Source: an optimization exercise on an open RTL-to-GDS flow (aim: small area, a short achievable clock period and few clock cycles per item). Production flows keep margins and buffers that such runs may drop.
The RTL was checked by simulation tests, not by an equivalence proof against the original design.
The series may have gaps, and a smaller design here may also do less where the tests do not look.

**Run 1: wiring by layer**

(1.5 px per um)
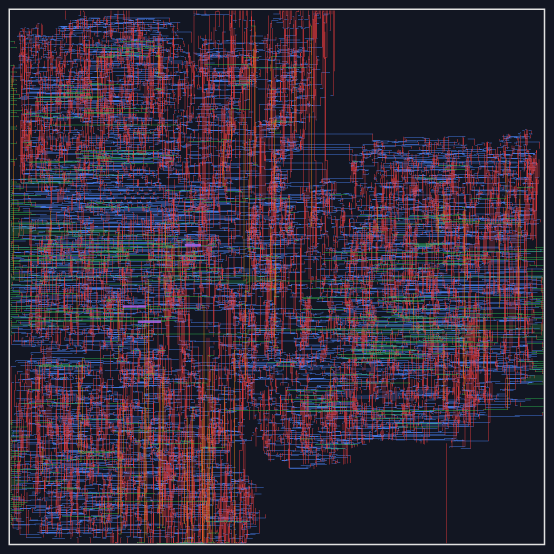
**Run 1: gate-type map**

(1.5 px per um)
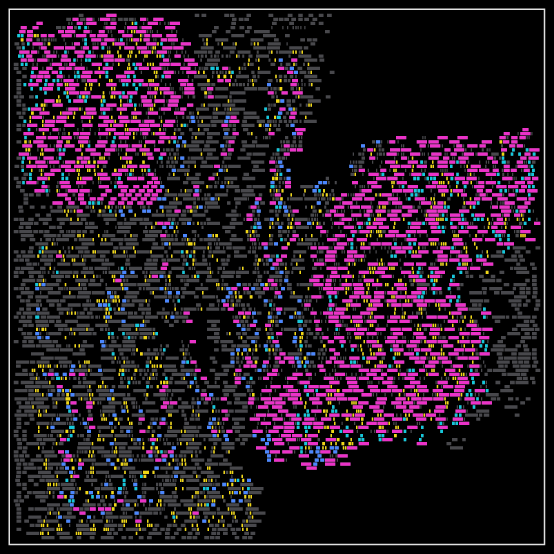
**Run 1: the metal 4 layer**

(1.5 px per um) Supply wires on this layer in grey.
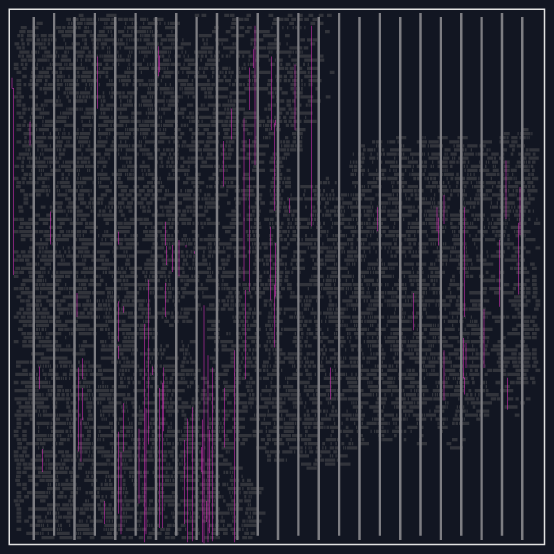
**Run 1: I/O nets highlighted**

(2 px per um)
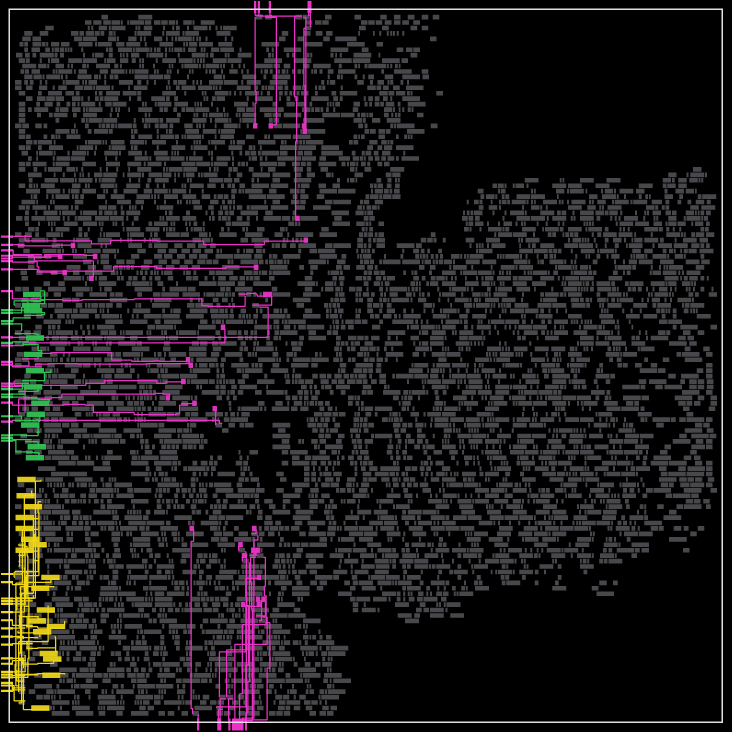
`design/flow/run.sh`:
```
#!/bin/bash
# synth_recipe.tcl (not shown) runs the flow's synth.tcl, then flattens the netlist and writes it again
# the make line also repeats each setting of config.mk as NAME=value (left out here)
make -C /OpenROAD-flow-scripts/flow DESIGN_CONFIG=/design/flow/config.mk WORK_HOME=/design/flow/orfs CLKGATE_MAP_FILE= SYNTH_SCRIPT=/design/flow/synth_recipe.tcl finish
```
`design/flow/constraint.sdc`:
```
create_clock -name core_clock -period 14.0 [get_ports {clk}]
set_input_delay 2.8000 -clock core_clock [delete_from_list [all_inputs] [get_ports {clk}]]
set_output_delay 2.8000 -clock core_clock [all_outputs]
set_load 0.01 [all_outputs]
```
`design/flow/config.mk`:
```
export PLATFORM = sky130hd
export DESIGN_NAME = kitten_fabric_tile
export DESIGN_NICKNAME = kitten_fabric_tile
export VERILOG_FILES = /design/flow/design.v
export SDC_FILE = /design/flow/constraint.sdc
export NUM_CORES = 4
export LEC_CHECK = 0
export CAP_MARGIN = 20
export CORE_MARGIN = 2
export CORE_UTILIZATION = 40
export SLEW_MARGIN = 20
```
`design/flow/design.v`:
```
`timescale 1ns / 1ps
`default_nettype none
module csr_projection #(
    parameter N_PRE      = 4096,
    parameter N_POST     = 4096,
    parameter ADDRW_R    = 13,       
    parameter ADDRW_C    = 18,       
    parameter BRAM_DELAY = 1         
) (
    input  wire              clk,
    input  wire              rst,
    input  wire              i_start,
    output reg               o_done,
    input  wire              i_spike_valid,
    input  wire              i_spike,             
    input  wire [15:0]       i_spike_idx,         
    output reg               o_spike_ready,
    output reg  [ADDRW_R-1:0] o_indptr_addr,
    input  wire [31:0]        i_indptr_data,      
    output reg  [ADDRW_C-1:0] o_indices_addr,
    input  wire [31:0]        i_indices_data,     
    output reg  [ADDRW_C-1:0] o_values_addr,
    input  wire [15:0]        i_values_q_data,    
    input  wire [15:0]        i_scale_q,          
    output reg               o_curr_valid,
    output reg  [31:0]       o_curr_value,        
    output reg  [15:0]       o_curr_idx,          
    input  wire              i_curr_ready
);
    localparam [3:0] S_IDLE          = 4'd0;
    localparam [3:0] S_NEXT_SPIKE    = 4'd1;
    localparam [3:0] S_READ_PTR0     = 4'd2;   
    localparam [3:0] S_READ_PTR1     = 4'd3;   
    localparam [3:0] S_READ_PTR2     = 4'd4;   
    localparam [3:0] S_CHECK_SPIKE   = 4'd5;
    localparam [3:0] S_ITER_ISSUE    = 4'd6;   
    localparam [3:0] S_ITER_WAIT     = 4'd7;   
    localparam [3:0] S_ITER_EMIT     = 4'd8;   
    localparam [3:0] S_WAIT_ACC      = 4'd9;   
    localparam [3:0] S_DONE          = 4'd10;
    reg [3:0]   state;
    reg [3:0]   state_next;
    reg [15:0]  curr_j;              
    reg         curr_spike;          
    reg [31:0]  row_start;           
    reg [31:0]  row_end;             
    reg [31:0]  k;                   
    reg [BRAM_DELAY-1:0] wait_cnt;   
    wire signed [31:0] values_q_ext;
    wire signed [31:0] scale_q_ext;
    wire signed [47:0] product;
    wire signed [31:0] delta_I;
    assign values_q_ext = {{16{i_values_q_data[15]}}, i_values_q_data};   
    assign scale_q_ext  = {16'b0, i_scale_q};                             
    assign product      = values_q_ext * scale_q_ext;
    assign delta_I      = product[45:14];   
    always @(posedge clk or posedge rst) begin
        if (rst) begin
            state <= S_IDLE;
        end else begin
            state <= state_next;
        end
    end
    always @(*) begin
        state_next = state;
        case (state)
            S_IDLE: begin
                if (i_start) begin
                    state_next = S_NEXT_SPIKE;
                end
            end
            S_NEXT_SPIKE: begin
                if (i_spike_valid && o_spike_ready) begin
                    state_next = S_READ_PTR0;
                end else if (!i_spike_valid) begin
                    state_next = S_DONE;
                end
            end
            S_READ_PTR0: begin
                state_next = S_READ_PTR1;
            end
            S_READ_PTR1: begin
                state_next = S_READ_PTR2;
            end
            S_READ_PTR2: begin
                state_next = S_CHECK_SPIKE;
            end
            S_CHECK_SPIKE: begin
                if (!curr_spike || (row_start == row_end)) begin
                    state_next = S_NEXT_SPIKE;
                end else begin
                    state_next = S_ITER_ISSUE;
                end
            end
            S_ITER_ISSUE: begin
                state_next = S_ITER_WAIT;
            end
            S_ITER_WAIT: begin
                if (wait_cnt == 0) begin
                    state_next = S_ITER_EMIT;
                end
            end
            S_ITER_EMIT: begin
                state_next = S_WAIT_ACC;
            end
            S_WAIT_ACC: begin
                if (i_curr_ready) begin
                    if (k + 1 >= row_end) begin
                        state_next = S_NEXT_SPIKE;
                    end else begin
                        state_next = S_ITER_ISSUE;
                    end
                end
            end
            S_DONE: begin
                if (!i_start) begin
                    state_next = S_IDLE;
                end
            end
            default: state_next = S_IDLE;
        endcase
    end
    always @(posedge clk or posedge rst) begin
        if (rst) begin
            o_done        <= 1'b0;
            o_spike_ready <= 1'b0;
            o_curr_valid  <= 1'b0;
            o_curr_value  <= 32'd0;
            o_curr_idx    <= 16'd0;
            o_indptr_addr <= {ADDRW_R{1'b0}};
            o_indices_addr<= {ADDRW_C{1'b0}};
            o_values_addr <= {ADDRW_C{1'b0}};
            curr_j        <= 16'd0;
            curr_spike    <= 1'b0;
            row_start     <= 32'd0;
            row_end       <= 32'd0;
            k             <= 32'd0;
            wait_cnt      <= {BRAM_DELAY{1'b0}};
        end else begin
            case (state)
                S_IDLE: begin
                    o_done        <= 1'b0;
                    o_curr_valid  <= 1'b0;
                    o_spike_ready <= 1'b0;
                    if (i_start) begin
                        o_spike_ready <= 1'b1;
                    end
                end
                S_NEXT_SPIKE: begin
                    o_curr_valid <= 1'b0;
                    if (i_spike_valid && o_spike_ready) begin
                        curr_j        <= i_spike_idx;
                        curr_spike    <= i_spike;
                        o_spike_ready <= 1'b0;
                        o_indptr_addr <= i_spike_idx[ADDRW_R-1:0];
                    end else if (!i_spike_valid) begin
                        o_spike_ready <= 1'b0;
                    end
                end
                S_READ_PTR0: begin
                end
                S_READ_PTR1: begin
                    row_start     <= i_indptr_data;
                    o_indptr_addr <= curr_j[ADDRW_R-1:0] + 1'b1;
                end
                S_READ_PTR2: begin
                    row_end <= i_indptr_data;
                end
                S_CHECK_SPIKE: begin
                    if (!curr_spike || (row_start == row_end)) begin
                        o_spike_ready <= 1'b1;
                    end else begin
                        k <= row_start;
                    end
                end
                S_ITER_ISSUE: begin
                    o_indices_addr <= k[ADDRW_C-1:0];
                    o_values_addr  <= k[ADDRW_C-1:0];
                    wait_cnt       <= BRAM_DELAY - 1;
                end
                S_ITER_WAIT: begin
                    if (wait_cnt > 0) begin
                        wait_cnt <= wait_cnt - 1;
                    end
                end
                S_ITER_EMIT: begin
                    o_curr_valid <= 1'b1;
                    o_curr_idx   <= i_indices_data[15:0];
                    o_curr_value <= delta_I;
                end
                S_WAIT_ACC: begin
                    if (i_curr_ready) begin
                        o_curr_valid <= 1'b0;
                        k <= k + 1;
                        if (k + 1 >= row_end) begin
                            o_spike_ready <= 1'b1;
                        end
                    end
                end
                S_DONE: begin
                    o_done        <= 1'b1;
                    o_curr_valid  <= 1'b0;
                    o_spike_ready <= 1'b0;
                    if (!i_start) begin
                        o_done <= 1'b0;
                    end
                end
                default: begin
                    o_done        <= 1'b0;
                    o_curr_valid  <= 1'b0;
                    o_spike_ready <= 1'b0;
                end
            endcase
        end
    end
endmodule
`default_nettype wire
`timescale 1ns / 1ps
`default_nettype none
module current_accumulator #(
    parameter N_POST     = 4096,
    parameter ADDRW      = 12,       
    parameter BRAM_DELAY = 1         
) (
    input  wire         clk,
    input  wire         rst,
    input  wire         i_curr_valid,
    input  wire [15:0]  i_curr_idx,
    input  wire [31:0]  i_curr_value,    
    output wire         o_curr_ready,
    output reg  [ADDRW-1:0]  o_mem_addr,
    output reg               o_mem_we,
    output reg  [31:0]       o_mem_din,
    input  wire [31:0]       i_mem_dout,
    input  wire         i_clear,         
    output reg          o_clear_done
);
    localparam [2:0] S_IDLE       = 3'd0;
    localparam [2:0] S_READ_CURR  = 3'd1;   
    localparam [2:0] S_WAIT_READ  = 3'd2;   
    localparam [2:0] S_ADD        = 3'd3;   
    localparam [2:0] S_WRITE_BACK = 3'd4;   
    localparam [2:0] S_CLEAR      = 3'd5;   
    reg [2:0] state;
    reg [2:0] state_next;
    reg [15:0]       pending_idx;
    reg [31:0]       pending_delta;
    reg [ADDRW-1:0]  clear_addr;
    reg [BRAM_DELAY-1:0] wait_cnt;
    assign o_curr_ready = (state == S_IDLE) && !i_clear;
    always @(posedge clk or posedge rst) begin
        if (rst) begin
            state <= S_IDLE;
        end else begin
            state <= state_next;
        end
    end
    always @(*) begin
        state_next = state;
        case (state)
            S_IDLE: begin
                if (i_clear) begin
                    state_next = S_CLEAR;
                end else if (i_curr_valid) begin
                    state_next = S_READ_CURR;
                end
            end
            S_READ_CURR: begin
                state_next = S_WAIT_READ;
            end
            S_WAIT_READ: begin
                if (wait_cnt == 0) begin
                    state_next = S_ADD;
                end
            end
            S_ADD: begin
                state_next = S_WRITE_BACK;
            end
            S_WRITE_BACK: begin
                state_next = S_IDLE;
            end
            S_CLEAR: begin
                if (clear_addr == N_POST - 1) begin
                    state_next = S_IDLE;
                end
            end
            default: state_next = S_IDLE;
        endcase
    end
    always @(posedge clk or posedge rst) begin
        if (rst) begin
            o_mem_addr    <= {ADDRW{1'b0}};
            o_mem_we      <= 1'b0;
            o_mem_din     <= 32'd0;
            o_clear_done  <= 1'b0;
            pending_idx   <= 16'd0;
            pending_delta <= 32'd0;
            clear_addr    <= {ADDRW{1'b0}};
            wait_cnt      <= {BRAM_DELAY{1'b0}};
        end else begin
            case (state)
                S_IDLE: begin
                    o_mem_we     <= 1'b0;
                    o_clear_done <= 1'b0;
                    if (i_clear) begin
                        clear_addr <= {ADDRW{1'b0}};
                        o_mem_addr <= {ADDRW{1'b0}};
                        o_mem_din  <= 32'd0;
                        o_mem_we   <= 1'b1;
                    end else if (i_curr_valid) begin
                        pending_idx   <= i_curr_idx;
                        pending_delta <= i_curr_value;
                        o_mem_addr    <= i_curr_idx[ADDRW-1:0];
                        o_mem_we      <= 1'b0;
                    end
                end
                S_READ_CURR: begin
                    wait_cnt <= BRAM_DELAY - 1;
                end
                S_WAIT_READ: begin
                    if (wait_cnt > 0) begin
                        wait_cnt <= wait_cnt - 1;
                    end
                end
                S_ADD: begin
                    o_mem_din  <= $signed(i_mem_dout) + $signed(pending_delta);
                    o_mem_addr <= pending_idx[ADDRW-1:0];
                    o_mem_we   <= 1'b1;
                end
                S_WRITE_BACK: begin
                    o_mem_we <= 1'b0;
                end
                S_CLEAR: begin
                    o_mem_we  <= 1'b1;
                    o_mem_din <= 32'd0;
                    if (clear_addr == N_POST - 1) begin
                        o_clear_done <= 1'b1;
                        o_mem_we     <= 1'b0;
                    end else begin
                        clear_addr <= clear_addr + 1;
                        o_mem_addr <= clear_addr + 1;
                    end
                end
                default: begin
                    o_mem_we <= 1'b0;
                end
            endcase
        end
    end
endmodule
`default_nettype wire
`timescale 1ns / 1ps
`default_nettype none
module lif_population #(
    parameter N          = 4096,
    parameter ADDRW      = 12,       
    parameter PACK_WIDTH = 8,        
    parameter BRAM_DELAY = 1         
) (
    input  wire         clk,
    input  wire         rst,
    input  wire         i_start,
    output reg          o_done,
    input  wire [15:0]  i_alpha,         
    input  wire [15:0]  i_v_th,          
    output reg  [ADDRW-1:0]  o_curr_addr,
    output reg               o_curr_we,       
    output reg  [31:0]       o_curr_din,      
    input  wire [31:0]       i_curr_data,     
    output reg  [ADDRW-1:0]  o_v_addr,
    output reg               o_v_we,
    output reg  [31:0]       o_v_din,
    input  wire [31:0]       i_v_dout,        
    output reg               o_spike_valid,
    output reg  [PACK_WIDTH-1:0] o_spike_data,
    input  wire              i_spike_ready
);
    localparam [3:0] S_IDLE      = 4'd0;
    localparam [3:0] S_ISSUE_RD  = 4'd1;   
    localparam [3:0] S_WAIT_RD   = 4'd2;   
    localparam [3:0] S_COMPUTE   = 4'd3;   
    localparam [3:0] S_WRITE_V   = 4'd4;   
    localparam [3:0] S_CLEAR_I   = 4'd5;   
    localparam [3:0] S_PACK      = 4'd6;   
    localparam [3:0] S_EMIT      = 4'd7;   
    localparam [3:0] S_DONE      = 4'd8;
    reg [3:0] state;
    reg [3:0] state_next;
    reg [ADDRW-1:0]       neuron_idx;        
    reg [$clog2(PACK_WIDTH)-1:0] pack_idx;   
    reg [PACK_WIDTH-1:0]  spike_pack;        
    reg [BRAM_DELAY-1:0]  wait_cnt;
    reg  [31:0] v_reg;               
    reg  [31:0] I_reg;               
    wire [47:0] v_decay;             
    wire [31:0] v_decayed;           
    wire [31:0] v_new_no_reset;      
    wire        spike_out;           
    wire [31:0] v_reset;             
    wire [31:0] v_new;               
    assign v_decay    = $signed({{16{i_alpha[15]}}, i_alpha}) * $signed(v_reg);
    assign v_decayed  = v_decay[45:14];   
    assign v_new_no_reset = $signed(v_decayed) + $signed(I_reg);
    wire [31:0] v_th_ext;
    assign v_th_ext = {{16{i_v_th[15]}}, i_v_th};
    assign spike_out = ($signed(v_new_no_reset) >= $signed(v_th_ext));
    assign v_reset = spike_out ? ($signed(v_new_no_reset) - $signed(v_th_ext)) : v_new_no_reset;
    assign v_new = v_reset;
    always @(posedge clk or posedge rst) begin
        if (rst) begin
            state <= S_IDLE;
        end else begin
            state <= state_next;
        end
    end
    always @(*) begin
        state_next = state;
        case (state)
            S_IDLE: begin
                if (i_start) begin
                    state_next = S_ISSUE_RD;
                end
            end
            S_ISSUE_RD: begin
                state_next = S_WAIT_RD;
            end
            S_WAIT_RD: begin
                if (wait_cnt == 0) begin
                    state_next = S_COMPUTE;
                end
            end
            S_COMPUTE: begin
                state_next = S_WRITE_V;
            end
            S_WRITE_V: begin
                state_next = S_CLEAR_I;
            end
            S_CLEAR_I: begin
                state_next = S_PACK;
            end
            S_PACK: begin
                if (pack_idx == PACK_WIDTH - 1 || neuron_idx == N - 1) begin
                    state_next = S_EMIT;
                end else if (neuron_idx < N - 1) begin
                    state_next = S_ISSUE_RD;
                end else begin
                    state_next = S_DONE;
                end
            end
            S_EMIT: begin
                if (i_spike_ready) begin
                    if (neuron_idx >= N - 1) begin
                        state_next = S_DONE;
                    end else begin
                        state_next = S_ISSUE_RD;
                    end
                end
            end
            S_DONE: begin
                if (!i_start) begin
                    state_next = S_IDLE;
                end
            end
            default: state_next = S_IDLE;
        endcase
    end
    always @(posedge clk or posedge rst) begin
        if (rst) begin
            o_done        <= 1'b0;
            o_curr_addr   <= {ADDRW{1'b0}};
            o_curr_we     <= 1'b0;
            o_curr_din    <= 32'd0;
            o_v_addr      <= {ADDRW{1'b0}};
            o_v_we        <= 1'b0;
            o_v_din       <= 32'd0;
            o_spike_valid <= 1'b0;
            o_spike_data  <= {PACK_WIDTH{1'b0}};
            neuron_idx    <= {ADDRW{1'b0}};
            pack_idx      <= {$clog2(PACK_WIDTH){1'b0}};
            spike_pack    <= {PACK_WIDTH{1'b0}};
            wait_cnt      <= {BRAM_DELAY{1'b0}};
            v_reg         <= 32'd0;
            I_reg         <= 32'd0;
        end else begin
            case (state)
                S_IDLE: begin
                    o_done        <= 1'b0;
                    o_spike_valid <= 1'b0;
                    o_v_we        <= 1'b0;
                    o_curr_we     <= 1'b0;
                    if (i_start) begin
                        neuron_idx <= {ADDRW{1'b0}};
                        pack_idx   <= {$clog2(PACK_WIDTH){1'b0}};
                        spike_pack <= {PACK_WIDTH{1'b0}};
                    end
                end
                S_ISSUE_RD: begin
                    o_v_addr    <= neuron_idx;
                    o_curr_addr <= neuron_idx;
                    o_v_we      <= 1'b0;
                    o_curr_we   <= 1'b0;
                    wait_cnt    <= BRAM_DELAY - 1;
                end
                S_WAIT_RD: begin
                    if (wait_cnt > 0) begin
                        wait_cnt <= wait_cnt - 1;
                    end
                end
                S_COMPUTE: begin
                    v_reg <= i_v_dout;
                    I_reg <= i_curr_data;
                end
                S_WRITE_V: begin
                    o_v_addr <= neuron_idx;
                    o_v_din  <= v_new;
                    o_v_we   <= 1'b1;
                end
                S_CLEAR_I: begin
                    o_v_we      <= 1'b0;
                    o_curr_addr <= neuron_idx;
                    o_curr_din  <= 32'd0;
                    o_curr_we   <= 1'b1;
                end
                S_PACK: begin
                    o_v_we    <= 1'b0;
                    o_curr_we <= 1'b0;
                    spike_pack[pack_idx] <= spike_out;
                    if (pack_idx == PACK_WIDTH - 1 || neuron_idx == N - 1) begin
                        o_spike_data <= spike_pack;
                        o_spike_data[pack_idx] <= spike_out;   
                        o_spike_valid <= 1'b1;
                    end else begin
                        pack_idx   <= pack_idx + 1;
                        neuron_idx <= neuron_idx + 1;
                    end
                end
                S_EMIT: begin
                    if (i_spike_ready) begin
                        o_spike_valid <= 1'b0;
                        spike_pack    <= {PACK_WIDTH{1'b0}};
                        pack_idx      <= {$clog2(PACK_WIDTH){1'b0}};
                        if (neuron_idx < N - 1) begin
                            neuron_idx <= neuron_idx + 1;
                        end
                    end
                end
                S_DONE: begin
                    o_done        <= 1'b1;
                    o_spike_valid <= 1'b0;
                    o_v_we        <= 1'b0;
                    o_curr_we     <= 1'b0;
                    if (!i_start) begin
                        o_done <= 1'b0;
                    end
                end
                default: begin
                    o_v_we        <= 1'b0;
                    o_curr_we     <= 1'b0;
                    o_spike_valid <= 1'b0;
                end
            endcase
        end
    end
endmodule
`default_nettype wire
`timescale 1ns / 1ps
`default_nettype none
module kitten_fabric_tile #(
    parameter N_PRE       = 4096,
    parameter N_POST      = 4096,
    parameter ADDRW_PRE   = 13,        
    parameter ADDRW_CSR   = 18,        
    parameter ADDRW_POST  = 12,        
    parameter PACK_WIDTH  = 8,         
    parameter BRAM_DELAY  = 1          
) (
    input  wire                  clk,
    input  wire                  rst,
    input  wire                  i_step_start,    
    input  wire                  i_proj_done,     
    output reg                   o_step_done,     
    input  wire                  i_pre_spike_valid,
    input  wire [15:0]           i_pre_spike_idx,
    input  wire                  i_pre_spike,
    output wire                  o_pre_spike_ready,
    output wire                  o_post_spike_valid,
    output wire [PACK_WIDTH-1:0] o_post_spike_data,
    input  wire                  i_post_spike_ready,
    output wire [ADDRW_PRE-1:0]  o_indptr_addr,
    input  wire [31:0]           i_indptr_data,
    output wire [ADDRW_CSR-1:0]  o_indices_addr,
    input  wire [31:0]           i_indices_data,
    output wire [ADDRW_CSR-1:0]  o_values_addr,
    input  wire [15:0]           i_values_q_data,
    input  wire [15:0]           i_scale_q,
    output wire [ADDRW_POST-1:0] o_I_addr,
    output wire                  o_I_we,
    output wire [31:0]           o_I_din,
    input  wire [31:0]           i_I_dout,
    output wire [ADDRW_POST-1:0] o_v_addr,
    output wire                  o_v_we,
    output wire [31:0]           o_v_din,
    input  wire [31:0]           i_v_dout,
    input  wire [15:0]           i_alpha,         
    input  wire [15:0]           i_v_th           
);
    localparam [1:0] T_IDLE = 2'd0;
    localparam [1:0] T_PROJ = 2'd1;
    localparam [1:0] T_POP  = 2'd2;
    localparam [1:0] T_DONE = 2'd3;
    reg [1:0] state, state_next;
    reg  proj_start;
    reg  pop_start;
    wire lif_done;
    wire proj_done;
    wire        proj_curr_valid;
    wire [15:0] proj_curr_idx;
    wire [31:0] proj_curr_value;
    wire        acc_curr_ready;
    wire [ADDRW_POST-1:0] I_addr_acc;
    wire                  I_we_acc;
    wire [31:0]           I_din_acc;
    wire [ADDRW_POST-1:0] I_addr_lif;
    wire                  I_we_lif;
    wire [31:0]           I_din_lif;
    assign o_I_addr = (state == T_POP) ? I_addr_lif : I_addr_acc;
    assign o_I_we   = (state == T_POP) ? I_we_lif   : I_we_acc;
    assign o_I_din  = (state == T_POP) ? I_din_lif  : I_din_acc;
    csr_projection #(
        .N_PRE      (N_PRE),
        .N_POST     (N_POST),
        .ADDRW_R    (ADDRW_PRE),
        .ADDRW_C    (ADDRW_CSR),
        .BRAM_DELAY (BRAM_DELAY)
    ) u_csr_projection (
        .clk            (clk),
        .rst            (rst),
        .i_start        (proj_start),
        .o_done         (proj_done),
        .i_spike_valid  (i_pre_spike_valid),
        .i_spike        (i_pre_spike),
        .i_spike_idx    (i_pre_spike_idx),
        .o_spike_ready  (o_pre_spike_ready),
        .o_indptr_addr  (o_indptr_addr),
        .i_indptr_data  (i_indptr_data),
        .o_indices_addr (o_indices_addr),
        .i_indices_data (i_indices_data),
        .o_values_addr  (o_values_addr),
        .i_values_q_data(i_values_q_data),
        .i_scale_q      (i_scale_q),
        .o_curr_valid   (proj_curr_valid),
        .o_curr_idx     (proj_curr_idx),
        .o_curr_value   (proj_curr_value),
        .i_curr_ready   (acc_curr_ready)
    );
    current_accumulator #(
        .N_POST     (N_POST),
        .ADDRW      (ADDRW_POST),
        .BRAM_DELAY (BRAM_DELAY)
    ) u_current_accumulator (
        .clk         (clk),
        .rst         (rst),
        .i_curr_valid(proj_curr_valid),
        .i_curr_idx  (proj_curr_idx),
        .i_curr_value(proj_curr_value),
        .o_curr_ready(acc_curr_ready),
        .o_mem_addr  (I_addr_acc),
        .o_mem_we    (I_we_acc),
        .o_mem_din   (I_din_acc),
        .i_mem_dout  (i_I_dout),
        .i_clear     (1'b0),
        .o_clear_done( )
    );
    lif_population #(
        .N          (N_POST),
        .ADDRW      (ADDRW_POST),
        .PACK_WIDTH (PACK_WIDTH),
        .BRAM_DELAY (BRAM_DELAY)
    ) u_lif_population (
        .clk            (clk),
        .rst            (rst),
        .i_start        (pop_start),
        .o_done         (lif_done),
        .i_alpha        (i_alpha),
        .i_v_th         (i_v_th),
        .o_curr_addr    (I_addr_lif),
        .o_curr_we      (I_we_lif),
        .o_curr_din     (I_din_lif),
        .i_curr_data    (i_I_dout),
        .o_v_addr       (o_v_addr),
        .o_v_we         (o_v_we),
        .o_v_din        (o_v_din),
        .i_v_dout       (i_v_dout),
        .o_spike_valid  (o_post_spike_valid),
        .o_spike_data   (o_post_spike_data),
        .i_spike_ready  (i_post_spike_ready)
    );
    always @(posedge clk or posedge rst) begin
        if (rst) begin
            state <= T_IDLE;
        end else begin
            state <= state_next;
        end
    end
    always @(*) begin
        state_next  = state;
        proj_start  = 1'b0;
        pop_start   = 1'b0;
        o_step_done = 1'b0;
        case (state)
            T_IDLE: begin
                if (i_step_start) begin
                    state_next = T_PROJ;
                end
            end
            T_PROJ: begin
                proj_start = 1'b1;
                if (i_proj_done && proj_done && acc_curr_ready) begin
                    state_next = T_POP;
                end
            end
            T_POP: begin
                pop_start = 1'b1;
                if (lif_done) begin
                    state_next = T_DONE;
                end
            end
            T_DONE: begin
                o_step_done = 1'b1;
                if (!i_step_start) begin
                    state_next = T_IDLE;
                end
            end
            default: begin
                state_next = T_IDLE;
            end
        endcase
    end
endmodule
`default_nettype wire
```
==> results.py, run 1 <==
metrics = {
    "outcome": {
        "status": "finished clean",
    },
    "synthesis": {
        "synth_seq_cells": 434,
        "syn_nets": 6632,
        "synth-main-ff-cell": "dfrtp_1",
        "yosysUniqueCellTypes": 84,
        "synth_area_leaders": "fa_1, dfrtp_1, ha_1",
        "synth_compound_area_share_pct": 8.82,
        "synth_xor_area_share_pct": 4.26,
        "synth_simple_gate_area_share_pct": 15.8,
        "ys_seq_area_share_pct": 21.9,
        "yosysWarnings": 4,
        "synth_top_family_by_area": "adder cells",
        "netlist.area_leader.share_pct": 27.0,
        "synth_fa_ha_area_share_pct": 36.3,
        "synthArstFlopShare_pct": 100,
        "synthCells": 5382,
        "synth_edf_count": 0,
        "syn_area_per_cell_um2": 9.20,
    },
    "setup_path": {
        "r2r_slack_ps": 2900,
        "path_max_fanout": 12,
        "worst_ep_required_time_ps": 14500,
        "crit_buf_inv": 5,
        "slowest_stage": "clkdlybuf4s50_1",
        "path_class": "primary input to register",
        "crit_path_start_kind": "primary input",
        "cp-end-kind": "register",
        "path_delay_family": "adder cells",
        "reg2regPathDepth": 41,
    },
    "cts": {
        "clk_latency_ps": 690,
        "cts_tree": "done",
        "h-tree-depth": 2,
        "postCtsSetupBuffers": 0,
        "root_buffer": "clkbuf_16",
        "postCtsHoldBufs": 0,
        "cts.sinks": 434,
        "cts_buffer_depth": 3,
    },
    "floorplanning": {
        "die_h_um": 356,
        "die_w_um": 356,
        "fp.coreArea_mm2": 0.123,
        "initial_core_util_pct": 40.1,
        "io_pins": 365,
        "die_area_mm2": 0.127,
        "rows": 129,
    },
    "sta": {
        "rsz0062_at_grt": "no",
        "slew_headroom_pct": 31.6,
        "worstMarginPinSlew_ps": 1030,
        "finClkSkew_ps": 98.5,
        "min_period_ps": 13250,
        "tns_ps": 0,
        "period_share_pct": 94.6,
        "hold_viol": 0,
        "clock.fmax_mhz": 75.5,
        "finalWorstSetupSlack_ps": 750,
        "setup_viol": 0,
    },
    "run": {
        "maxCapViolCount": 0,
    },
    "min_path": {
        "hold_end": "u_current_accumulator.o_mem_din[7]$_DFFE_PP0N_",
        "hold_path_depth": 2,
        "hold_start": "u_current_accumulator.o_mem_din[7]$_DFFE_PP0N_",
        "hp-class": "register to register",
    },
    "cells_and_area": {
        "syn_to_final_growth_pct": 14.5,
        "finalNetCount": 6885,
        "drive_gt1_share_pct": 6.91,
    },
    "routing": {
        "route.detailed.drc": 0,
        "viasPerCell": 5.11,
        "met3WireLength_um": 9730,
        "top_layer_used": "met5",
        "firstDrtPassIters": 5,
        "wl_met1_um": 60500,
        "final_antenna_net_count": 0,
    },
    "global_routing": {
        "grt_max_degree": 154,
        "grt_pass1_vias": 39411,
        "track_usage_pct": 22.2,
        "grt_pass1_wl_um": 221000,
        "antenna_found_initial": 13,
    },
    "placement": {
        "dp_hpwl_um": 108000,
        "pre_cts_slack_ps": 129,
        "portBuffers": 341,
    },
}
Testbench counts for the RTL of run 1, summed over its fixed seeds: cycles 963,906, steps 24.
Back to the opening pictures, 'wiring by layer':
colour	layer	wire length
purple	met5	36.8 um
orange	met4	3,670 um
red	met2	63.7 mm
green	met3	9,730 um
blue	met1	60.5 mm
final wirelength: 138,000 um
via count: 37,404
Wirelength per Cell: 18.8 um

Back to the opening pictures, 'gate-type map':
colour	family	cells
magenta	adder and majority cells	1,035
blue	XOR/XNOR gates	241
yellow	NAND gates	1,039
cyan	AND and OR gates	353
commonest non-fill, non-tap cell in the layout: nand2_1
multi-input gate share of the layout cell area: 60.8%
Finished Layout Cells: 7,318

Back to the opening pictures, 'the metal 4 layer':
nets with wire on the layer	59
share of all routed wire	2.7%

Back to the opening pictures, 'I/O nets highlighted':
colour	port	bits	direction	edge	end cells	buffers	wire
magenta	o_I_din	32	output	16 west, 11 south, 5 north	32	32	2,930 um
green	o_v_addr	12	output	west	12	12	318 um
yellow	o_indices_addr	18	output	west	18	18	1,090 um

[run 1: metal layers]
layer | GRT usage, % | vias up
met5 | 0.189 | -
met4 | 6.18 | 6
met3 | 4.58 | 176
met2 | 36.1 | 993
met1 | 30.1 | 18766
li1 | - | 17463
[run 1: how the worst max path moves through the flow]
stage	cells past startpoint	to	startpoint
CTS	43	u_lif_population.spike_pack[1]$_DFFE_PP0P_	i_alpha[1]
global route	43	u_lif_population.spike_pack[1]$_DFFE_PP0P_	i_alpha[1]
finish	43	u_lif_population.spike_pack[1]$_DFFE_PP0P_	i_alpha[1]
floorplan	46	u_lif_population.o_v_din[30]$_DFFE_PP0P_	i_alpha[7]
global placement	43	u_lif_population.o_spike_data[1]$_DFFE_PP0P_	i_alpha[7]
detailed placement	43	u_lif_population.spike_pack[1]$_DFFE_PP0P_	i_alpha[1]
[run 1: cell type report]
cell class,instances,area (um2)
fillers,11951,66600
multi-input cells,3851,34500
flip-flops and latches,434,10900
repair buffers,436,4190
inverters,861,3240
well taps,1637,2050
clock buffers,66,1460
clock inverters,27,392
diodes,6,15.0
[run 1: cells in the final DEF (no fill, tap or decap), drive strengths merged, types with 9 or more instances in the layout]
cell type	netlist	final
a211oi	14	14
a21o	73	73
a21oi	150	150
a221oi	12	12
a22oi	18	18
a31oi	27	27
and2	285	285
and3	33	33
buf	38	95
clkbuf	198	66
clkdlybuf4s50	0	341
clkinv	1	16
dfrtp	434	434
fa	667	667
ha	368	368
inv	860	863
mux2	155	155
mux2i	43	43
nand2	889	889
nand2b	54	54
nand3	56	56
nand4	37	37
nor2	191	191
nor2b	59	59
nor3	38	38
nor4	9	9
o211ai	12	12
o21a	29	29
o21ai	231	231
o21bai	25	25
o22a	9	9
o22ai	9	9
o31ai	17	17
or2	10	10
or3	13	13
xnor2	162	162
xor2	79	79
[run 1: worst register-to-register path: cells and delay by family (launching register included)]
kind	cells	cell delay, ps
xor+xnor	2	290
buf+inv	3	360
simple gates	9	1410
compound gates	18	3980
fa+ha+maj	9	4060
flops	1	850
[run 1: cell families (layout without fill, tap and decap cells)]
| logic type | count (synthesis) | in the layout |
|---|---|---|
| and+or+nand+nor | 1691 | 1691 |
| other | 0 | 6 |
| DFF | 434 | 434 |
| muxes | 198 | 198 |
| xor gates and xnor gates | 241 | 241 |
| AOI/OAI and AO/OA | 686 | 686 |
| buffers and inverters | 1097 | 1390 |
| adders and majority gates | 1035 | 1035 |
[run 1: cell usage after synthesis (8+ instances only)]
library cell and instances:
buf_4 20, dfrtp_1 434, xnor2_1 162, o22a_1 9, a31oi_1 26, a21oi_1 144, o21bai_1 25, a22o_1 8
o31ai_1 15, nand4_1 36, mux2i_1 43, nand3_1 55, o211ai_1 11, fa_1 667, o21ai_1 9, o21ai_0 221
nor2_1 190, and2_1 285, a221oi_1 12, and3_1 32, nor4_1 9, a211oi_1 12, or3_1 12, clkbuf_1 198
o21a_1 28, a22oi_1 18, buf_1 13, nand2_1 888, a21o_1 72, xor2_1 79, nand2b_1 54, o22ai_1 9
inv_1 859, ha_1 368, mux2_2 155, nor2b_1 59, nor3_1 38
[run 1: per-stage QoR]
step / instance area (um2) / hold slack (ps) / cells / util, %
2_1_floorplan: 49500 / 433 / 5382 / -
3_3_place_gp: 54800 / 451 / 7219 / 44.4
3_5_place_dp: 54800 / 460 / 7219 / 44.4
4_1_cts: 56700 / 475 / 7312 / 46.0
5_1_grt: 56700 / 492 / 7318 / 46.0
6_report: 56700 / 473 / 7318 / 46.0
## Run 2: files that changed since run 1, shown whole
==> design/flow/design.v <==
`timescale 1ns / 1ps
`default_nettype none
module kitten_fabric_tile #(
    parameter N_PRE       = 4096,
    parameter N_POST      = 4096,
    parameter ADDRW_PRE   = 13,
    parameter ADDRW_CSR   = 18,
    parameter ADDRW_POST  = 12,
    parameter PACK_WIDTH  = 8,
    parameter BRAM_DELAY  = 1
) (
    input  wire                  clk,
    input  wire                  rst,
    input  wire                  i_step_start,
    input  wire                  i_proj_done,
    output wire                  o_step_done,
    input  wire                  i_pre_spike_valid,
    input  wire [15:0]           i_pre_spike_idx,
    input  wire                  i_pre_spike,
    output wire                  o_pre_spike_ready,
    output wire                  o_post_spike_valid,
    output wire [PACK_WIDTH-1:0] o_post_spike_data,
    input  wire                  i_post_spike_ready,
    output wire [ADDRW_PRE-1:0]  o_indptr_addr,
    input  wire [31:0]           i_indptr_data,
    output wire [ADDRW_CSR-1:0]  o_indices_addr,
    input  wire [31:0]           i_indices_data,
    output wire [ADDRW_CSR-1:0]  o_values_addr,
    input  wire [15:0]           i_values_q_data,
    input  wire [15:0]           i_scale_q,
    output wire [ADDRW_POST-1:0] o_I_addr,
    output wire                  o_I_we,
    output wire [31:0]           o_I_din,
    input  wire [31:0]           i_I_dout,
    output wire [ADDRW_POST-1:0] o_v_addr,
    output wire                  o_v_we,
    output wire [31:0]           o_v_din,
    input  wire [31:0]           i_v_dout,
    input  wire [15:0]           i_alpha,
    input  wire [15:0]           i_v_th
);
    localparam [1:0] T_IDLE = 2'd0;
    localparam [1:0] T_PROJ = 2'd1;
    localparam [1:0] T_POP  = 2'd2;
    localparam [1:0] T_DONE = 2'd3;
    localparam [1:0] F_IDLE = 2'd0;    
    localparam [1:0] F_P0   = 2'd1;    
    localparam [1:0] F_P1   = 2'd2;    
    localparam [1:0] F_IT   = 2'd3;    
    reg  [1:0]  st;
    reg  [1:0]  fe;
    reg         ph;
    reg         rdy;
    reg  [12:0] pa;          
    reg  [18:0] k;           
    reg  [18:0] kend;        
    reg  [2:0]  ev;          
    reg  [3:0]  sv;          
    reg  [15:0] A;           
    reg  [16:0] B;           
    reg  [15:0] vh;
    reg  [32:0] P;           
    reg  [31:0] rd;          
    reg  [31:0] acc;
    reg  [31:0] D;           
    reg  [11:0] AD;          
    reg  [11:0] aw;          
    reg         I_we, v_we;
    reg  [8:0]  pk;          
    reg  [7:0]  ow;
    reg         owv;
    wire pop  = (st == T_POP);
    wire proj = (st == T_PROJ);
    assign o_step_done        = (st == T_DONE);
    assign o_pre_spike_ready  = rdy;
    assign o_post_spike_valid = owv;
    assign o_post_spike_data  = ow;
    assign o_indptr_addr      = pa;
    assign o_indices_addr     = k[17:0];
    assign o_values_addr      = k[17:0];
    assign o_I_addr           = AD;
    assign o_v_addr           = AD;
    assign o_I_we             = I_we;
    assign o_v_we             = v_we;
    assign o_I_din            = D & {32{proj}};
    assign o_v_din            = D;
    wire [18:0] kend_cur = (fe == F_P1) ? i_indptr_data[18:0] : kend;
    wire        has      = (k < kend_cur);
    wire        last     = ((k + 19'd1) == kend_cur);
    wire        issue    = ((fe == F_P1) && has && !ph) || ((fe == F_IT) && !ph);
    wire        acc_ev   = i_pre_spike_valid && rdy &&
                           (proj || ((st == T_IDLE) && i_step_start));
    wire        proj_idle = (fe == F_IDLE) && !(|ev) && !I_we;
    wire signed [32:0] prod  = $signed(A) * $signed(B);
    wire [31:0] p_lo  = {{13{P[32]}}, P[32:14]};
    wire [31:0] p_hi  = {P[29:0], 2'b00};
    wire [31:0] sum   = (ph ? rd : acc) + (ph ? p_lo : p_hi);
    wire [31:0] th    = {{16{kend[15]}}, kend[15:0]};
    wire [31:0] dif   = acc - th;
    wire        spk   = !(($signed(acc)) < ($signed(th)));
    wire [31:0] vnew  = spk ? dif : acc;
    wire        fwd   = !pop && I_we && (AD == aw);
    wire        rd_issue = !k[12] && !((k[2:0] == 3'd7) && owv);
    always @(posedge clk or posedge rst) begin
        if (rst) begin
            st   <= T_IDLE;
            fe   <= F_IDLE;
            ph   <= 1'b0;
            rdy  <= 1'b1;
            ev   <= 3'd0;
            sv   <= 4'd0;
            I_we <= 1'b0;
            v_we <= 1'b0;
            owv  <= 1'b0;
        end else begin
            ph <= !ph;
            ev <= {ev[1:0], issue};
            case (st)
                T_IDLE: if (i_step_start) st <= T_PROJ;
                T_PROJ: if (proj_idle && !i_pre_spike_valid && i_proj_done) st <= T_POP;
                T_POP:  if (k[12] && !(|sv) && !v_we && !owv) st <= T_DONE;
                T_DONE: if (!i_step_start) st <= T_IDLE;
            endcase
            case (fe)
                F_P0: fe <= F_P1;
                F_P1: begin
                    if (!has) begin
                        fe  <= F_IDLE;
                        rdy <= 1'b1;
                    end else if (!ph) begin
                        if (last) begin
                            fe  <= F_IDLE;
                            rdy <= 1'b1;
                        end else begin
                            fe <= F_IT;
                        end
                    end else begin
                        fe <= F_IT;
                        if (last) rdy <= 1'b1;
                    end
                end
                F_IT: begin
                    if (!ph) begin
                        if (rdy) fe <= F_IDLE;
                    end else begin
                        if (last) rdy <= 1'b1;
                    end
                end
                default: ;
            endcase
            if (acc_ev) begin
                if (i_pre_spike) begin
                    fe  <= F_P0;
                    rdy <= 1'b0;
                end else begin
                    fe  <= F_IDLE;
                end
            end
            if (pop) begin
                if (ph) begin
                    I_we <= rd_issue;
                    v_we <= 1'b0;
                    sv   <= {sv[2:0], rd_issue};
                    if (sv[2]) begin
                        if (pk[1]) owv <= 1'b1;
                    end
                end else begin
                    I_we <= 1'b0;
                    v_we <= sv[3];
                end
            end else begin
                I_we <= ph ? ev[2] : 1'b0;
                v_we <= 1'b0;
                sv   <= 4'd0;
            end
            if (owv && i_post_spike_ready) owv <= 1'b0;
        end
    end
    always @(posedge clk) begin
        if (acc_ev)
            pa <= i_pre_spike_idx[12:0];
        else if (fe == F_P0)
            pa <= pa + 13'd1;
        if (proj && (st == T_PROJ) && i_proj_done && proj_idle && !i_pre_spike_valid)
            k <= 19'd0;
        else if (pop) begin
            if (ph && rd_issue) k <= k + 19'd1;
        end else if (fe == F_P0)
            k <= i_indptr_data[18:0];
        else if (issue)
            k <= k + 19'd1;
        if (pop)
            kend <= {3'd0, i_v_th};
        else if (fe == F_P1)
            kend <= i_indptr_data[18:0];
        if (!ph) A <= pop ? i_alpha : i_values_q_data;
        if (pop) B <= ph ? {1'b0, i_v_dout[15:0]} : {vh[15], vh};
        else     B <= {1'b0, i_scale_q};
        vh <= i_v_dout[31:16];
        P  <= prod;
        if (pop ? ph : !ph) rd <= fwd ? D : i_I_dout;
        acc <= sum;
        if (ph) D <= pop ? vnew : sum;
        if (pop) begin
            if (ph) begin
                AD <= k[11:0];
            end else begin
                AD <= aw;
                if (sv[3]) aw <= aw + 12'd1;
            end
        end else begin
            if (ph) begin
                AD <= aw;
                aw <= AD;
            end else begin
                AD <= i_indices_data[11:0];
            end
            if (proj_idle && !i_pre_spike_valid && i_proj_done) aw <= 12'd0;
        end
        if (!pop) pk <= 9'h100;
        else if (ph && sv[2]) begin
            if (pk[1]) begin
                ow <= {spk, pk[8:2]};
                pk <= 9'h100;
            end else begin
                pk <= {spk, pk[8:1]};
            end
        end
    end
endmodule
`default_nettype wire
**Run 2: the metal 4 layer**

(2 px per um) Supply wires on this layer in grey.
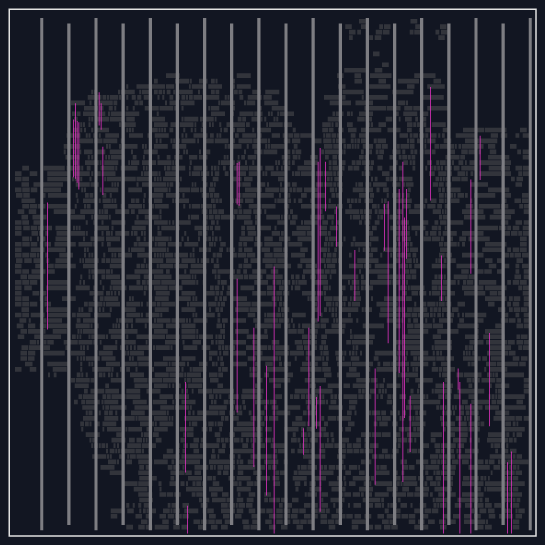
share of all routed wire	2.9%
main direction	vertical
longest straight run	160 um
nets with wire on the layer	32
wire length on this layer	2,110 um

**Run 2: gate-type map**

(2 px per um)
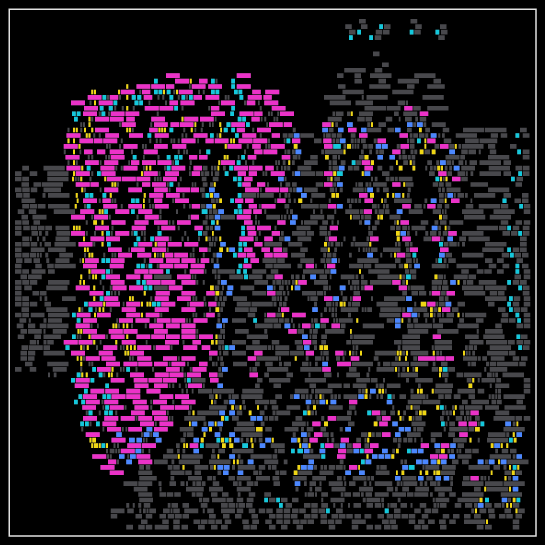
colour	family	cells
magenta	adder and majority cells	459
blue	XOR/XNOR gates	166
yellow	NAND gates	324
cyan	AND and OR gates	205
commonest non-fill, non-tap cell in the layout: inv_1
multi-input gate share of the layout cell area: 56.0%
Finished Layout Cells: 3,921

==> results.py, run 2 <==
metrics = {
    "outcome": {
        "status": "finished clean",
    },
    "placement": {
        "pre_cts_slack_ps": 7150,
        "dp_hpwl_um": 57000,
        "portBuffers": 328,
        "placed_cells": 3858,
    },
    "setup_path": {
        "path_max_fanout": 16,
        "reg2regPathDepth": 18,
        "r2r_slack_ps": 7080,
        "crit_path_start_kind": "register",
        "slowest_stage": "dfxtp_1",
        "path_class": "register to register",
    },
    "sta": {
        "tns_ps": 0,
        "slew_headroom_pct": 29.5,
        "finClkSkew_ps": 32.4,
        "setup_viol": 0,
        "whs_ps": 383,
        "period_share_pct": 49.4,
    },
    "cells_and_area": {
        "drive_gt1_share_pct": 6.09,
        "syn_to_final_growth_pct": 17.6,
        "final_cell_area_mm2": 0.0315,
    },
    "synthesis": {
        "synthArstFlopShare_pct": 5.61,
        "synth_seq_cells": 285,
        "ys_seq_area_share_pct": 25.8,
        "synthTopCellsByCount": "inv_1, fa_1, nand2_1, ha_1, and2_1",
        "yosysWarnings": 1,
        "netlist.area_leader.share_pct": 20.8,
        "synth_edf_count": 113,
        "yosysUniqueCellTypes": 80,
        "synth-main-ff-cell": "dfxtp_1",
    },
    "cts": {
        "postCtsSetupBuffers": 0,
        "clk_latency_ps": 560,
        "cts_tree": "done",
        "root_buffer": "clkbuf_16",
    },
    "floorplanning": {
        "die_w_um": 263,
        "rows": 94,
        "fp.coreArea_mm2": 0.0660,
    },
    "min_path": {
        "hold_path_depth": 0,
        "hp-class": "register to register",
    },
    "global_routing": {
        "grt_pass1_vias": 21209,
        "grt_pass1_wl_um": 117000,
    },
    "run": {
        "maxCapViolCount": 0,
    },
    "routing": {
        "firstDrtPassIters": 7,
        "final_antenna_net_count": 0,
        "wl_per_cell_um": 18.8,
        "route.detailed.drc": 0,
        "wl_um": 73600,
    },
}
Testbench counts for the RTL of run 2, summed over its fixed seeds: cycles 330,670, steps 24.
**Run 2: wiring by layer**

(2 px per um)
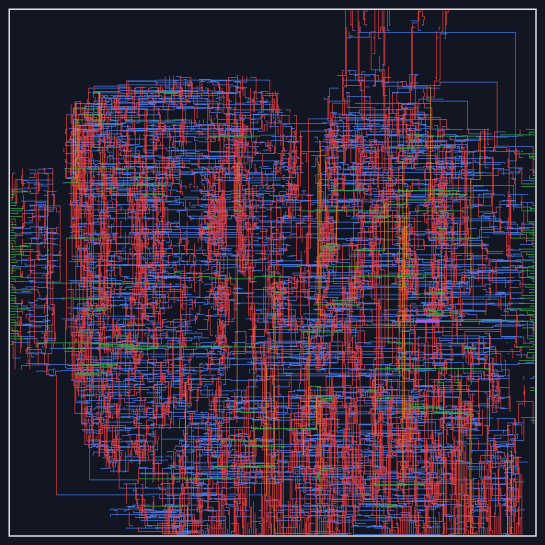
colour	layer	wire length
blue	met1	32.8 mm
green	met3	2,920 um
red	met2	35.8 mm
purple	met5	10.1 um
orange	met4	2,110 um
via count: 20,359
GRT Resource Usage Total: 21.2%

run 2: changes by cell type in the layout (fill, tap and decap cells not counted), moves of 128 or more:
cell | previous run | this run
dfrtp_1 | 434 | 14
dfxtp_1 | 0 | 156
fa_1 | 667 | 278
ha_1 | 367 | 180
inv_1 | 858 | 372
nand2_1 | 888 | 243
o21ai_0 | 219 | 91
run 2: final cells by class:
type | instances | area (um2)
sequential | 285 | 6920
timing repair buffer | 339 | 3370
clock buffer | 45 | 935
multi-input combinational | 1997 | 17600
clock inverter | 17 | 133
inverter | 373 | 1400
fill | 6103 | 34500
tap | 864 | 1080
antenna | 1 | 2.50
run 2: worst reg2reg max path, cell delays in order (launching register included):
cell	delay, ps
dfxtp_1	1000
nand2_1	220
fa_1	540
fa_1	590
fa_1	460
fa_1	560
inv_1	50
fa_1	520
fa_1	420
ha_1	360
and3_1	220
nand2_1	60
o21ai_0	430
a21oi_1	130
o21ai_0	600
a21oi_1	220
o21bai_1	210
a21oi_1	110
xnor2_1	130
run 2: logic make-up after synthesis:
| logic type | synth area share (%) |
|---|---|
| multiplexers | 6.91 |
| adder cells (fa/ha/maj) | 29.3 |
| AO/OA/AOI/OAI | 10.7 |
| AND/OR/NAND/NOR | 13.5 |
| XOR/XNOR | 5.43 |
| flip-flops | 25.8 |
| buffers and inverters | 8.30 |
run 2: how the worst max path moves through the flow:
stage	startpoint	slack, ps	endpoint	cells after the start
detailed placement	B[9]$_DFF_P_	7150	P[25]$_DFF_P_	20
CTS	B[9]$_DFF_P_	7130	P[25]$_DFF_P_	20
floorplan	A[1]$_DFFE_PN_	7970	P[32]$_DFF_P_	23
finish	B[9]$_DFF_P_	7080	P[25]$_DFF_P_	18
global placement	B[10]$_DFF_P_	7260	P[31]$_DFF_P_	20
global route	B[9]$_DFF_P_	6720	P[25]$_DFF_P_	20
run 2: metal layers:
layer	part of all wire, %	vias up	track usage, %
met1	45	10047	27.9
li1	-	9642	-
met5	0.014	-	0
met2	49	566	36.6
met4	2.9	2	6.94
met3	4.0	102	2.05
## Run 3: what changed since run 2
--- a/design/flow/design.v
+++ b/design/flow/design.v
@@ -57,5 +57,5 @@
     reg  [2:0]  ev;          
     reg  [3:0]  sv;          
-    reg  [15:0] A;           
+    reg  [7:0]  NEG, ONE, TWO;    
     reg  [16:0] B;           
     reg  [15:0] vh;
@@ -70,4 +70,5 @@
     reg  [7:0]  ow;
     reg         owv;
+    reg         pdv;         
     wire pop  = (st == T_POP);
     wire proj = (st == T_PROJ);
@@ -86,5 +87,5 @@
     assign o_v_din            = D;
     wire [18:0] kend_cur = (fe == F_P1) ? i_indptr_data[18:0] : kend;
-    wire        has      = (k < kend_cur);
+    wire        has      = (k != kend_cur);
     wire        last     = ((k + 19'd1) == kend_cur);
     wire        issue    = ((fe == F_P1) && has && !ph) || ((fe == F_IT) && !ph);
@@ -92,11 +93,39 @@
                            (proj || ((st == T_IDLE) && i_step_start));
     wire        proj_idle = (fe == F_IDLE) && !(|ev) && !I_we;
-    wire signed [32:0] prod  = $signed(A) * $signed(B);
+    wire        go_pop    = proj && proj_idle && pdv;
+    reg  [32:0] prod;
+    reg  [17:0] m;
+    integer j;
+    always @(*) begin
+        prod = 33'd0;
+        for (j = 0; j < 8; j = j + 1) begin
+            m = ({18{ONE[j]}} & {B[16], B}) | ({18{TWO[j]}} & {B, 1'b0});
+            m = m ^ {18{NEG[j]}};
+            m[17] = ~m[17];
+            prod = prod + ({15'd0, m} << (2*j));
+            prod = prod - (33'd1 << (17 + 2*j));
+        end
+        prod = prod + {17'd0, 1'b0, NEG[7], 1'b0, NEG[6], 1'b0, NEG[5], 1'b0, NEG[4],
+                       1'b0, NEG[3], 1'b0, NEG[2], 1'b0, NEG[1], 1'b0, NEG[0]};
+    end
+    wire [15:0] a_in = pop ? i_alpha : i_values_q_data;
+    wire [16:0] a_x  = {a_in, 1'b0};
+    reg  [7:0]  neg_n, one_n, two_n;
+    integer q;
+    always @(*) begin
+        for (q = 0; q < 8; q = q + 1) begin
+            neg_n[q] = a_x[2*q+2] & ~(a_x[2*q+1] & a_x[2*q]);
+            one_n[q] = a_x[2*q+1] ^ a_x[2*q];
+            two_n[q] = (a_x[2*q+2] & ~a_x[2*q+1] & ~a_x[2*q]) |
+                       (~a_x[2*q+2] & a_x[2*q+1] & a_x[2*q]);
+        end
+    end
     wire [31:0] p_lo  = {{13{P[32]}}, P[32:14]};
     wire [31:0] p_hi  = {P[29:0], 2'b00};
     wire [31:0] sum   = (ph ? rd : acc) + (ph ? p_lo : p_hi);
     wire [31:0] th    = {{16{kend[15]}}, kend[15:0]};
-    wire [31:0] dif   = acc - th;
-    wire        spk   = !(($signed(acc)) < ($signed(th)));
+    wire [32:0] dif33 = {acc[31], acc} - {th[31], th};
+    wire [31:0] dif   = dif33[31:0];
+    wire        spk   = !dif33[32];
     wire [31:0] vnew  = spk ? dif : acc;
     wire        fwd   = !pop && I_we && (AD == aw);
@@ -113,10 +142,12 @@
             v_we <= 1'b0;
             owv  <= 1'b0;
+            pdv  <= 1'b0;
         end else begin
+            pdv <= i_proj_done && !i_pre_spike_valid;
             ph <= !ph;
             ev <= {ev[1:0], issue};
             case (st)
                 T_IDLE: if (i_step_start) st <= T_PROJ;
-                T_PROJ: if (proj_idle && !i_pre_spike_valid && i_proj_done) st <= T_POP;
+                T_PROJ: if (go_pop) st <= T_POP;
                 T_POP:  if (k[12] && !(|sv) && !v_we && !owv) st <= T_DONE;
                 T_DONE: if (!i_step_start) st <= T_IDLE;
@@ -178,9 +209,6 @@
     end
     always @(posedge clk) begin
-        if (acc_ev)
-            pa <= i_pre_spike_idx[12:0];
-        else if (fe == F_P0)
-            pa <= pa + 13'd1;
-        if (proj && (st == T_PROJ) && i_proj_done && proj_idle && !i_pre_spike_valid)
+        pa <= rdy ? i_pre_spike_idx[12:0] : pa + 13'd1;
+        if (go_pop)
             k <= 19'd0;
         else if (pop) begin
@@ -188,5 +216,5 @@
         end else if (fe == F_P0)
             k <= i_indptr_data[18:0];
-        else if (issue)
+        else if (fe[1] && !ph)
             k <= k + 19'd1;
         if (pop)
@@ -194,5 +222,9 @@
         else if (fe == F_P1)
             kend <= i_indptr_data[18:0];
-        if (!ph) A <= pop ? i_alpha : i_values_q_data;
+        if (!ph) begin
+            NEG <= neg_n;
+            ONE <= one_n;
+            TWO <= two_n;
+        end
         if (pop) B <= ph ? {1'b0, i_v_dout[15:0]} : {vh[15], vh};
         else     B <= {1'b0, i_scale_q};
@@ -216,5 +248,5 @@
                 AD <= i_indices_data[11:0];
             end
-            if (proj_idle && !i_pre_spike_valid && i_proj_done) aw <= 12'd0;
+            if (go_pop) aw <= 12'd0;
         end
         if (!pop) pk <= 9'h100;
**Run 3: wiring by layer**

(2 px per um)
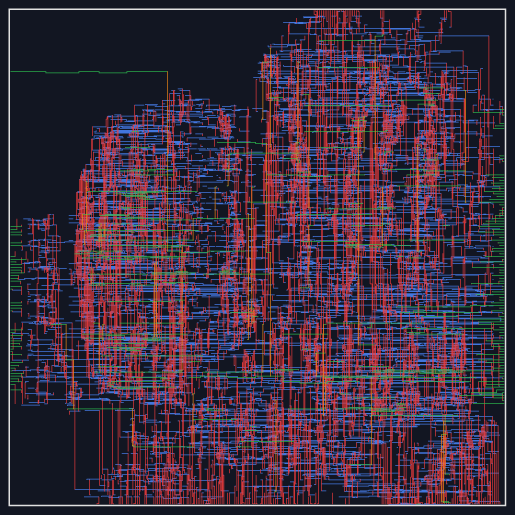
colour	layer	wire length
red	met2	33.2 mm
orange	met4	1,580 um
blue	met1	30.6 mm
green	met3	4,050 um

**Run 3: I/O nets highlighted**

(3 px per um)
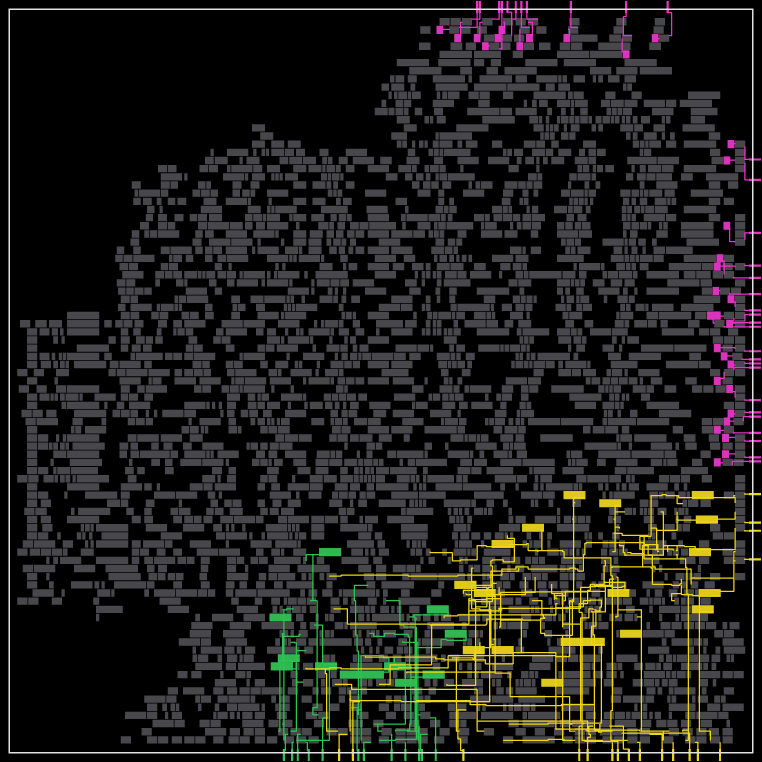
colour	port	bits	direction	edge	end cells	buffers	wire
yellow	o_indices_addr	18	output	14 south, 4 east	18	18	2,680 um
magenta	o_I_din	32	output	21 east, 11 north	32	32	278 um
green	o_v_addr	12	output	south	12	12	750 um

==> results.py, run 3 <==
metrics = {
    "cells_and_area": {
        "antennaDiodeCount": 0,
        "final_common_cell": "clkdlybuf4s50_1",
        "syn_to_final_growth_pct": 19.9,
        "drive_gt1_share_pct": 6.91,
        "final_cell_area_mm2": 0.0284,
    },
    "routing": {
        "viasPerCell": 5.40,
        "firstDrtPassIters": 6,
        "wl_met2_um": 33200,
        "final_antenna_net_count": 0,
        "top_layer_used": "met4",
        "vias": 19012,
        "route.detailed.drc": 0,
    },
    "sta": {
        "worstMarginPinSlew_ps": 1100,
        "slew_headroom_pct": 26.5,
        "min_period_ps": 6080,
        "finalWorstSetupSlack_ps": 7920,
        "rsz0062_at_grt": "no",
        "setup_viol": 0,
        "clock.fmax_mhz": 164,
        "tns_ps": 0,
    },
    "floorplanning": {
        "io_pins": 365,
        "die_area_mm2": 0.0612,
        "die_h_um": 247,
    },
    "cts": {
        "cts_tree": "done",
        "clk_latency_ps": 580,
        "h-tree-depth": 2,
        "cts.sinks": 294,
    },
    "global_routing": {
        "grt_pass1_vias": 18919,
        "grt_max_degree": 84,
    },
    "setup_path": {
        "slowest_stage": "edfxtp_1",
        "path_class": "register to register",
        "cp-end-kind": "register",
        "crit_buf_inv": 2,
        "crit_path_start_kind": "register",
        "path_max_fanout": 18,
        "path_delay_family": "compound AO/OA/AOI/OAI gates",
    },
    "synthesis": {
        "yosysWarnings": 1,
        "synthCells": 2548,
        "syn_area_per_cell_um2": 9.30,
        "yosysUniqueCellTypes": 72,
        "netlist.area_leader.share_pct": 14.3,
        "synth_area_leaders": "dfxtp_1, edfxtp_1, ha_1",
        "syn_nets": 3031,
    },
    "min_path": {
        "hp-class": "register to register",
    },
    "placement": {
        "place_area_mm2": 0.0271,
        "placed_cells": 3454,
        "portBuffers": 328,
        "dp_hpwl_um": 51500,
    },
    "outcome": {
        "status": "finished clean",
    },
}
Testbench counts for the RTL of run 3, summed over its fixed seeds: cycles 330,670, steps 24.
**Run 3: signal routing as the flow saved it**

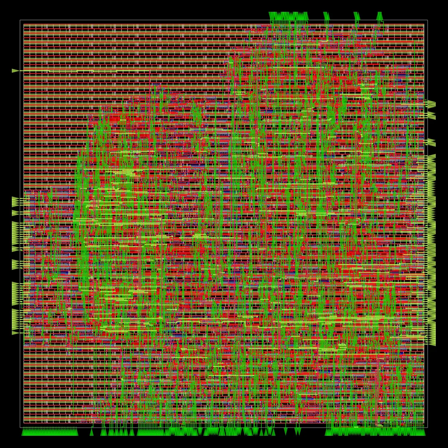
final wirelength: 69,400 um
M1 WL: 30,600 um
routed wl met3: 4050 um

-- run 3: final cells by class --
class	instances	area share, %
timing repair buffer	344	12.1
clock buffer	51	3.66
clock inverter	15	0.718
multi-input combinational	1852	52.7
sequential	294	24.9
tap	773	3.41
inverter	192	2.54
-- run 3: cells by family (layout without fill, tap and decap cells) --
group	after synthesis	in the layout	synth area share, %
mux	185	185	8.39
fa+ha+maj	268	268	17.3
simple gates	519	519	10.3
compound gates	586	586	16.2
flops	294	294	29.8
xor+xnor	294	294	10.9
buf+inv	402	602	7.23
-- run 3: path summary, 6_finish.rpt --
check,start,depth (start not counted),to
max in group asynchronous,rst,2,ph$_DFF_PP0_
max,ONE[3]$_DFFE_PN_,19,P[31]$_DFF_P_
min in group asynchronous,rst,2,owv$_DFFE_PP0P_
min reg2reg,ev[1]$_DFF_PP0_,0,ev[2]$_DFF_PP0_
max reg2reg,ONE[3]$_DFFE_PN_,19,P[31]$_DFF_P_
min,ev[1]$_DFF_PP0_,0,ev[2]$_DFF_PP0_
-- run 3: per-layer routing --
metal | vias to the layer above | GRT usage (%)
met4 | 0 | 6.20
met1 | 9158 | 29.2
li1 | 9169 | -
met2 | 581 | 38.5
met5 | - | 0
met3 | 104 | 3.13
-- run 3: through the flow --
step           hold WS [ps]  utilization, %
2_1_floorplan           354               -
3_3_place_gp            362            46.1
3_5_place_dp            370            46.1
4_1_cts                 367            48.2
5_1_grt                 369            48.3
6_report                354            48.3
==> run 4: a larger rewrite; changed files in full <==
==> design/flow/design.v <==
`timescale 1ns / 1ps
`default_nettype none
module booth_csa (
    input  wire [7:0]  NEG,
    input  wire [7:0]  ONE,
    input  wire [7:0]  TWO,
    input  wire [16:0] B,
    output wire [32:0] S,
    output wire [32:0] C
);
    wire [17:0] bx  = {B[16], B};
    wire [17:0] bx2 = {B, 1'b0};
    wire [17:0] pp0r = (({18{ONE[0]}} & bx) | ({18{TWO[0]}} & bx2)) ^ {18{NEG[0]}};
    wire [17:0] pp0 = {~pp0r[17], pp0r[16:0]};
    wire [17:0] pp1r = (({18{ONE[1]}} & bx) | ({18{TWO[1]}} & bx2)) ^ {18{NEG[1]}};
    wire [17:0] pp1 = {~pp1r[17], pp1r[16:0]};
    wire [17:0] pp2r = (({18{ONE[2]}} & bx) | ({18{TWO[2]}} & bx2)) ^ {18{NEG[2]}};
    wire [17:0] pp2 = {~pp2r[17], pp2r[16:0]};
    wire [17:0] pp3r = (({18{ONE[3]}} & bx) | ({18{TWO[3]}} & bx2)) ^ {18{NEG[3]}};
    wire [17:0] pp3 = {~pp3r[17], pp3r[16:0]};
    wire [17:0] pp4r = (({18{ONE[4]}} & bx) | ({18{TWO[4]}} & bx2)) ^ {18{NEG[4]}};
    wire [17:0] pp4 = {~pp4r[17], pp4r[16:0]};
    wire [17:0] pp5r = (({18{ONE[5]}} & bx) | ({18{TWO[5]}} & bx2)) ^ {18{NEG[5]}};
    wire [17:0] pp5 = {~pp5r[17], pp5r[16:0]};
    wire [17:0] pp6r = (({18{ONE[6]}} & bx) | ({18{TWO[6]}} & bx2)) ^ {18{NEG[6]}};
    wire [17:0] pp6 = {~pp6r[17], pp6r[16:0]};
    wire [17:0] pp7r = (({18{ONE[7]}} & bx) | ({18{TWO[7]}} & bx2)) ^ {18{NEG[7]}};
    wire [17:0] pp7 = {~pp7r[17], pp7r[16:0]};
    wire hs0 = pp0[10] ^ pp1[8];
    wire hc0 = pp0[10] & pp1[8];
    wire hs1 = pp0[11] ^ pp1[9];
    wire hc1 = pp0[11] & pp1[9];
    wire fs0 = pp0[12] ^ pp1[10] ^ pp2[8];
    wire fc0 = (pp0[12] & pp1[10]) | (pp0[12] & pp2[8]) | (pp1[10] & pp2[8]);
    wire hs2 = pp3[6] ^ pp4[4];
    wire hc2 = pp3[6] & pp4[4];
    wire fs1 = pp0[13] ^ pp1[11] ^ pp2[9];
    wire fc1 = (pp0[13] & pp1[11]) | (pp0[13] & pp2[9]) | (pp1[11] & pp2[9]);
    wire hs3 = pp3[7] ^ pp4[5];
    wire hc3 = pp3[7] & pp4[5];
    wire fs2 = pp0[14] ^ pp1[12] ^ pp2[10];
    wire fc2 = (pp0[14] & pp1[12]) | (pp0[14] & pp2[10]) | (pp1[12] & pp2[10]);
    wire fs3 = pp3[8] ^ pp4[6] ^ pp5[4];
    wire fc3 = (pp3[8] & pp4[6]) | (pp3[8] & pp5[4]) | (pp4[6] & pp5[4]);
    wire hs4 = pp6[2] ^ pp7[0];
    wire hc4 = pp6[2] & pp7[0];
    wire fs4 = pp0[15] ^ pp1[13] ^ pp2[11];
    wire fc4 = (pp0[15] & pp1[13]) | (pp0[15] & pp2[11]) | (pp1[13] & pp2[11]);
    wire fs5 = pp3[9] ^ pp4[7] ^ pp5[5];
    wire fc5 = (pp3[9] & pp4[7]) | (pp3[9] & pp5[5]) | (pp4[7] & pp5[5]);
    wire hs5 = pp6[3] ^ pp7[1];
    wire hc5 = pp6[3] & pp7[1];
    wire fs6 = pp0[16] ^ pp1[14] ^ pp2[12];
    wire fc6 = (pp0[16] & pp1[14]) | (pp0[16] & pp2[12]) | (pp1[14] & pp2[12]);
    wire fs7 = pp3[10] ^ pp4[8] ^ pp5[6];
    wire fc7 = (pp3[10] & pp4[8]) | (pp3[10] & pp5[6]) | (pp4[8] & pp5[6]);
    wire hs6 = pp6[4] ^ pp7[2];
    wire hc6 = pp6[4] & pp7[2];
    wire fs8 = pp0[17] ^ pp1[15] ^ pp2[13];
    wire fc8 = (pp0[17] & pp1[15]) | (pp0[17] & pp2[13]) | (pp1[15] & pp2[13]);
    wire fs9 = pp3[11] ^ pp4[9] ^ pp5[7];
    wire fc9 = (pp3[11] & pp4[9]) | (pp3[11] & pp5[7]) | (pp4[9] & pp5[7]);
    wire hs7 = pp6[5] ^ pp7[3];
    wire hc7 = pp6[5] & pp7[3];
    wire fs10 = pp1[16] ^ pp2[14] ^ pp3[12];
    wire fc10 = (pp1[16] & pp2[14]) | (pp1[16] & pp3[12]) | (pp2[14] & pp3[12]);
    wire fs11 = pp4[10] ^ pp5[8] ^ pp6[6];
    wire fc11 = (pp4[10] & pp5[8]) | (pp4[10] & pp6[6]) | (pp5[8] & pp6[6]);
    wire fs12 = pp1[17] ^ pp2[15] ^ pp3[13];
    wire fc12 = (pp1[17] & pp2[15]) | (pp1[17] & pp3[13]) | (pp2[15] & pp3[13]);
    wire hs8 = pp4[11] ^ pp5[9];
    wire hc8 = pp4[11] & pp5[9];
    wire fs13 = pp2[16] ^ pp3[14] ^ pp4[12];
    wire fc13 = (pp2[16] & pp3[14]) | (pp2[16] & pp4[12]) | (pp3[14] & pp4[12]);
    wire hs9 = pp2[17] ^ pp3[15];
    wire hc9 = pp2[17] & pp3[15];
    wire hs10 = pp0[6] ^ pp1[4];
    wire hc10 = pp0[6] & pp1[4];
    wire hs11 = pp0[7] ^ pp1[5];
    wire hc11 = pp0[7] & pp1[5];
    wire fs14 = pp0[8] ^ pp1[6] ^ pp2[4];
    wire fc14 = (pp0[8] & pp1[6]) | (pp0[8] & pp2[4]) | (pp1[6] & pp2[4]);
    wire hs12 = pp3[2] ^ pp4[0];
    wire hc12 = pp3[2] & pp4[0];
    wire fs15 = pp0[9] ^ pp1[7] ^ pp2[5];
    wire fc15 = (pp0[9] & pp1[7]) | (pp0[9] & pp2[5]) | (pp1[7] & pp2[5]);
    wire hs13 = pp3[3] ^ pp4[1];
    wire hc13 = pp3[3] & pp4[1];
    wire fs16 = pp2[6] ^ pp3[4] ^ pp4[2];
    wire fc16 = (pp2[6] & pp3[4]) | (pp2[6] & pp4[2]) | (pp3[4] & pp4[2]);
    wire fs17 = pp5[0] ^ NEG[5] ^ hs0;
    wire fc17 = (pp5[0] & NEG[5]) | (pp5[0] & hs0) | (NEG[5] & hs0);
    wire fs18 = pp2[7] ^ pp3[5] ^ pp4[3];
    wire fc18 = (pp2[7] & pp3[5]) | (pp2[7] & pp4[3]) | (pp3[5] & pp4[3]);
    wire fs19 = pp5[1] ^ hs1 ^ hc0;
    wire fc19 = (pp5[1] & hs1) | (pp5[1] & hc0) | (hs1 & hc0);
    wire fs20 = pp5[2] ^ pp6[0] ^ NEG[6];
    wire fc20 = (pp5[2] & pp6[0]) | (pp5[2] & NEG[6]) | (pp6[0] & NEG[6]);
    wire fs21 = fs0 ^ hs2 ^ hc1;
    wire fc21 = (fs0 & hs2) | (fs0 & hc1) | (hs2 & hc1);
    wire fs22 = pp5[3] ^ pp6[1] ^ fs1;
    wire fc22 = (pp5[3] & pp6[1]) | (pp5[3] & fs1) | (pp6[1] & fs1);
    wire fs23 = hs3 ^ fc0 ^ hc2;
    wire fc23 = (hs3 & fc0) | (hs3 & hc2) | (fc0 & hc2);
    wire fs24 = NEG[7] ^ fs2 ^ fs3;
    wire fc24 = (NEG[7] & fs2) | (NEG[7] & fs3) | (fs2 & fs3);
    wire fs25 = hs4 ^ fc1 ^ hc3;
    wire fc25 = (hs4 & fc1) | (hs4 & hc3) | (fc1 & hc3);
    wire fs26 = fs4 ^ fs5 ^ hs5;
    wire fc26 = (fs4 & fs5) | (fs4 & hs5) | (fs5 & hs5);
    wire fs27 = fc2 ^ fc3 ^ hc4;
    wire fc27 = (fc2 & fc3) | (fc2 & hc4) | (fc3 & hc4);
    wire fs28 = fs6 ^ fs7 ^ hs6;
    wire fc28 = (fs6 & fs7) | (fs6 & hs6) | (fs7 & hs6);
    wire fs29 = fc4 ^ fc5 ^ hc5;
    wire fc29 = (fc4 & fc5) | (fc4 & hc5) | (fc5 & hc5);
    wire fs30 = fs8 ^ fs9 ^ hs7;
    wire fc30 = (fs8 & fs9) | (fs8 & hs7) | (fs9 & hs7);
    wire fs31 = fc6 ^ fc7 ^ hc6;
    wire fc31 = (fc6 & fc7) | (fc6 & hc6) | (fc7 & hc6);
    wire fs32 = pp7[4] ^ fs10 ^ fs11;
    wire fc32 = (pp7[4] & fs10) | (pp7[4] & fs11) | (fs10 & fs11);
    wire fs33 = fc8 ^ fc9 ^ hc7;
    wire fc33 = (fc8 & fc9) | (fc8 & hc7) | (fc9 & hc7);
    wire fs34 = pp6[7] ^ pp7[5] ^ fs12;
    wire fc34 = (pp6[7] & pp7[5]) | (pp6[7] & fs12) | (pp7[5] & fs12);
    wire fs35 = hs8 ^ fc10 ^ fc11;
    wire fc35 = (hs8 & fc10) | (hs8 & fc11) | (fc10 & fc11);
    wire fs36 = pp5[10] ^ pp6[8] ^ pp7[6];
    wire fc36 = (pp5[10] & pp6[8]) | (pp5[10] & pp7[6]) | (pp6[8] & pp7[6]);
    wire fs37 = fs13 ^ fc12 ^ hc8;
    wire fc37 = (fs13 & fc12) | (fs13 & hc8) | (fc12 & hc8);
    wire fs38 = pp4[13] ^ pp5[11] ^ pp6[9];
    wire fc38 = (pp4[13] & pp5[11]) | (pp4[13] & pp6[9]) | (pp5[11] & pp6[9]);
    wire fs39 = pp7[7] ^ hs9 ^ fc13;
    wire fc39 = (pp7[7] & hs9) | (pp7[7] & fc13) | (hs9 & fc13);
    wire fs40 = pp3[16] ^ pp4[14] ^ pp5[12];
    wire fc40 = (pp3[16] & pp4[14]) | (pp3[16] & pp5[12]) | (pp4[14] & pp5[12]);
    wire fs41 = pp6[10] ^ pp7[8] ^ hc9;
    wire fc41 = (pp6[10] & pp7[8]) | (pp6[10] & hc9) | (pp7[8] & hc9);
    wire fs42 = pp3[17] ^ pp4[15] ^ pp5[13];
    wire fc42 = (pp3[17] & pp4[15]) | (pp3[17] & pp5[13]) | (pp4[15] & pp5[13]);
    wire hs14 = pp6[11] ^ pp7[9];
    wire hc14 = pp6[11] & pp7[9];
    wire fs43 = pp4[16] ^ pp5[14] ^ pp6[12];
    wire fc43 = (pp4[16] & pp5[14]) | (pp4[16] & pp6[12]) | (pp5[14] & pp6[12]);
    wire hs15 = pp4[17] ^ pp5[15];
    wire hc15 = pp4[17] & pp5[15];
    wire hs16 = pp0[4] ^ pp1[2];
    wire hc16 = pp0[4] & pp1[2];
    wire hs17 = pp0[5] ^ pp1[3];
    wire hc17 = pp0[5] & pp1[3];
    wire fs44 = pp2[2] ^ pp3[0] ^ NEG[3];
    wire fc44 = (pp2[2] & pp3[0]) | (pp2[2] & NEG[3]) | (pp3[0] & NEG[3]);
    wire fs45 = pp2[3] ^ pp3[1] ^ hs11;
    wire fc45 = (pp2[3] & pp3[1]) | (pp2[3] & hs11) | (pp3[1] & hs11);
    wire fs46 = NEG[4] ^ fs14 ^ hs12;
    wire fc46 = (NEG[4] & fs14) | (NEG[4] & hs12) | (fs14 & hs12);
    wire fs47 = fs15 ^ hs13 ^ fc14;
    wire fc47 = (fs15 & hs13) | (fs15 & fc14) | (hs13 & fc14);
    wire fs48 = fs16 ^ fs17 ^ fc15;
    wire fc48 = (fs16 & fs17) | (fs16 & fc15) | (fs17 & fc15);
    wire fs49 = fs18 ^ fs19 ^ fc16;
    wire fc49 = (fs18 & fs19) | (fs18 & fc16) | (fs19 & fc16);
    wire fs50 = fs20 ^ fs21 ^ fc18;
    wire fc50 = (fs20 & fs21) | (fs20 & fc18) | (fs21 & fc18);
    wire fs51 = fs22 ^ fs23 ^ fc20;
    wire fc51 = (fs22 & fs23) | (fs22 & fc20) | (fs23 & fc20);
    wire fs52 = fs24 ^ fs25 ^ fc22;
    wire fc52 = (fs24 & fs25) | (fs24 & fc22) | (fs25 & fc22);
    wire fs53 = fs26 ^ fs27 ^ fc24;
    wire fc53 = (fs26 & fs27) | (fs26 & fc24) | (fs27 & fc24);
    wire fs54 = fs28 ^ fs29 ^ fc26;
    wire fc54 = (fs28 & fs29) | (fs28 & fc26) | (fs29 & fc26);
    wire fs55 = fs30 ^ fs31 ^ fc28;
    wire fc55 = (fs30 & fs31) | (fs30 & fc28) | (fs31 & fc28);
    wire fs56 = fs32 ^ fs33 ^ fc30;
    wire fc56 = (fs32 & fs33) | (fs32 & fc30) | (fs33 & fc30);
    wire fs57 = fs34 ^ fs35 ^ fc32;
    wire fc57 = (fs34 & fs35) | (fs34 & fc32) | (fs35 & fc32);
    wire fs58 = fs36 ^ fs37 ^ fc34;
    wire fc58 = (fs36 & fs37) | (fs36 & fc34) | (fs37 & fc34);
    wire fs59 = fs38 ^ fs39 ^ fc36;
    wire fc59 = (fs38 & fs39) | (fs38 & fc36) | (fs39 & fc36);
    wire fs60 = fs40 ^ fs41 ^ fc38;
    wire fc60 = (fs40 & fs41) | (fs40 & fc38) | (fs41 & fc38);
    wire fs61 = fs42 ^ hs14 ^ fc40;
    wire fc61 = (fs42 & hs14) | (fs42 & fc40) | (hs14 & fc40);
    wire fs62 = pp7[10] ^ fs43 ^ fc42;
    wire fc62 = (pp7[10] & fs43) | (pp7[10] & fc42) | (fs43 & fc42);
    wire fs63 = pp6[13] ^ pp7[11] ^ hs15;
    wire fc63 = (pp6[13] & pp7[11]) | (pp6[13] & hs15) | (pp7[11] & hs15);
    wire fs64 = pp5[16] ^ pp6[14] ^ pp7[12];
    wire fc64 = (pp5[16] & pp6[14]) | (pp5[16] & pp7[12]) | (pp6[14] & pp7[12]);
    wire hs18 = pp5[17] ^ pp6[15];
    wire hc18 = pp5[17] & pp6[15];
    wire hs19 = pp0[2] ^ pp1[0];
    wire hc19 = pp0[2] & pp1[0];
    wire hs20 = pp0[3] ^ pp1[1];
    wire hc20 = pp0[3] & pp1[1];
    wire fs65 = pp2[0] ^ NEG[2] ^ hs16;
    wire fc65 = (pp2[0] & NEG[2]) | (pp2[0] & hs16) | (NEG[2] & hs16);
    wire fs66 = pp2[1] ^ hs17 ^ hc16;
    wire fc66 = (pp2[1] & hs17) | (pp2[1] & hc16) | (hs17 & hc16);
    wire fs67 = hs10 ^ fs44 ^ hc17;
    wire fc67 = (hs10 & fs44) | (hs10 & hc17) | (fs44 & hc17);
    wire fs68 = hc10 ^ fs45 ^ fc44;
    wire fc68 = (hc10 & fs45) | (hc10 & fc44) | (fs45 & fc44);
    wire fs69 = hc11 ^ fs46 ^ fc45;
    wire fc69 = (hc11 & fs46) | (hc11 & fc45) | (fs46 & fc45);
    wire fs70 = hc12 ^ fs47 ^ fc46;
    wire fc70 = (hc12 & fs47) | (hc12 & fc46) | (fs47 & fc46);
    wire fs71 = hc13 ^ fs48 ^ fc47;
    wire fc71 = (hc13 & fs48) | (hc13 & fc47) | (fs48 & fc47);
    wire fs72 = fc17 ^ fs49 ^ fc48;
    wire fc72 = (fc17 & fs49) | (fc17 & fc48) | (fs49 & fc48);
    wire fs73 = fc19 ^ fs50 ^ fc49;
    wire fc73 = (fc19 & fs50) | (fc19 & fc49) | (fs50 & fc49);
    wire fs74 = fc21 ^ fs51 ^ fc50;
    wire fc74 = (fc21 & fs51) | (fc21 & fc50) | (fs51 & fc50);
    wire fs75 = fc23 ^ fs52 ^ fc51;
    wire fc75 = (fc23 & fs52) | (fc23 & fc51) | (fs52 & fc51);
    wire fs76 = fc25 ^ fs53 ^ fc52;
    wire fc76 = (fc25 & fs53) | (fc25 & fc52) | (fs53 & fc52);
    wire fs77 = fc27 ^ fs54 ^ fc53;
    wire fc77 = (fc27 & fs54) | (fc27 & fc53) | (fs54 & fc53);
    wire fs78 = fc29 ^ fs55 ^ fc54;
    wire fc78 = (fc29 & fs55) | (fc29 & fc54) | (fs55 & fc54);
    wire fs79 = fc31 ^ fs56 ^ fc55;
    wire fc79 = (fc31 & fs56) | (fc31 & fc55) | (fs56 & fc55);
    wire fs80 = fc33 ^ fs57 ^ fc56;
    wire fc80 = (fc33 & fs57) | (fc33 & fc56) | (fs57 & fc56);
    wire fs81 = fc35 ^ fs58 ^ fc57;
    wire fc81 = (fc35 & fs58) | (fc35 & fc57) | (fs58 & fc57);
    wire fs82 = fc37 ^ fs59 ^ fc58;
    wire fc82 = (fc37 & fs59) | (fc37 & fc58) | (fs59 & fc58);
    wire fs83 = fc39 ^ fs60 ^ fc59;
    wire fc83 = (fc39 & fs60) | (fc39 & fc59) | (fs60 & fc59);
    wire fs84 = fc41 ^ fs61 ^ fc60;
    wire fc84 = (fc41 & fs61) | (fc41 & fc60) | (fs61 & fc60);
    wire fs85 = hc14 ^ fs62 ^ fc61;
    wire fc85 = (hc14 & fs62) | (hc14 & fc61) | (fs62 & fc61);
    wire fs86 = fc43 ^ fs63 ^ fc62;
    wire fc86 = (fc43 & fs63) | (fc43 & fc62) | (fs63 & fc62);
    wire fs87 = hc15 ^ fs64 ^ fc63;
    wire fc87 = (hc15 & fs64) | (hc15 & fc63) | (fs64 & fc63);
    wire fs88 = pp7[13] ^ hs18 ^ fc64;
    wire fc88 = (pp7[13] & hs18) | (pp7[13] & fc64) | (hs18 & fc64);
    wire fs89 = pp6[16] ^ pp7[14] ^ hc18;
    wire fc89 = (pp6[16] & pp7[14]) | (pp6[16] & hc18) | (pp7[14] & hc18);
    wire hs21 = pp6[17] ^ pp7[15];
    wire hc21 = pp6[17] & pp7[15];
    assign S = {1'b0, pp7[17], pp7[16], hs21, fs89, fs88, fs87, fs86, fs85, fs84, fs83, fs82, fs81, fs80, fs79, fs78, fs77, fs76, fs75, fs74, fs73, fs72, fs71, fs70, fs69, fs68, fs67, fs66, fs65, hs20, NEG[1], pp0[1], pp0[0]};
    assign C = {1'b0, 1'b0, hc21, fc89, fc88, fc87, fc86, fc85, fc84, fc83, fc82, fc81, fc80, fc79, fc78, fc77, fc76, fc75, fc74, fc73, fc72, fc71, fc70, fc69, fc68, fc67, fc66, fc65, hc20, hc19, hs19, 1'b0, NEG[0]};
endmodule
`default_nettype wire
`timescale 1ns / 1ps
`default_nettype none
module kitten_fabric_tile #(
    parameter N_PRE       = 4096,
    parameter N_POST      = 4096,
    parameter ADDRW_PRE   = 13,
    parameter ADDRW_CSR   = 18,
    parameter ADDRW_POST  = 12,
    parameter PACK_WIDTH  = 8,
    parameter BRAM_DELAY  = 1
) (
    input  wire                  clk,
    input  wire                  rst,
    input  wire                  i_step_start,
    input  wire                  i_proj_done,
    output wire                  o_step_done,
    input  wire                  i_pre_spike_valid,
    input  wire [15:0]           i_pre_spike_idx,
    input  wire                  i_pre_spike,
    output wire                  o_pre_spike_ready,
    output wire                  o_post_spike_valid,
    output wire [PACK_WIDTH-1:0] o_post_spike_data,
    input  wire                  i_post_spike_ready,
    output wire [ADDRW_PRE-1:0]  o_indptr_addr,
    input  wire [31:0]           i_indptr_data,
    output wire [ADDRW_CSR-1:0]  o_indices_addr,
    input  wire [31:0]           i_indices_data,
    output wire [ADDRW_CSR-1:0]  o_values_addr,
    input  wire [15:0]           i_values_q_data,
    input  wire [15:0]           i_scale_q,
    output wire [ADDRW_POST-1:0] o_I_addr,
    output wire                  o_I_we,
    output wire [31:0]           o_I_din,
    input  wire [31:0]           i_I_dout,
    output wire [ADDRW_POST-1:0] o_v_addr,
    output wire                  o_v_we,
    output wire [31:0]           o_v_din,
    input  wire [31:0]           i_v_dout,
    input  wire [15:0]           i_alpha,
    input  wire [15:0]           i_v_th
);
    localparam [1:0] T_IDLE = 2'd0;
    localparam [1:0] T_PROJ = 2'd1;
    localparam [1:0] T_POP  = 2'd2;
    localparam [1:0] T_DONE = 2'd3;
    localparam [1:0] F_IDLE = 2'd0;    
    localparam [1:0] F_P0   = 2'd1;    
    localparam [1:0] F_P1   = 2'd2;    
    localparam [1:0] F_IT   = 2'd3;    
    reg  [1:0]  st;
    reg  [1:0]  fe;
    reg         ph;
    reg         rdy;
    reg  [12:0] pa;          
    reg  [18:0] k;           
    reg  [18:0] kend;        
    reg  [2:0]  ev;          
    reg  [3:0]  sv;          
    reg  [7:0]  NEG, ONE, TWO;    
    reg  [16:0] B;           
    reg  [15:0] vh;
    reg  [32:0] S, C;        
    reg         phm, phd;    
    reg  [31:0] rd;          
    reg  [31:0] acc;
    reg  [31:0] D;           
    reg  [11:0] AD;          
    reg  [11:0] aw;          
    reg         I_we, v_we;
    reg  [8:0]  pk;          
    reg  [7:0]  ow;
    reg         owv;
    reg         pdv;         
    wire pop  = (st == T_POP);
    wire proj = (st == T_PROJ);
    assign o_step_done        = (st == T_DONE);
    assign o_pre_spike_ready  = rdy;
    assign o_post_spike_valid = owv;
    assign o_post_spike_data  = ow;
    assign o_indptr_addr      = pa;
    assign o_indices_addr     = k[17:0];
    assign o_values_addr      = k[17:0];
    assign o_I_addr           = AD;
    assign o_v_addr           = AD;
    assign o_I_we             = I_we;
    assign o_v_we             = v_we;
    assign o_I_din            = D & {32{proj}};
    assign o_v_din            = D;
    wire [18:0] k1       = k + 19'd1;
    wire        has      = (k != i_indptr_data[18:0]);           
    wire        last     = (fe == F_P1) ? (k1 == i_indptr_data[18:0]) : (k1 == kend);
    wire        issue    = ((fe == F_P1) && has && !ph) || ((fe == F_IT) && !ph);
    wire        acc_ev   = i_pre_spike_valid && rdy &&
                           (proj || ((st == T_IDLE) && i_step_start));
    wire        proj_idle = (fe == F_IDLE) && !(|ev) && !I_we;
    wire        go_pop    = proj && proj_idle && pdv;
    wire [32:0] s_n, c_n;
    booth_csa u_mul (.NEG(NEG), .ONE(ONE), .TWO(TWO), .B(B), .S(s_n), .C(c_n));
    wire [15:0] a_in = pop ? i_alpha : i_values_q_data;
    wire [16:0] a_x  = {a_in, 1'b0};
    reg  [7:0]  neg_n, one_n, two_n;
    integer q;
    always @(*) begin
        for (q = 0; q < 8; q = q + 1) begin
            neg_n[q] = a_x[2*q+2] & ~(a_x[2*q+1] & a_x[2*q]);
            one_n[q] = a_x[2*q+1] ^ a_x[2*q];
            two_n[q] = (a_x[2*q+2] & ~a_x[2*q+1] & ~a_x[2*q]) |
                       (~a_x[2*q+2] & a_x[2*q+1] & a_x[2*q]);
        end
    end
    wire [14:0] c14_t = {1'b0, S[13:0]} + {1'b0, C[13:0]};
    wire [31:0] ys    = phm ? {13'd0, S[32:14]} : {S[29:0], 2'b00};
    wire [31:0] yc    = phm ? {13'd0, C[32:14]} : {C[29:0], 2'b00};
    wire [31:0] kc    = phm ? (32'd0 - 32'd174760) : (32'd0 - (32'd21845 << 19));
    wire [31:0] xo    = phm ? rd : acc;
    wire [31:0] sum   = xo + kc + ys + yc + {31'd0, phm & c14_t[14]};
    wire [31:0] th    = {{16{kend[15]}}, kend[15:0]};
    wire [32:0] dif33 = {acc[31], acc} - {th[31], th};
    wire [31:0] dif   = dif33[31:0];
    wire        spk   = !dif33[32];
    wire [31:0] vnew  = spk ? dif : acc;
    wire        fwd   = !pop && I_we && (AD == aw);
    wire        rd_issue = !k[12] && !((k[2:0] == 3'd7) && owv);
    always @(posedge clk or posedge rst) begin
        if (rst) begin
            st   <= T_IDLE;
            fe   <= F_IDLE;
            ph   <= 1'b0;
            phm  <= 1'b0;
            phd  <= 1'b0;
            rdy  <= 1'b1;
            ev   <= 3'd0;
            sv   <= 4'd0;
            I_we <= 1'b0;
            v_we <= 1'b0;
            owv  <= 1'b0;
            pdv  <= 1'b0;
        end else begin
            pdv <= i_proj_done && !i_pre_spike_valid;
            ph  <= !ph;
            phm <= !phm;
            phd <= !phd;
            ev <= {ev[1:0], issue};
            case (st)
                T_IDLE: if (i_step_start) st <= T_PROJ;
                T_PROJ: if (go_pop) st <= T_POP;
                T_POP:  if (k[12] && !(|sv) && !v_we && !owv) st <= T_DONE;
                T_DONE: if (!i_step_start) st <= T_IDLE;
            endcase
            case (fe)
                F_P0: fe <= F_P1;
                F_P1: begin
                    if (!has) begin
                        fe  <= F_IDLE;
                        rdy <= 1'b1;
                    end else if (!ph) begin
                        if (last) begin
                            fe  <= F_IDLE;
                            rdy <= 1'b1;
                        end else begin
                            fe <= F_IT;
                        end
                    end else begin
                        fe <= F_IT;
                        if (last) rdy <= 1'b1;
                    end
                end
                F_IT: begin
                    if (!ph) begin
                        if (rdy) fe <= F_IDLE;
                    end else begin
                        if (last) rdy <= 1'b1;
                    end
                end
                default: ;
            endcase
            if (acc_ev) begin
                if (i_pre_spike) begin
                    fe  <= F_P0;
                    rdy <= 1'b0;
                end else begin
                    fe  <= F_IDLE;
                end
            end
            if (pop) begin
                if (ph) begin
                    I_we <= rd_issue;
                    v_we <= 1'b0;
                    sv   <= {sv[2:0], rd_issue};
                    if (sv[2]) begin
                        if (pk[1]) owv <= 1'b1;
                    end
                end else begin
                    I_we <= 1'b0;
                    v_we <= sv[3];
                end
            end else begin
                I_we <= ph ? ev[2] : 1'b0;
                v_we <= 1'b0;
                sv   <= 4'd0;
            end
            if (owv && i_post_spike_ready) owv <= 1'b0;
        end
    end
    always @(posedge clk) begin
        pa <= rdy ? i_pre_spike_idx[12:0] : pa + 13'd1;
        if (go_pop)
            k <= 19'd0;
        else if (pop) begin
            if (ph && rd_issue) k <= k1;
        end else if (fe == F_P0)
            k <= i_indptr_data[18:0];
        else if (fe[1] && !ph)
            k <= k1;
        if (pop)
            kend <= {3'd0, i_v_th};
        else if (fe == F_P1)
            kend <= i_indptr_data[18:0];
        if (!phd) begin
            NEG <= neg_n;
            ONE <= one_n;
            TWO <= two_n;
        end
        if (pop) B <= phd ? {1'b0, i_v_dout[15:0]} : {vh[15], vh};
        else     B <= {1'b0, i_scale_q};
        vh <= i_v_dout[31:16];
        S  <= s_n;
        C  <= c_n;
        if (pop ? phd : !phd) rd <= fwd ? D : i_I_dout;
        acc <= sum;
        if (phd) D <= pop ? vnew : sum;
        if (pop) begin
            if (ph) begin
                AD <= k[11:0];
            end else begin
                AD <= aw;
                if (sv[3]) aw <= aw + 12'd1;
            end
        end else begin
            if (ph) begin
                AD <= aw;
                aw <= AD;
            end else begin
                AD <= i_indices_data[11:0];
            end
            if (go_pop) aw <= 12'd0;
        end
        if (!pop) pk <= 9'h100;
        else if (ph && sv[2]) begin
            if (pk[1]) begin
                ow <= {spk, pk[8:2]};
                pk <= 9'h100;
            end else begin
                pk <= {spk, pk[8:1]};
            end
        end
    end
endmodule
`default_nettype wire
**Run 4: gate-type map**

(2 px per um)
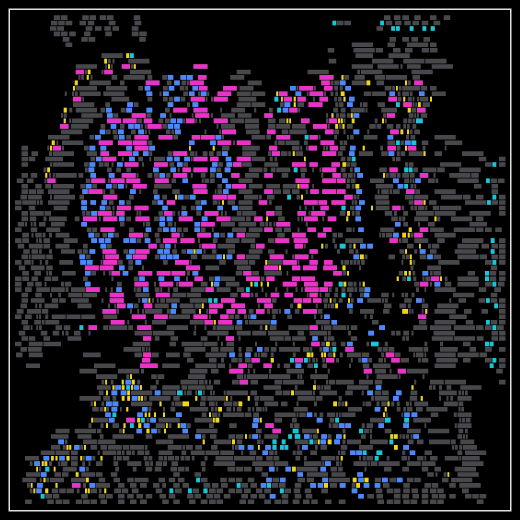
colour	family	cells
blue	XOR/XNOR gates	286
cyan	AND and OR gates	86
yellow	NAND gates	195
magenta	adder and majority cells	262

**Run 4: wiring by layer**

(2 px per um)
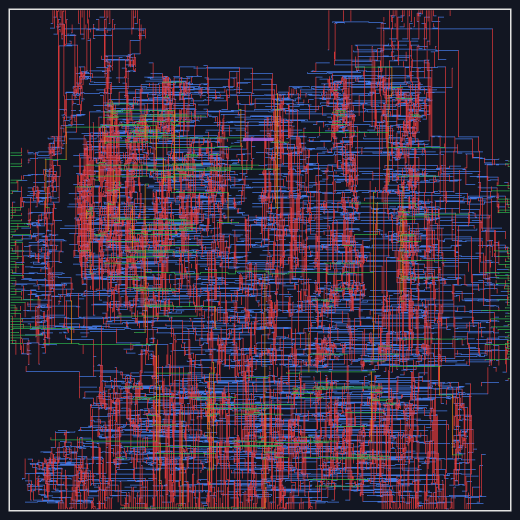
colour	layer	wire length
purple	met5	13.8 um
red	met2	32.5 mm
blue	met1	31.3 mm
orange	met4	1,240 um
green	met3	3,470 um
via count: 18,475
final wirelength: 68,500 um
GRT Resource Usage Total: 21.4%
Wirelength per Cell: 19.9 um

==> results.py, run 4 <==
metrics = {
    "placement": {
        "dp_hpwl_um": 51000,
        "pre_cts_slack_ps": 8270,
        "place_area_mm2": 0.0275,
        "place.gp.congestion": 0.891,
        "placed_cells": 3373,
    },
    "cts": {
        "root_buffer": "clkbuf_16",
        "path_clk_slew_ps": 60,
        "h-tree-depth": 2,
        "cts_tree": "done",
        "postCtsSetupBuffers": 0,
        "numCtsBuffers": 39,
        "postCtsHoldBufs": 0,
        "cts_buffer_depth": 3,
        "clk_latency_ps": 570,
        "cts-resized-gates": 0,
        "cts.sinks": 325,
    },
    "min_path": {
        "hp-class": "register to register",
        "hold_path_depth": 0,
        "hold_start": "ev[0]$_DFF_PP0_",
    },
    "floorplanning": {
        "rows": 90,
        "initial_core_util_pct": 40.2,
        "die_h_um": 250,
        "die_w_um": 250,
        "fp.coreArea_mm2": 0.0601,
        "die_area_mm2": 0.0625,
    },
    "cells_and_area": {
        "final_common_cell": "clkdlybuf4s50_1",
        "finalNetCount": 3110,
        "final_cell_mix": "clkdlybuf4s50_1, inv_1, dfxtp_1, xnor2_1",
        "drive_gt1_share_pct": 7.28,
        "n_fill_cell": 5659,
        "instances_no_fill": 3450,
        "syn_to_final_growth_pct": 19.1,
        "final_cell_area_mm2": 0.0288,
    },
    "routing": {
        "route.detailed.drc": 0,
        "met3WireLength_um": 3470,
        "wl_met2_um": 32500,
        "drt_iter0_drc": 1246,
        "firstDrtPassIters": 5,
        "viasPerCell": 5.36,
        "wl_met1_um": 31300,
        "final_antenna_net_count": 0,
        "top_layer_used": "met5",
    },
    "global_routing": {
        "grt_pass1_wl_um": 107000,
        "grt_max_degree": 144,
        "antenna_found_initial": 4,
        "gr-total-overflow": 0,
        "grt_pass1_vias": 18716,
    },
    "sta": {
        "worstMarginPinSlew_ps": 1170,
        "hold_viol": 0,
        "min_period_ps": 5770,
        "slew_headroom_pct": 21.8,
        "rsz0062_at_grt": "no",
        "finalWorstSetupSlack_ps": 8230,
        "clock.fmax_mhz": 173,
        "tns_ps": 0,
        "finClkSkew_ps": 19.3,
        "setup_viol": 0,
        "maxSlewViolCount": 0,
        "period_share_pct": 41.2,
    },
    "setup_path": {
        "crit_path_start_kind": "register",
        "r2r_end": "D[29]$_DFFE_PP_",
        "path_class": "register to register",
        "reg2regPathDepth": 15,
        "arrival_ps": 6040,
        "worst_ep_required_time_ps": 14270,
        "path_max_fanout": 49,
        "cp-startpoint": "phm$_DFF_PP0_",
        "cp-end-kind": "register",
        "r2r_slack_ps": 8230,
        "r2r_start": "phm$_DFF_PP0_",
        "endpoint": "D[29]$_DFFE_PP_",
    },
    "outcome": {
        "status": "finished clean",
    },
    "synthesis": {
        "synth-main-ff-cell": "dfxtp_1",
        "synth_edf_count": 124,
        "synth_most_common_cell": "inv_1",
        "yosysWarnings": 1,
        "synth_simple_gate_area_share_pct": 9.84,
        "ys_seq_area_share_pct": 32.4,
        "muxShareOfSynthArea_pct": 9.45,
        "yosysUniqueCellTypes": 76,
        "synthTopCellsByCount": "inv_1, dfxtp_1, xnor2_1, clkbuf_1, ha_1",
        "synth_fa_ha_area_share_pct": 17.5,
        "synth_xor_area_share_pct": 10.4,
        "synth_top_family_by_area": "adder cells",
        "syn_area_per_cell_um2": 9.79,
        "syn_area_mm2": 0.0242,
        "netlist.area_leader.share_pct": 15.4,
        "synth_seq_cells": 325,
        "syn_nets": 2948,
        "synth_area_leaders": "edfxtp_1, dfxtp_1, fa_1",
        "synthArstFlopShare_pct": 5.85,
        "synthCells": 2471,
        "synth_top_area_cell": "edfxtp_1",
        "synth_compound_area_share_pct": 13.1,
    },
    "run": {
        "maxCapViolCount": 0,
    },
}
Testbench counts for the RTL of run 4, summed over its fixed seeds: cycles 330,670, steps 24.
**Run 4: I/O nets highlighted**

(3 px per um)
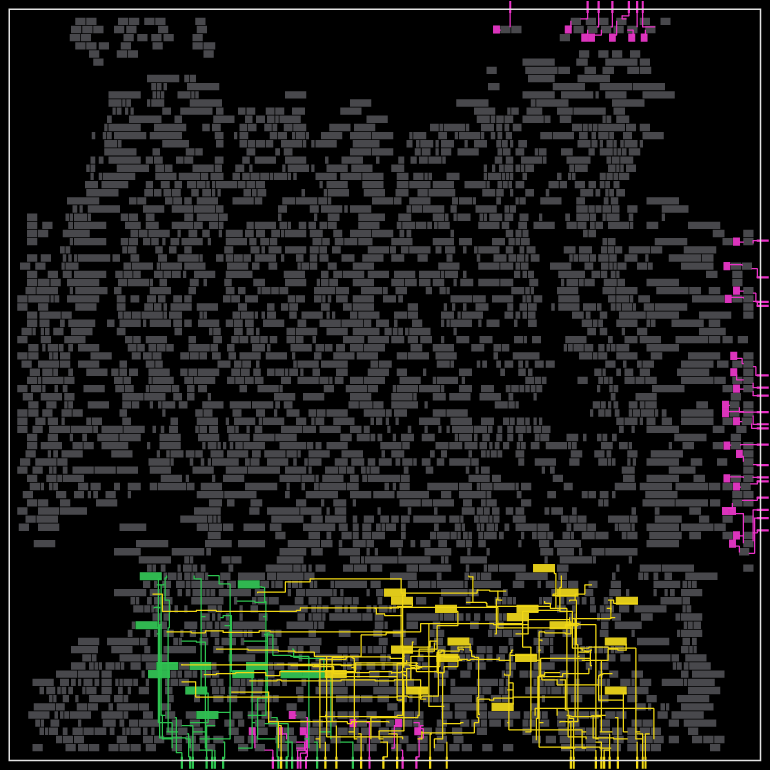
colour	port	bits	direction	edge	end cells	buffers	wire
green	o_v_addr	12	output	south	12	12	839 um
yellow	o_indices_addr	18	output	south	18	18	2,770 um
magenta	o_I_din	32	output	18 east, 7 south, 7 north	32	32	319 um
IO Port Bufs: 328
io pins: 365

[run 4: critical path: stages, from the launching register on]
cell and delay, ps:
dfrtp_4 790, buf_4 600, inv_2 410, fa_1 620, inv_1 50, fa_1 440, ha_1 400, and4_1 300
nand3_1 130, nor4_1 330, nor3_1 170, a21oi_1 300, a31o_2 260, a41oi_1 200, o31ai_1 340, a311oi_2 70
[run 4: through the flow]
step                      hold slack (ps)  util [%]
after global routing                  397      47.9
after CTS                             388      47.9
after global placement                361      45.8
after floorplan                       346         -
final                                 383      47.9
after detailed placement              369      45.8
[run 4: kinds of logic after synthesis]
logic type      count (synthesis)
fa+ha+maj                     262
compound gates                486
xor+xnor                      286
flops                         325
simple gates                  486
mux                           215
buf+inv                       411
[run 4: final cells by class]
class	count	area (um2)	share of cell area [%]
Clock inverter	18	143	0.495
Sequential cell	325	7850	27.2
Antenna cell	4	10.0	0.0347
Timing Repair Buffer	346	3440	11.9
Tap cell	782	978	3.40
Inverter	186	698	2.42
Clock buffer	54	1100	3.83
Multi-Input combinational cell	1735	14600	50.7
[run 4: metal layers]
metal / up-vias / track usage (%)
met1: 9017 / 29.4
met2: 538 / 35.5
met5: - / 0
met3: 86 / 2.92
li1: 8832 / -
met4: 2 / 5.92
[run 4: how the worst min path moves through the flow]
stage / endpoint / slack [ps]
3_3_place_gp: ev[1]$_DFF_PP0_ / 360
2_1_floorplan: C[0]$_DFF_P_ / 350
5_1_grt: ev[1]$_DFF_PP0_ / 400
4_1_cts: ev[1]$_DFF_PP0_ / 390
6_report: ev[1]$_DFF_PP0_ / 380
3_5_place_dp: ev[2]$_DFF_PP0_ / 370
## Run 5: what changed since run 4
--- a/design/flow/config.mk
+++ b/design/flow/config.mk
@@ -6,6 +6,6 @@
 export NUM_CORES = 4
 export LEC_CHECK = 0
-export CAP_MARGIN = 20
+export CAP_MARGIN = 40
 export CORE_MARGIN = 2
 export CORE_UTILIZATION = 40
-export SLEW_MARGIN = 20
+export SLEW_MARGIN = 60
**Run 5: I/O nets highlighted**

(3 px per um)
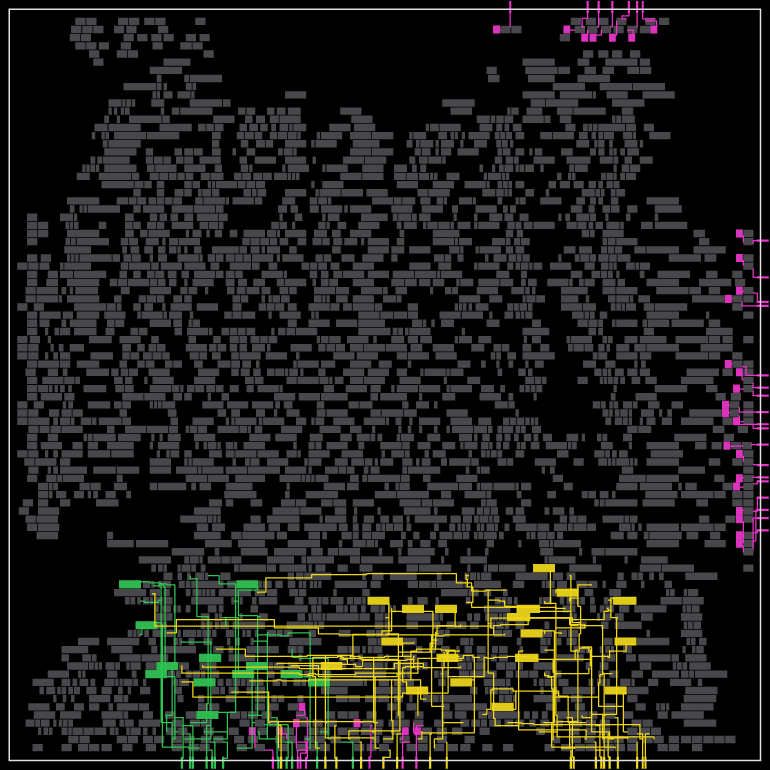
colour	port	bits	direction	edge	end cells	buffers	wire
magenta	o_I_din	32	output	18 east, 7 south, 7 north	32	32	302 um
yellow	o_indices_addr	18	output	south	18	18	2,730 um
green	o_v_addr	12	output	south	12	12	871 um

**Run 5: gate-type map**

(2 px per um)
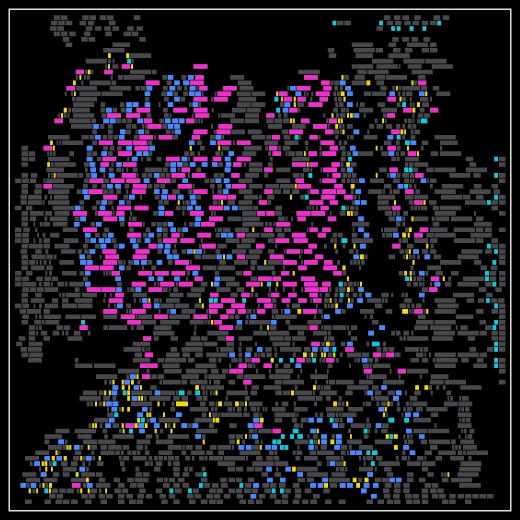
colour	family	cells
blue	XOR/XNOR gates	286
yellow	NAND gates	195
magenta	adder and majority cells	262
cyan	AND and OR gates	86

==> results.py, run 5 <==
metrics = {
    "outcome": {
        "status": "finished clean",
    },
    "synthesis": {
        "syn_area_per_cell_um2": 9.79,
        "yosysUniqueCellTypes": 76,
        "syn_nets": 2948,
        "synth_area_leaders": "edfxtp_1, dfxtp_1, fa_1",
        "yosysWarnings": 1,
        "synth_most_common_cell": "inv_1",
        "synthTopCellsByCount": "inv_1, dfxtp_1, xnor2_1, clkbuf_1, ha_1",
        "netlist.area_leader.share_pct": 15.4,
        "syn_area_mm2": 0.0242,
        "synth_seq_cells": 325,
        "synthArstFlopShare_pct": 5.85,
    },
    "global_routing": {
        "grt_max_degree": 89,
        "antenna_found_initial": 4,
        "grt_pass1_vias": 18805,
        "track_usage_pct": 21.7,
        "gr-total-overflow": 0,
        "grt_pass1_wl_um": 107000,
    },
    "setup_path": {
        "path_class": "register to register",
        "crit_path_start_kind": "register",
        "arrival_ps": 5840,
        "worst_ep_required_time_ps": 14360,
    },
    "sta": {
        "hold_viol": 0,
        "period_share_pct": 39.1,
        "slew_headroom_pct": 61.0,
        "worstMarginPinSlew_ps": 580,
        "tns_ps": 0,
        "maxSlewViolCount": 0,
    },
    "min_path": {
        "hp-class": "register to register",
    },
    "routing": {
        "route.detailed.drc": 0,
        "final_antenna_net_count": 0,
        "vias": 18598,
        "wl_um": 68800,
        "drt_iter0_drc": 1198,
        "wl_per_cell_um": 19.7,
    },
    "floorplanning": {
        "die_area_mm2": 0.0625,
        "initial_core_util_pct": 40.2,
        "io_pins": 365,
        "die_h_um": 250,
        "fp.coreArea_mm2": 0.0601,
    },
    "cts": {
        "cts.sinks": 325,
        "h-tree-depth": 2,
        "clk_latency_ps": 560,
        "root_buffer": "clkbuf_16",
        "cts-resized-gates": 0,
        "numCtsBuffers": 39,
        "postCtsHoldBufs": 0,
    },
    "cells_and_area": {
        "final_common_cell": "clkdlybuf4s50_1",
        "syn_to_final_growth_pct": 21.0,
        "final_cell_mix": "clkdlybuf4s50_1, inv_1, xnor2_1, dfxtp_1, ha_1",
    },
    "placement": {
        "place.gp.congestion": 0.891,
    },
}
**Run 5: signal routing as the flow saved it**

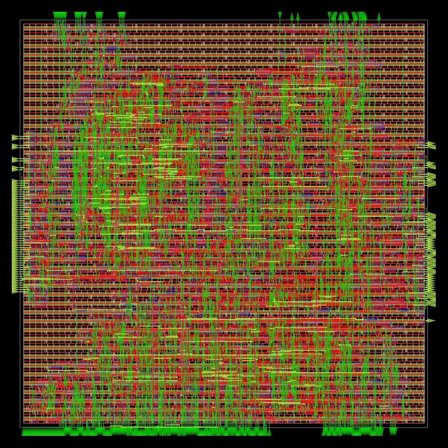
Highest Signal Layer: met4
M1 WL: 31,000 um

==> run 5: layout make-up <==
type                    count  area [um2]  share of cell area [%]
multi-input cells        1735       14600                    50.0
repair buffers            382        3770                    12.9
diodes                      3        7.51                  0.0256
clock buffers              51        1100                    3.77
flip-flops and latches    325        7880                    26.9
well taps                 782         978                    3.34
inverters                 186         702                    2.40
clock inverters            21         219                   0.748
==> run 5: final timing paths <==
check	from	endpoint	slack, ps	cells after the start
setup / recovery	C[2]$_DFF_P_	D[31]$_DFFE_PP_	8520	24
hold / removal	ev[0]$_DFF_PP0_	ev[1]$_DFF_PP0_	370	0
setup reg to reg	C[2]$_DFF_P_	D[31]$_DFFE_PP_	8520	24
hold reg to reg	ev[0]$_DFF_PP0_	ev[1]$_DFF_PP0_	370	0
max in group asynchronous	rst	phm$_DFF_PP0_	11140	2
min in group asynchronous	rst	phd$_DFF_PP0_	2540	2
==> run 5: logic make-up after synthesis <==
kind of cell / after synthesis / share of synthesized area, %
XOR/XNOR: 286 / 10.4
flip-flops: 325 / 32.4
adder cells (fa/ha/maj): 262 / 17.5
multiplexers: 215 / 9.45
AO/OA/AOI/OAI: 486 / 13.1
AND/OR/NAND/NOR: 486 / 9.84
buffers and inverters: 411 / 7.35
==> run 5: per-layer routing <==
metal,vias to the layer above,wire (um),track usage [%]
met5,-,0,0
met4,0,1920,7.19
met3,122,3630,2.65
met2,579,32200,35.6
met1,8998,31000,29.6
li1,8899,-,-
==> run 5: critical path, cell delays in order, from the launching register on <==
cell,delay [ps]
dfxtp_1,310
ha_1,280
a41o_1,240
a21o_1,190
a21o_1,180
a21oi_1,160
nor2b_1,60
o21ai_0,140
a21oi_1,80
o21a_1,170
o21ai_0,170
a21oi_1,160
ha_1,240
ha_1,250
fa_1,500
a21oi_1,240
o211a_1,240
nor4_1,70
nor3_1,350
a21oi_1,200
a31o_2,320
a211oi_1,250
xnor2_1,170
nor2_1,60
a211oi_1,250
==> run 5: per-stage QoR <==
step / hold slack, ps / setup WS (ps)
finish: 375 / 8520
global route: 386 / 8120
CTS: 382 / 8240
detailed placement: 370 / 8270
global placement: 361 / 8210
floorplan: 346 / 9400
## Run 6: what changed since run 5
==> design/flow/flow/run.sh (new file) <==
#!/bin/bash
# Standard layout with plain buffers on the ports; timing repair aims
# SETUP_MARGIN ns beyond the clock period.
set -o pipefail
export BUFFER_PORTS_ARGS="-buffer_cell sky130_fd_sc_hd__buf_1"
bash standard.sh SETUP_SLACK_MARGIN=10.5 finish 2>&1 | tee standard_flow.log
==> design/flow/standard.sh (new file) <==
#!/bin/bash
# synth_recipe.tcl (not shown) runs the flow's synth.tcl, then flattens the netlist and writes it again
# the make line also repeats each setting of config.mk as NAME=value (left out here)
make -C /OpenROAD-flow-scripts/flow DESIGN_CONFIG=/design/flow/config.mk WORK_HOME=/design/flow/orfs CLKGATE_MAP_FILE= SYNTH_SCRIPT=/design/flow/synth_recipe.tcl "${@:-finish}"
removed: design/flow/run.sh
**Run 6: gate-type map**

(2 px per um)
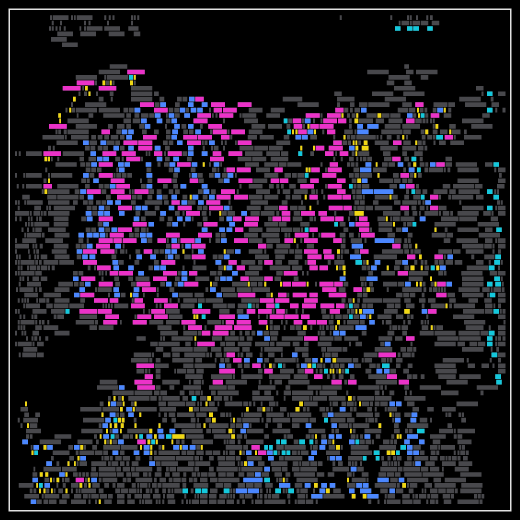
colour	family	cells
yellow	NAND gates	195
cyan	AND and OR gates	86
blue	XOR/XNOR gates	286
magenta	adder and majority cells	262

**Run 6: I/O nets highlighted**

(3 px per um)
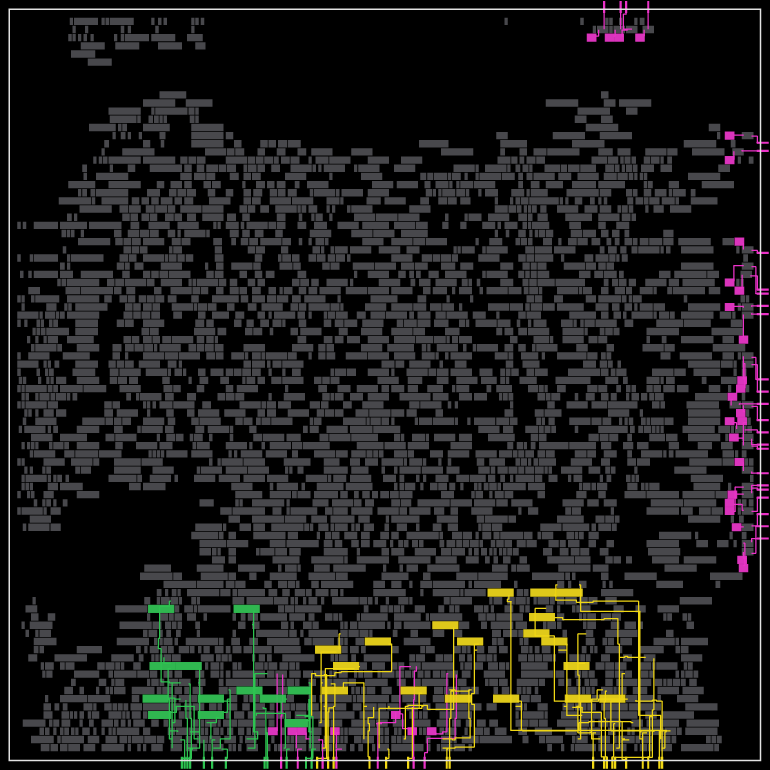
colour	port	bits	direction	edge	end cells	buffers	wire
magenta	o_I_din	32	output	21 east, 7 south, 4 north	32	32	495 um
yellow	o_indices_addr	18	output	south	18	18	1,300 um
green	o_v_addr	12	output	south	12	12	494 um

==> results.py, run 6 <==
metrics = {
    "cts": {
        "numCtsBuffers": 39,
        "cts_tree": "done",
        "h-tree-depth": 2,
        "clk_latency_ps": 560,
        "path_clk_slew_ps": 60,
        "cts.sinks": 325,
        "cts_buffer_depth": 3,
        "root_buffer": "clkbuf_16",
    },
    "sta": {
        "rsz0062_at_grt": "yes",
        "whs_ps": 382,
        "finClkSkew_ps": 22.2,
        "clock.fmax_mhz": 217,
        "tns_ps": 0,
        "maxSlewViolCount": 0,
        "period_share_pct": 33.0,
        "hold_viol": 0,
        "setup_viol": 0,
        "min_period_ps": 4620,
        "slew_headroom_pct": 62.6,
        "finalWorstSetupSlack_ps": 9380,
        "worstMarginPinSlew_ps": 558,
    },
    "floorplanning": {
        "fp.coreArea_mm2": 0.0601,
        "die_h_um": 250,
        "io_pins": 365,
        "initial_core_util_pct": 40.2,
        "rows": 90,
        "die_area_mm2": 0.0625,
        "die_w_um": 250,
    },
    "global_routing": {
        "grt_max_degree": 76,
        "track_usage_pct": 22.5,
        "grt_pass1_wl_um": 111000,
        "gr-total-overflow": 0,
        "antenna_found_initial": 4,
        "grt_pass1_vias": 19547,
    },
    "synthesis": {
        "synth-main-ff-cell": "dfxtp_1",
        "yosysUniqueCellTypes": 76,
        "synth_area_leaders": "edfxtp_1, dfxtp_1, fa_1",
        "synth_most_common_cell": "inv_1",
        "syn_area_mm2": 0.0242,
        "synthTopCellsByCount": "inv_1, dfxtp_1, xnor2_1, clkbuf_1, ha_1",
        "synth_edf_count": 124,
        "syn_nets": 2948,
        "ys_seq_area_share_pct": 32.4,
        "synth_top_area_cell": "edfxtp_1",
        "syn_area_per_cell_um2": 9.79,
        "synthCells": 2471,
        "synth_seq_cells": 325,
        "synthArstFlopShare_pct": 5.85,
        "netlist.area_leader.share_pct": 15.4,
        "yosysWarnings": 1,
    },
    "placement": {
        "portBuffers": 328,
        "place.gp.congestion": 0.897,
        "dp_hpwl_um": 51400,
        "placed_cells": 3408,
        "pre_cts_slack_ps": 8700,
        "place_area_mm2": 0.0263,
    },
    "setup_path": {
        "crit_top_cell": "ha_4",
        "cpPeakStageDelay_ps": 350,
        "slowest_stage": "fa_2",
        "crit_path_start_kind": "register",
        "path_class": "register to register",
        "worst_ep_required_time_ps": 14310,
        "cp-end-kind": "register",
        "arrival_ps": 4930,
        "path_max_fanout": 4,
    },
    "cells_and_area": {
        "fin_util_pct": 51.2,
        "instances_no_fill": 3610,
        "finalNetCount": 3272,
        "final_cell_area_mm2": 0.0308,
        "syn_to_final_growth_pct": 27.3,
        "final_common_cell": "buf_1",
        "drive_gt1_share_pct": 27.2,
        "final_cell_mix": "buf_1, inv_1, xnor2_1, buf_4, a22oi_1",
    },
    "routing": {
        "final_antenna_net_count": 0,
        "viasPerCell": 5.37,
        "route.detailed.drc": 0,
        "drt_iter0_drc": 1260,
        "wl_um": 73100,
    },
    "min_path": {
        "hp-class": "register to register",
    },
    "outcome": {
        "status": "finished clean",
    },
    "run": {
        "maxCapViolCount": 0,
    },
}
**Run 6: signal routing as the flow saved it**

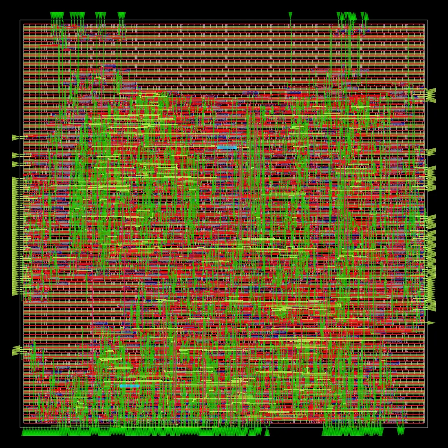
via count: 19,398
Highest Signal Layer: met5
Wirelength per Cell: 20.2 um
routed wl met2: 34,500 um
M1 WL: 32,000 um

==> run 6: cell counts after synthesis <==
No cell type changed its count.
==> run 6: cell type report <==
cell class                 instances  area (um2)
clock inverter                    18         244
sequential                       325        8000
clock buffer                      54        1170
timing repair buffer             508        3920
antenna                            2        5.00
inverter                         186         711
tap                              782         978
fill                            5423       29300
multi-input combinational       1735       15800
==> run 6: cells by family (layout without fill, tap and decap cells) <==
group	Yosys count	after routing	share of synthesized area, %
AO/OA/AOI/OAI	486	486	13.1
AND/OR/NAND/NOR	486	486	9.84
buffers and inverters	411	766	7.35
flip-flops	325	325	32.4
XOR/XNOR	286	286	10.4
adder cells (fa/ha/maj)	262	262	17.5
multiplexers	215	215	9.45
other	0	2	0
==> run 6: metal layers <==
metal	vias to the layer above	share of wire (%)	GRT usage [%]
met5	-	0.027	0
met4	4	2.9	7.19
met3	130	6.1	3.17
met2	657	47	36.8
met1	9443	44	30.8
li1	9164	-	-
==> run 6: worst paths after layout <==
| kind | endpoint | slack (ps) | depth (start not counted) | from |
|---|---|---|---|---|
| worst max-delay path | D[27]$_DFFE_PP_ | 9380 | 25 | S[2]$_DFF_P_ |
| worst min-delay path | ev[1]$_DFF_PP0_ | 380 | 0 | ev[0]$_DFF_PP0_ |
| worst max register to register | D[27]$_DFFE_PP_ | 9380 | 25 | S[2]$_DFF_P_ |
| worst min register to register | ev[1]$_DFF_PP0_ | 380 | 0 | ev[0]$_DFF_PP0_ |
| max in group asynchronous | phm$_DFF_PP0_ | 11480 | 2 | rst |
| min in group asynchronous | phd$_DFF_PP0_ | 2190 | 2 | rst |
==> run 6: critical path, delay by kind of cell, from the launching register on <==
kind | cells | cell delay (ps)
AO/OA/AOI/OAI | 13 | 2180
flip-flops | 1 | 330
multiplexers | 1 | 280
adder cells (fa/ha/maj) | 4 | 920
AND/OR/NAND/NOR | 5 | 390
buffers and inverters | 1 | 150
XOR/XNOR | 1 | 150
==> run 6: timing repair <==
item / CTS / global route
pin swaps: 50 / 45
buffers inserted: 81 / 33
hold buffers: 0 / 0
endpoints found under the setup margin: 215 / 217
gates cloned: 5 / 5
gates resized for setup: 348 / 180
## Run 7: what changed since run 6
==> design/flow/flow/run.sh (replaced) <==
#!/bin/bash
# Standard layout with plain buffers on the ports; timing repair aims
# SETUP_MARGIN ns beyond the clock period.
set -o pipefail
export BUFFER_PORTS_ARGS="-buffer_cell sky130_fd_sc_hd__buf_1"
bash standard.sh SETUP_SLACK_MARGIN=9.5 finish 2>&1 | tee standard_flow.log
**Run 7: gate-type map**

(2 px per um)
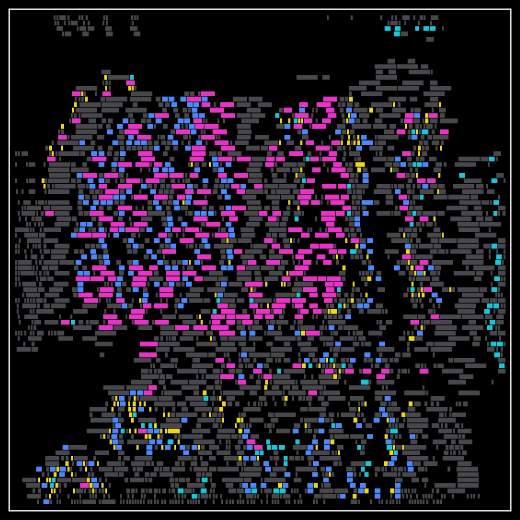
colour	family	cells
blue	XOR/XNOR gates	286
yellow	NAND gates	195
magenta	adder and majority cells	262
cyan	AND and OR gates	86
commonest non-fill, non-tap cell in the layout: buf_1
multi-input gate share of the layout cell area: 53.1%
Finished Layout Cells: 3,514

**Run 7: I/O nets highlighted**

(3 px per um)
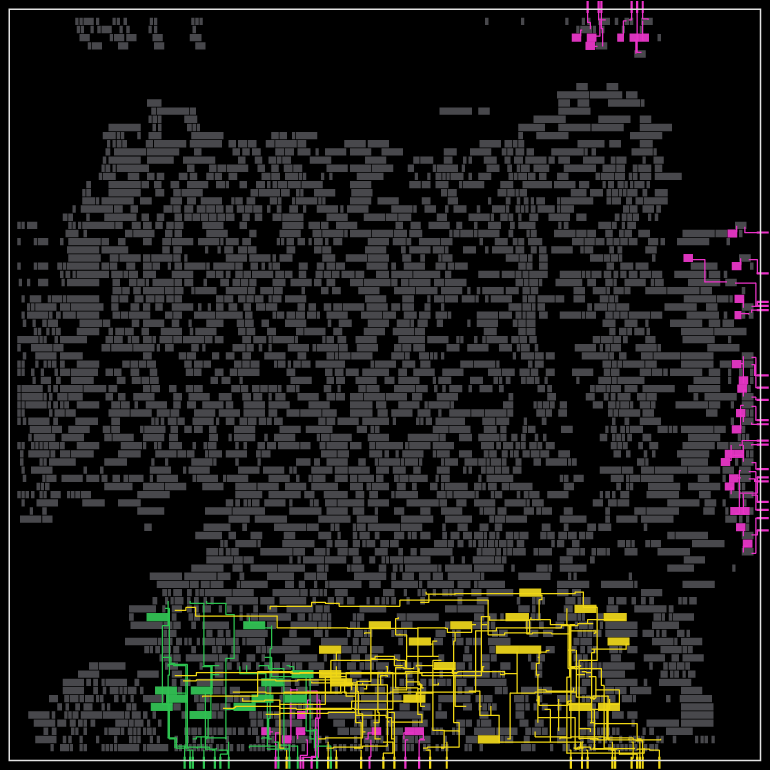
colour	port	bits	direction	edge	end cells	buffers	wire
green	o_v_addr	12	output	south	12	12	676 um
yellow	o_indices_addr	18	output	south	18	18	2,490 um
magenta	o_I_din	32	output	19 east, 7 south, 6 north	32	32	461 um

==> results.py, run 7 <==
metrics = {
    "synthesis": {
        "synthTopCellsByCount": "inv_1, dfxtp_1, xnor2_1, clkbuf_1, ha_1",
        "synth_top_area_cell": "edfxtp_1",
        "synth-main-ff-cell": "dfxtp_1",
        "synth_top_family_by_area": "adder cells",
        "synthCells": 2471,
        "synth_seq_cells": 325,
        "synth_edf_count": 124,
        "syn_nets": 2948,
        "yosysWarnings": 1,
        "syn_area_mm2": 0.0242,
        "yosysUniqueCellTypes": 76,
    },
    "setup_path": {
        "r2r_start": "phm$_DFF_PP0_",
        "arrival_ps": 4870,
        "path_max_fanout": 12,
        "path_class": "register to register",
        "crit_chain": "buf_8 -> mux2_2 -> fa_1 -> fa_1 -> ha_1 -> and4_2 -> nand3_1 -> nor4_4 -> nor3_2 -> a21oi_2 -> a31o_4 -> buf_4 -> a41oi_4 -> o31ai_1 -> a311oi_2",
        "cp-startpoint": "phm$_DFF_PP0_",
        "worst_ep_required_time_ps": 14270,
    },
    "placement": {
        "place.gp.congestion": 0.928,
    },
    "global_routing": {
        "grt_pass1_vias": 18526,
        "gr-total-overflow": 0,
    },
    "sta": {
        "clock.fmax_mhz": 217,
        "worstMarginPinSlew_ps": 608,
        "hold_viol": 0,
        "setup_viol": 0,
        "slew_headroom_pct": 59.4,
    },
    "cells_and_area": {
        "syn_to_final_growth_pct": 16.4,
        "finalNetCount": 3180,
    },
    "outcome": {
        "status": "finished clean",
    },
    "min_path": {
        "hp-class": "register to register",
        "hold_start": "ev[0]$_DFF_PP0_",
    },
    "cts": {
        "numCtsBuffers": 39,
        "postCtsHoldBufs": 0,
        "cts_tree": "done",
        "clk_latency_ps": 560,
        "h-tree-depth": 2,
        "cts.sinks": 325,
        "path_clk_slew_ps": 60,
    },
    "floorplanning": {
        "fp.coreArea_mm2": 0.0601,
        "die_area_mm2": 0.0625,
        "io_pins": 365,
        "die_w_um": 250,
        "initial_core_util_pct": 40.2,
    },
    "routing": {
        "viasPerCell": 5.34,
        "final_antenna_net_count": 0,
        "route.detailed.drc": 0,
        "drt_iter0_drc": 1409,
    },
}
**Run 7: wiring by layer**

(2 px per um)
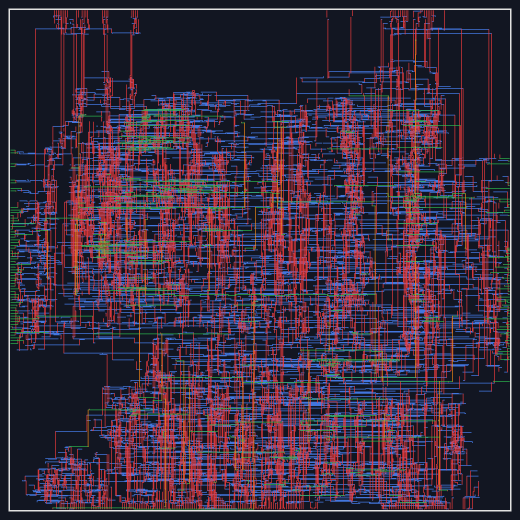
colour	layer	wire length
red	met2	32.5 mm
blue	met1	31.6 mm
orange	met4	1,370 um
green	met3	3,640 um
Wirelength per Cell: 19.7 um
GRT Resource Usage Total: 21.3%
via count: 18,759

==> run 7: cell counts after synthesis <==
Identical to the previous run, type by type.
==> run 7: stage by stage <==
stage	instance area (um2)	setup WS, ps
global route	28200	9210
detailed placement	25900	8300
CTS	27400	9270
floorplan	24200	9480
global placement	25500	8280
finish	28200	9400
==> run 7: worst max-delay path, delay by kind of cell (launching register included) <==
kind / cells / cell delay [ps]
flip-flops: 1 / 490
multiplexers: 1 / 410
AND/OR/NAND/NOR: 4 / 870
AO/OA/AOI/OAI: 5 / 880
adder cells (fa/ha/maj): 3 / 1320
buffers and inverters: 2 / 320
==> run 7: repair_timing <==
action | 4_1_cts | 5_1_grt
setup endpoints to repair | 77 | 72
gates resized for setup | 42 | 141
pin swaps | 25 | 32
buffers inserted | 15 | 9
endpoints found under the hold margin | 0 | 0
gates cloned | 1 | 5
==> run 7: per-layer routing <==
metal | GRT usage [%] | vias to the layer above | part of all wire, %
met5 | 0 | - | 0
met4 | 5.46 | 0 | 2.0
met3 | 2.66 | 87 | 5.3
met2 | 34.3 | 603 | 47
met1 | 30.3 | 9110 | 46
li1 | - | 8959 | -
==> run 7: cell type report <==
class,instances,area (um2),share of cell area (%)
diodes,1,2.50,0.00889
clock buffers,49,1090,3.86
clock inverters,20,171,0.609
inverters,186,707,2.51
multi-input cells,1735,15000,53.1
flip-flops and latches,325,7880,28.0
well taps,782,978,3.47
repair buffers,416,2370,8.42
==> run 7: cells by family after synthesis <==
logic type                 count (synthesis)
and+or+nand+nor                          486
muxes                                    215
xor gates and xnor gates                 286
DFF                                      325
AOI/OAI and AO/OA                        486
adders and majority gates                262
buffers and inverters                    411
==> run 7: how the worst min path moves through the flow <==
| stage | to | cells after the start | slack [ps] |
|---|---|---|---|
| after global placement | ev[1]$_DFF_PP0_ | 0 | 360 |
| after floorplan | C[0]$_DFF_P_ | 0 | 350 |
| after CTS | ev[2]$_DFF_PP0_ | 0 | 390 |
| after global routing | ev[2]$_DFF_PP0_ | 0 | 400 |
| final | ev[1]$_DFF_PP0_ | 0 | 390 |
| after detailed placement | ev[2]$_DFF_PP0_ | 0 | 370 |

static timing again, ports no longer ideal:
How much do the figures lean on ideal ports? The routed layouts below were timed once more, with nothing changed but the port constraints. Step 1 assumes that a clkbuf_16 drives the clock port and a buf_2 every other input. Step 2, shift: input delay + t, output delay - t, t = (earliest + latest rising clock arrival at the registers) / 2. This alone moves slack from input paths to output paths. Slacks: ideal ports / drivers / drivers and shift; pairs: ideal ports / drivers.
| run | t (ns) | setup slack, ns | latest minus earliest clock arrival (ns) | slew at the worst register clock pin (ns) | pins driven straight from the clock port |
|---|---|---|---|---|---|
| run 1 | 0.717 | 0.750 / 0.781 / 0.065 | 0.102 / 0.101 | 0.08 / 0.08 | 1 |
| run 2 | 0.597 | 7.081 / 7.081 / 7.081 | 0.034 / 0.034 | 0.06 / 0.06 | 1 |
| run 3 | 0.613 | 7.921 / 7.921 / 7.921 | 0.046 / 0.046 | 0.07 / 0.07 | 1 |
| run 4 | 0.613 | 8.228 / 8.228 / 8.228 | 0.020 / 0.020 | 0.07 / 0.07 | 1 |
| run 5 | 0.605 | 8.521 / 8.521 / 8.401 | 0.020 / 0.020 | 0.07 / 0.07 | 1 |
| run 6 | 0.609 | 9.385 / 9.362 / 9.198 | 0.022 / 0.023 | 0.06 / 0.06 | 1 |
| run 7 | 0.611 | 9.399 / 9.393 / 8.980 | 0.012 / 0.013 | 0.06 / 0.06 | 1 |
After both steps every run listed still meets setup and hold. For run 1, which loses most, drivers alone change the setup slack by +0.031 ns; drivers and shift together by -0.685 ns.
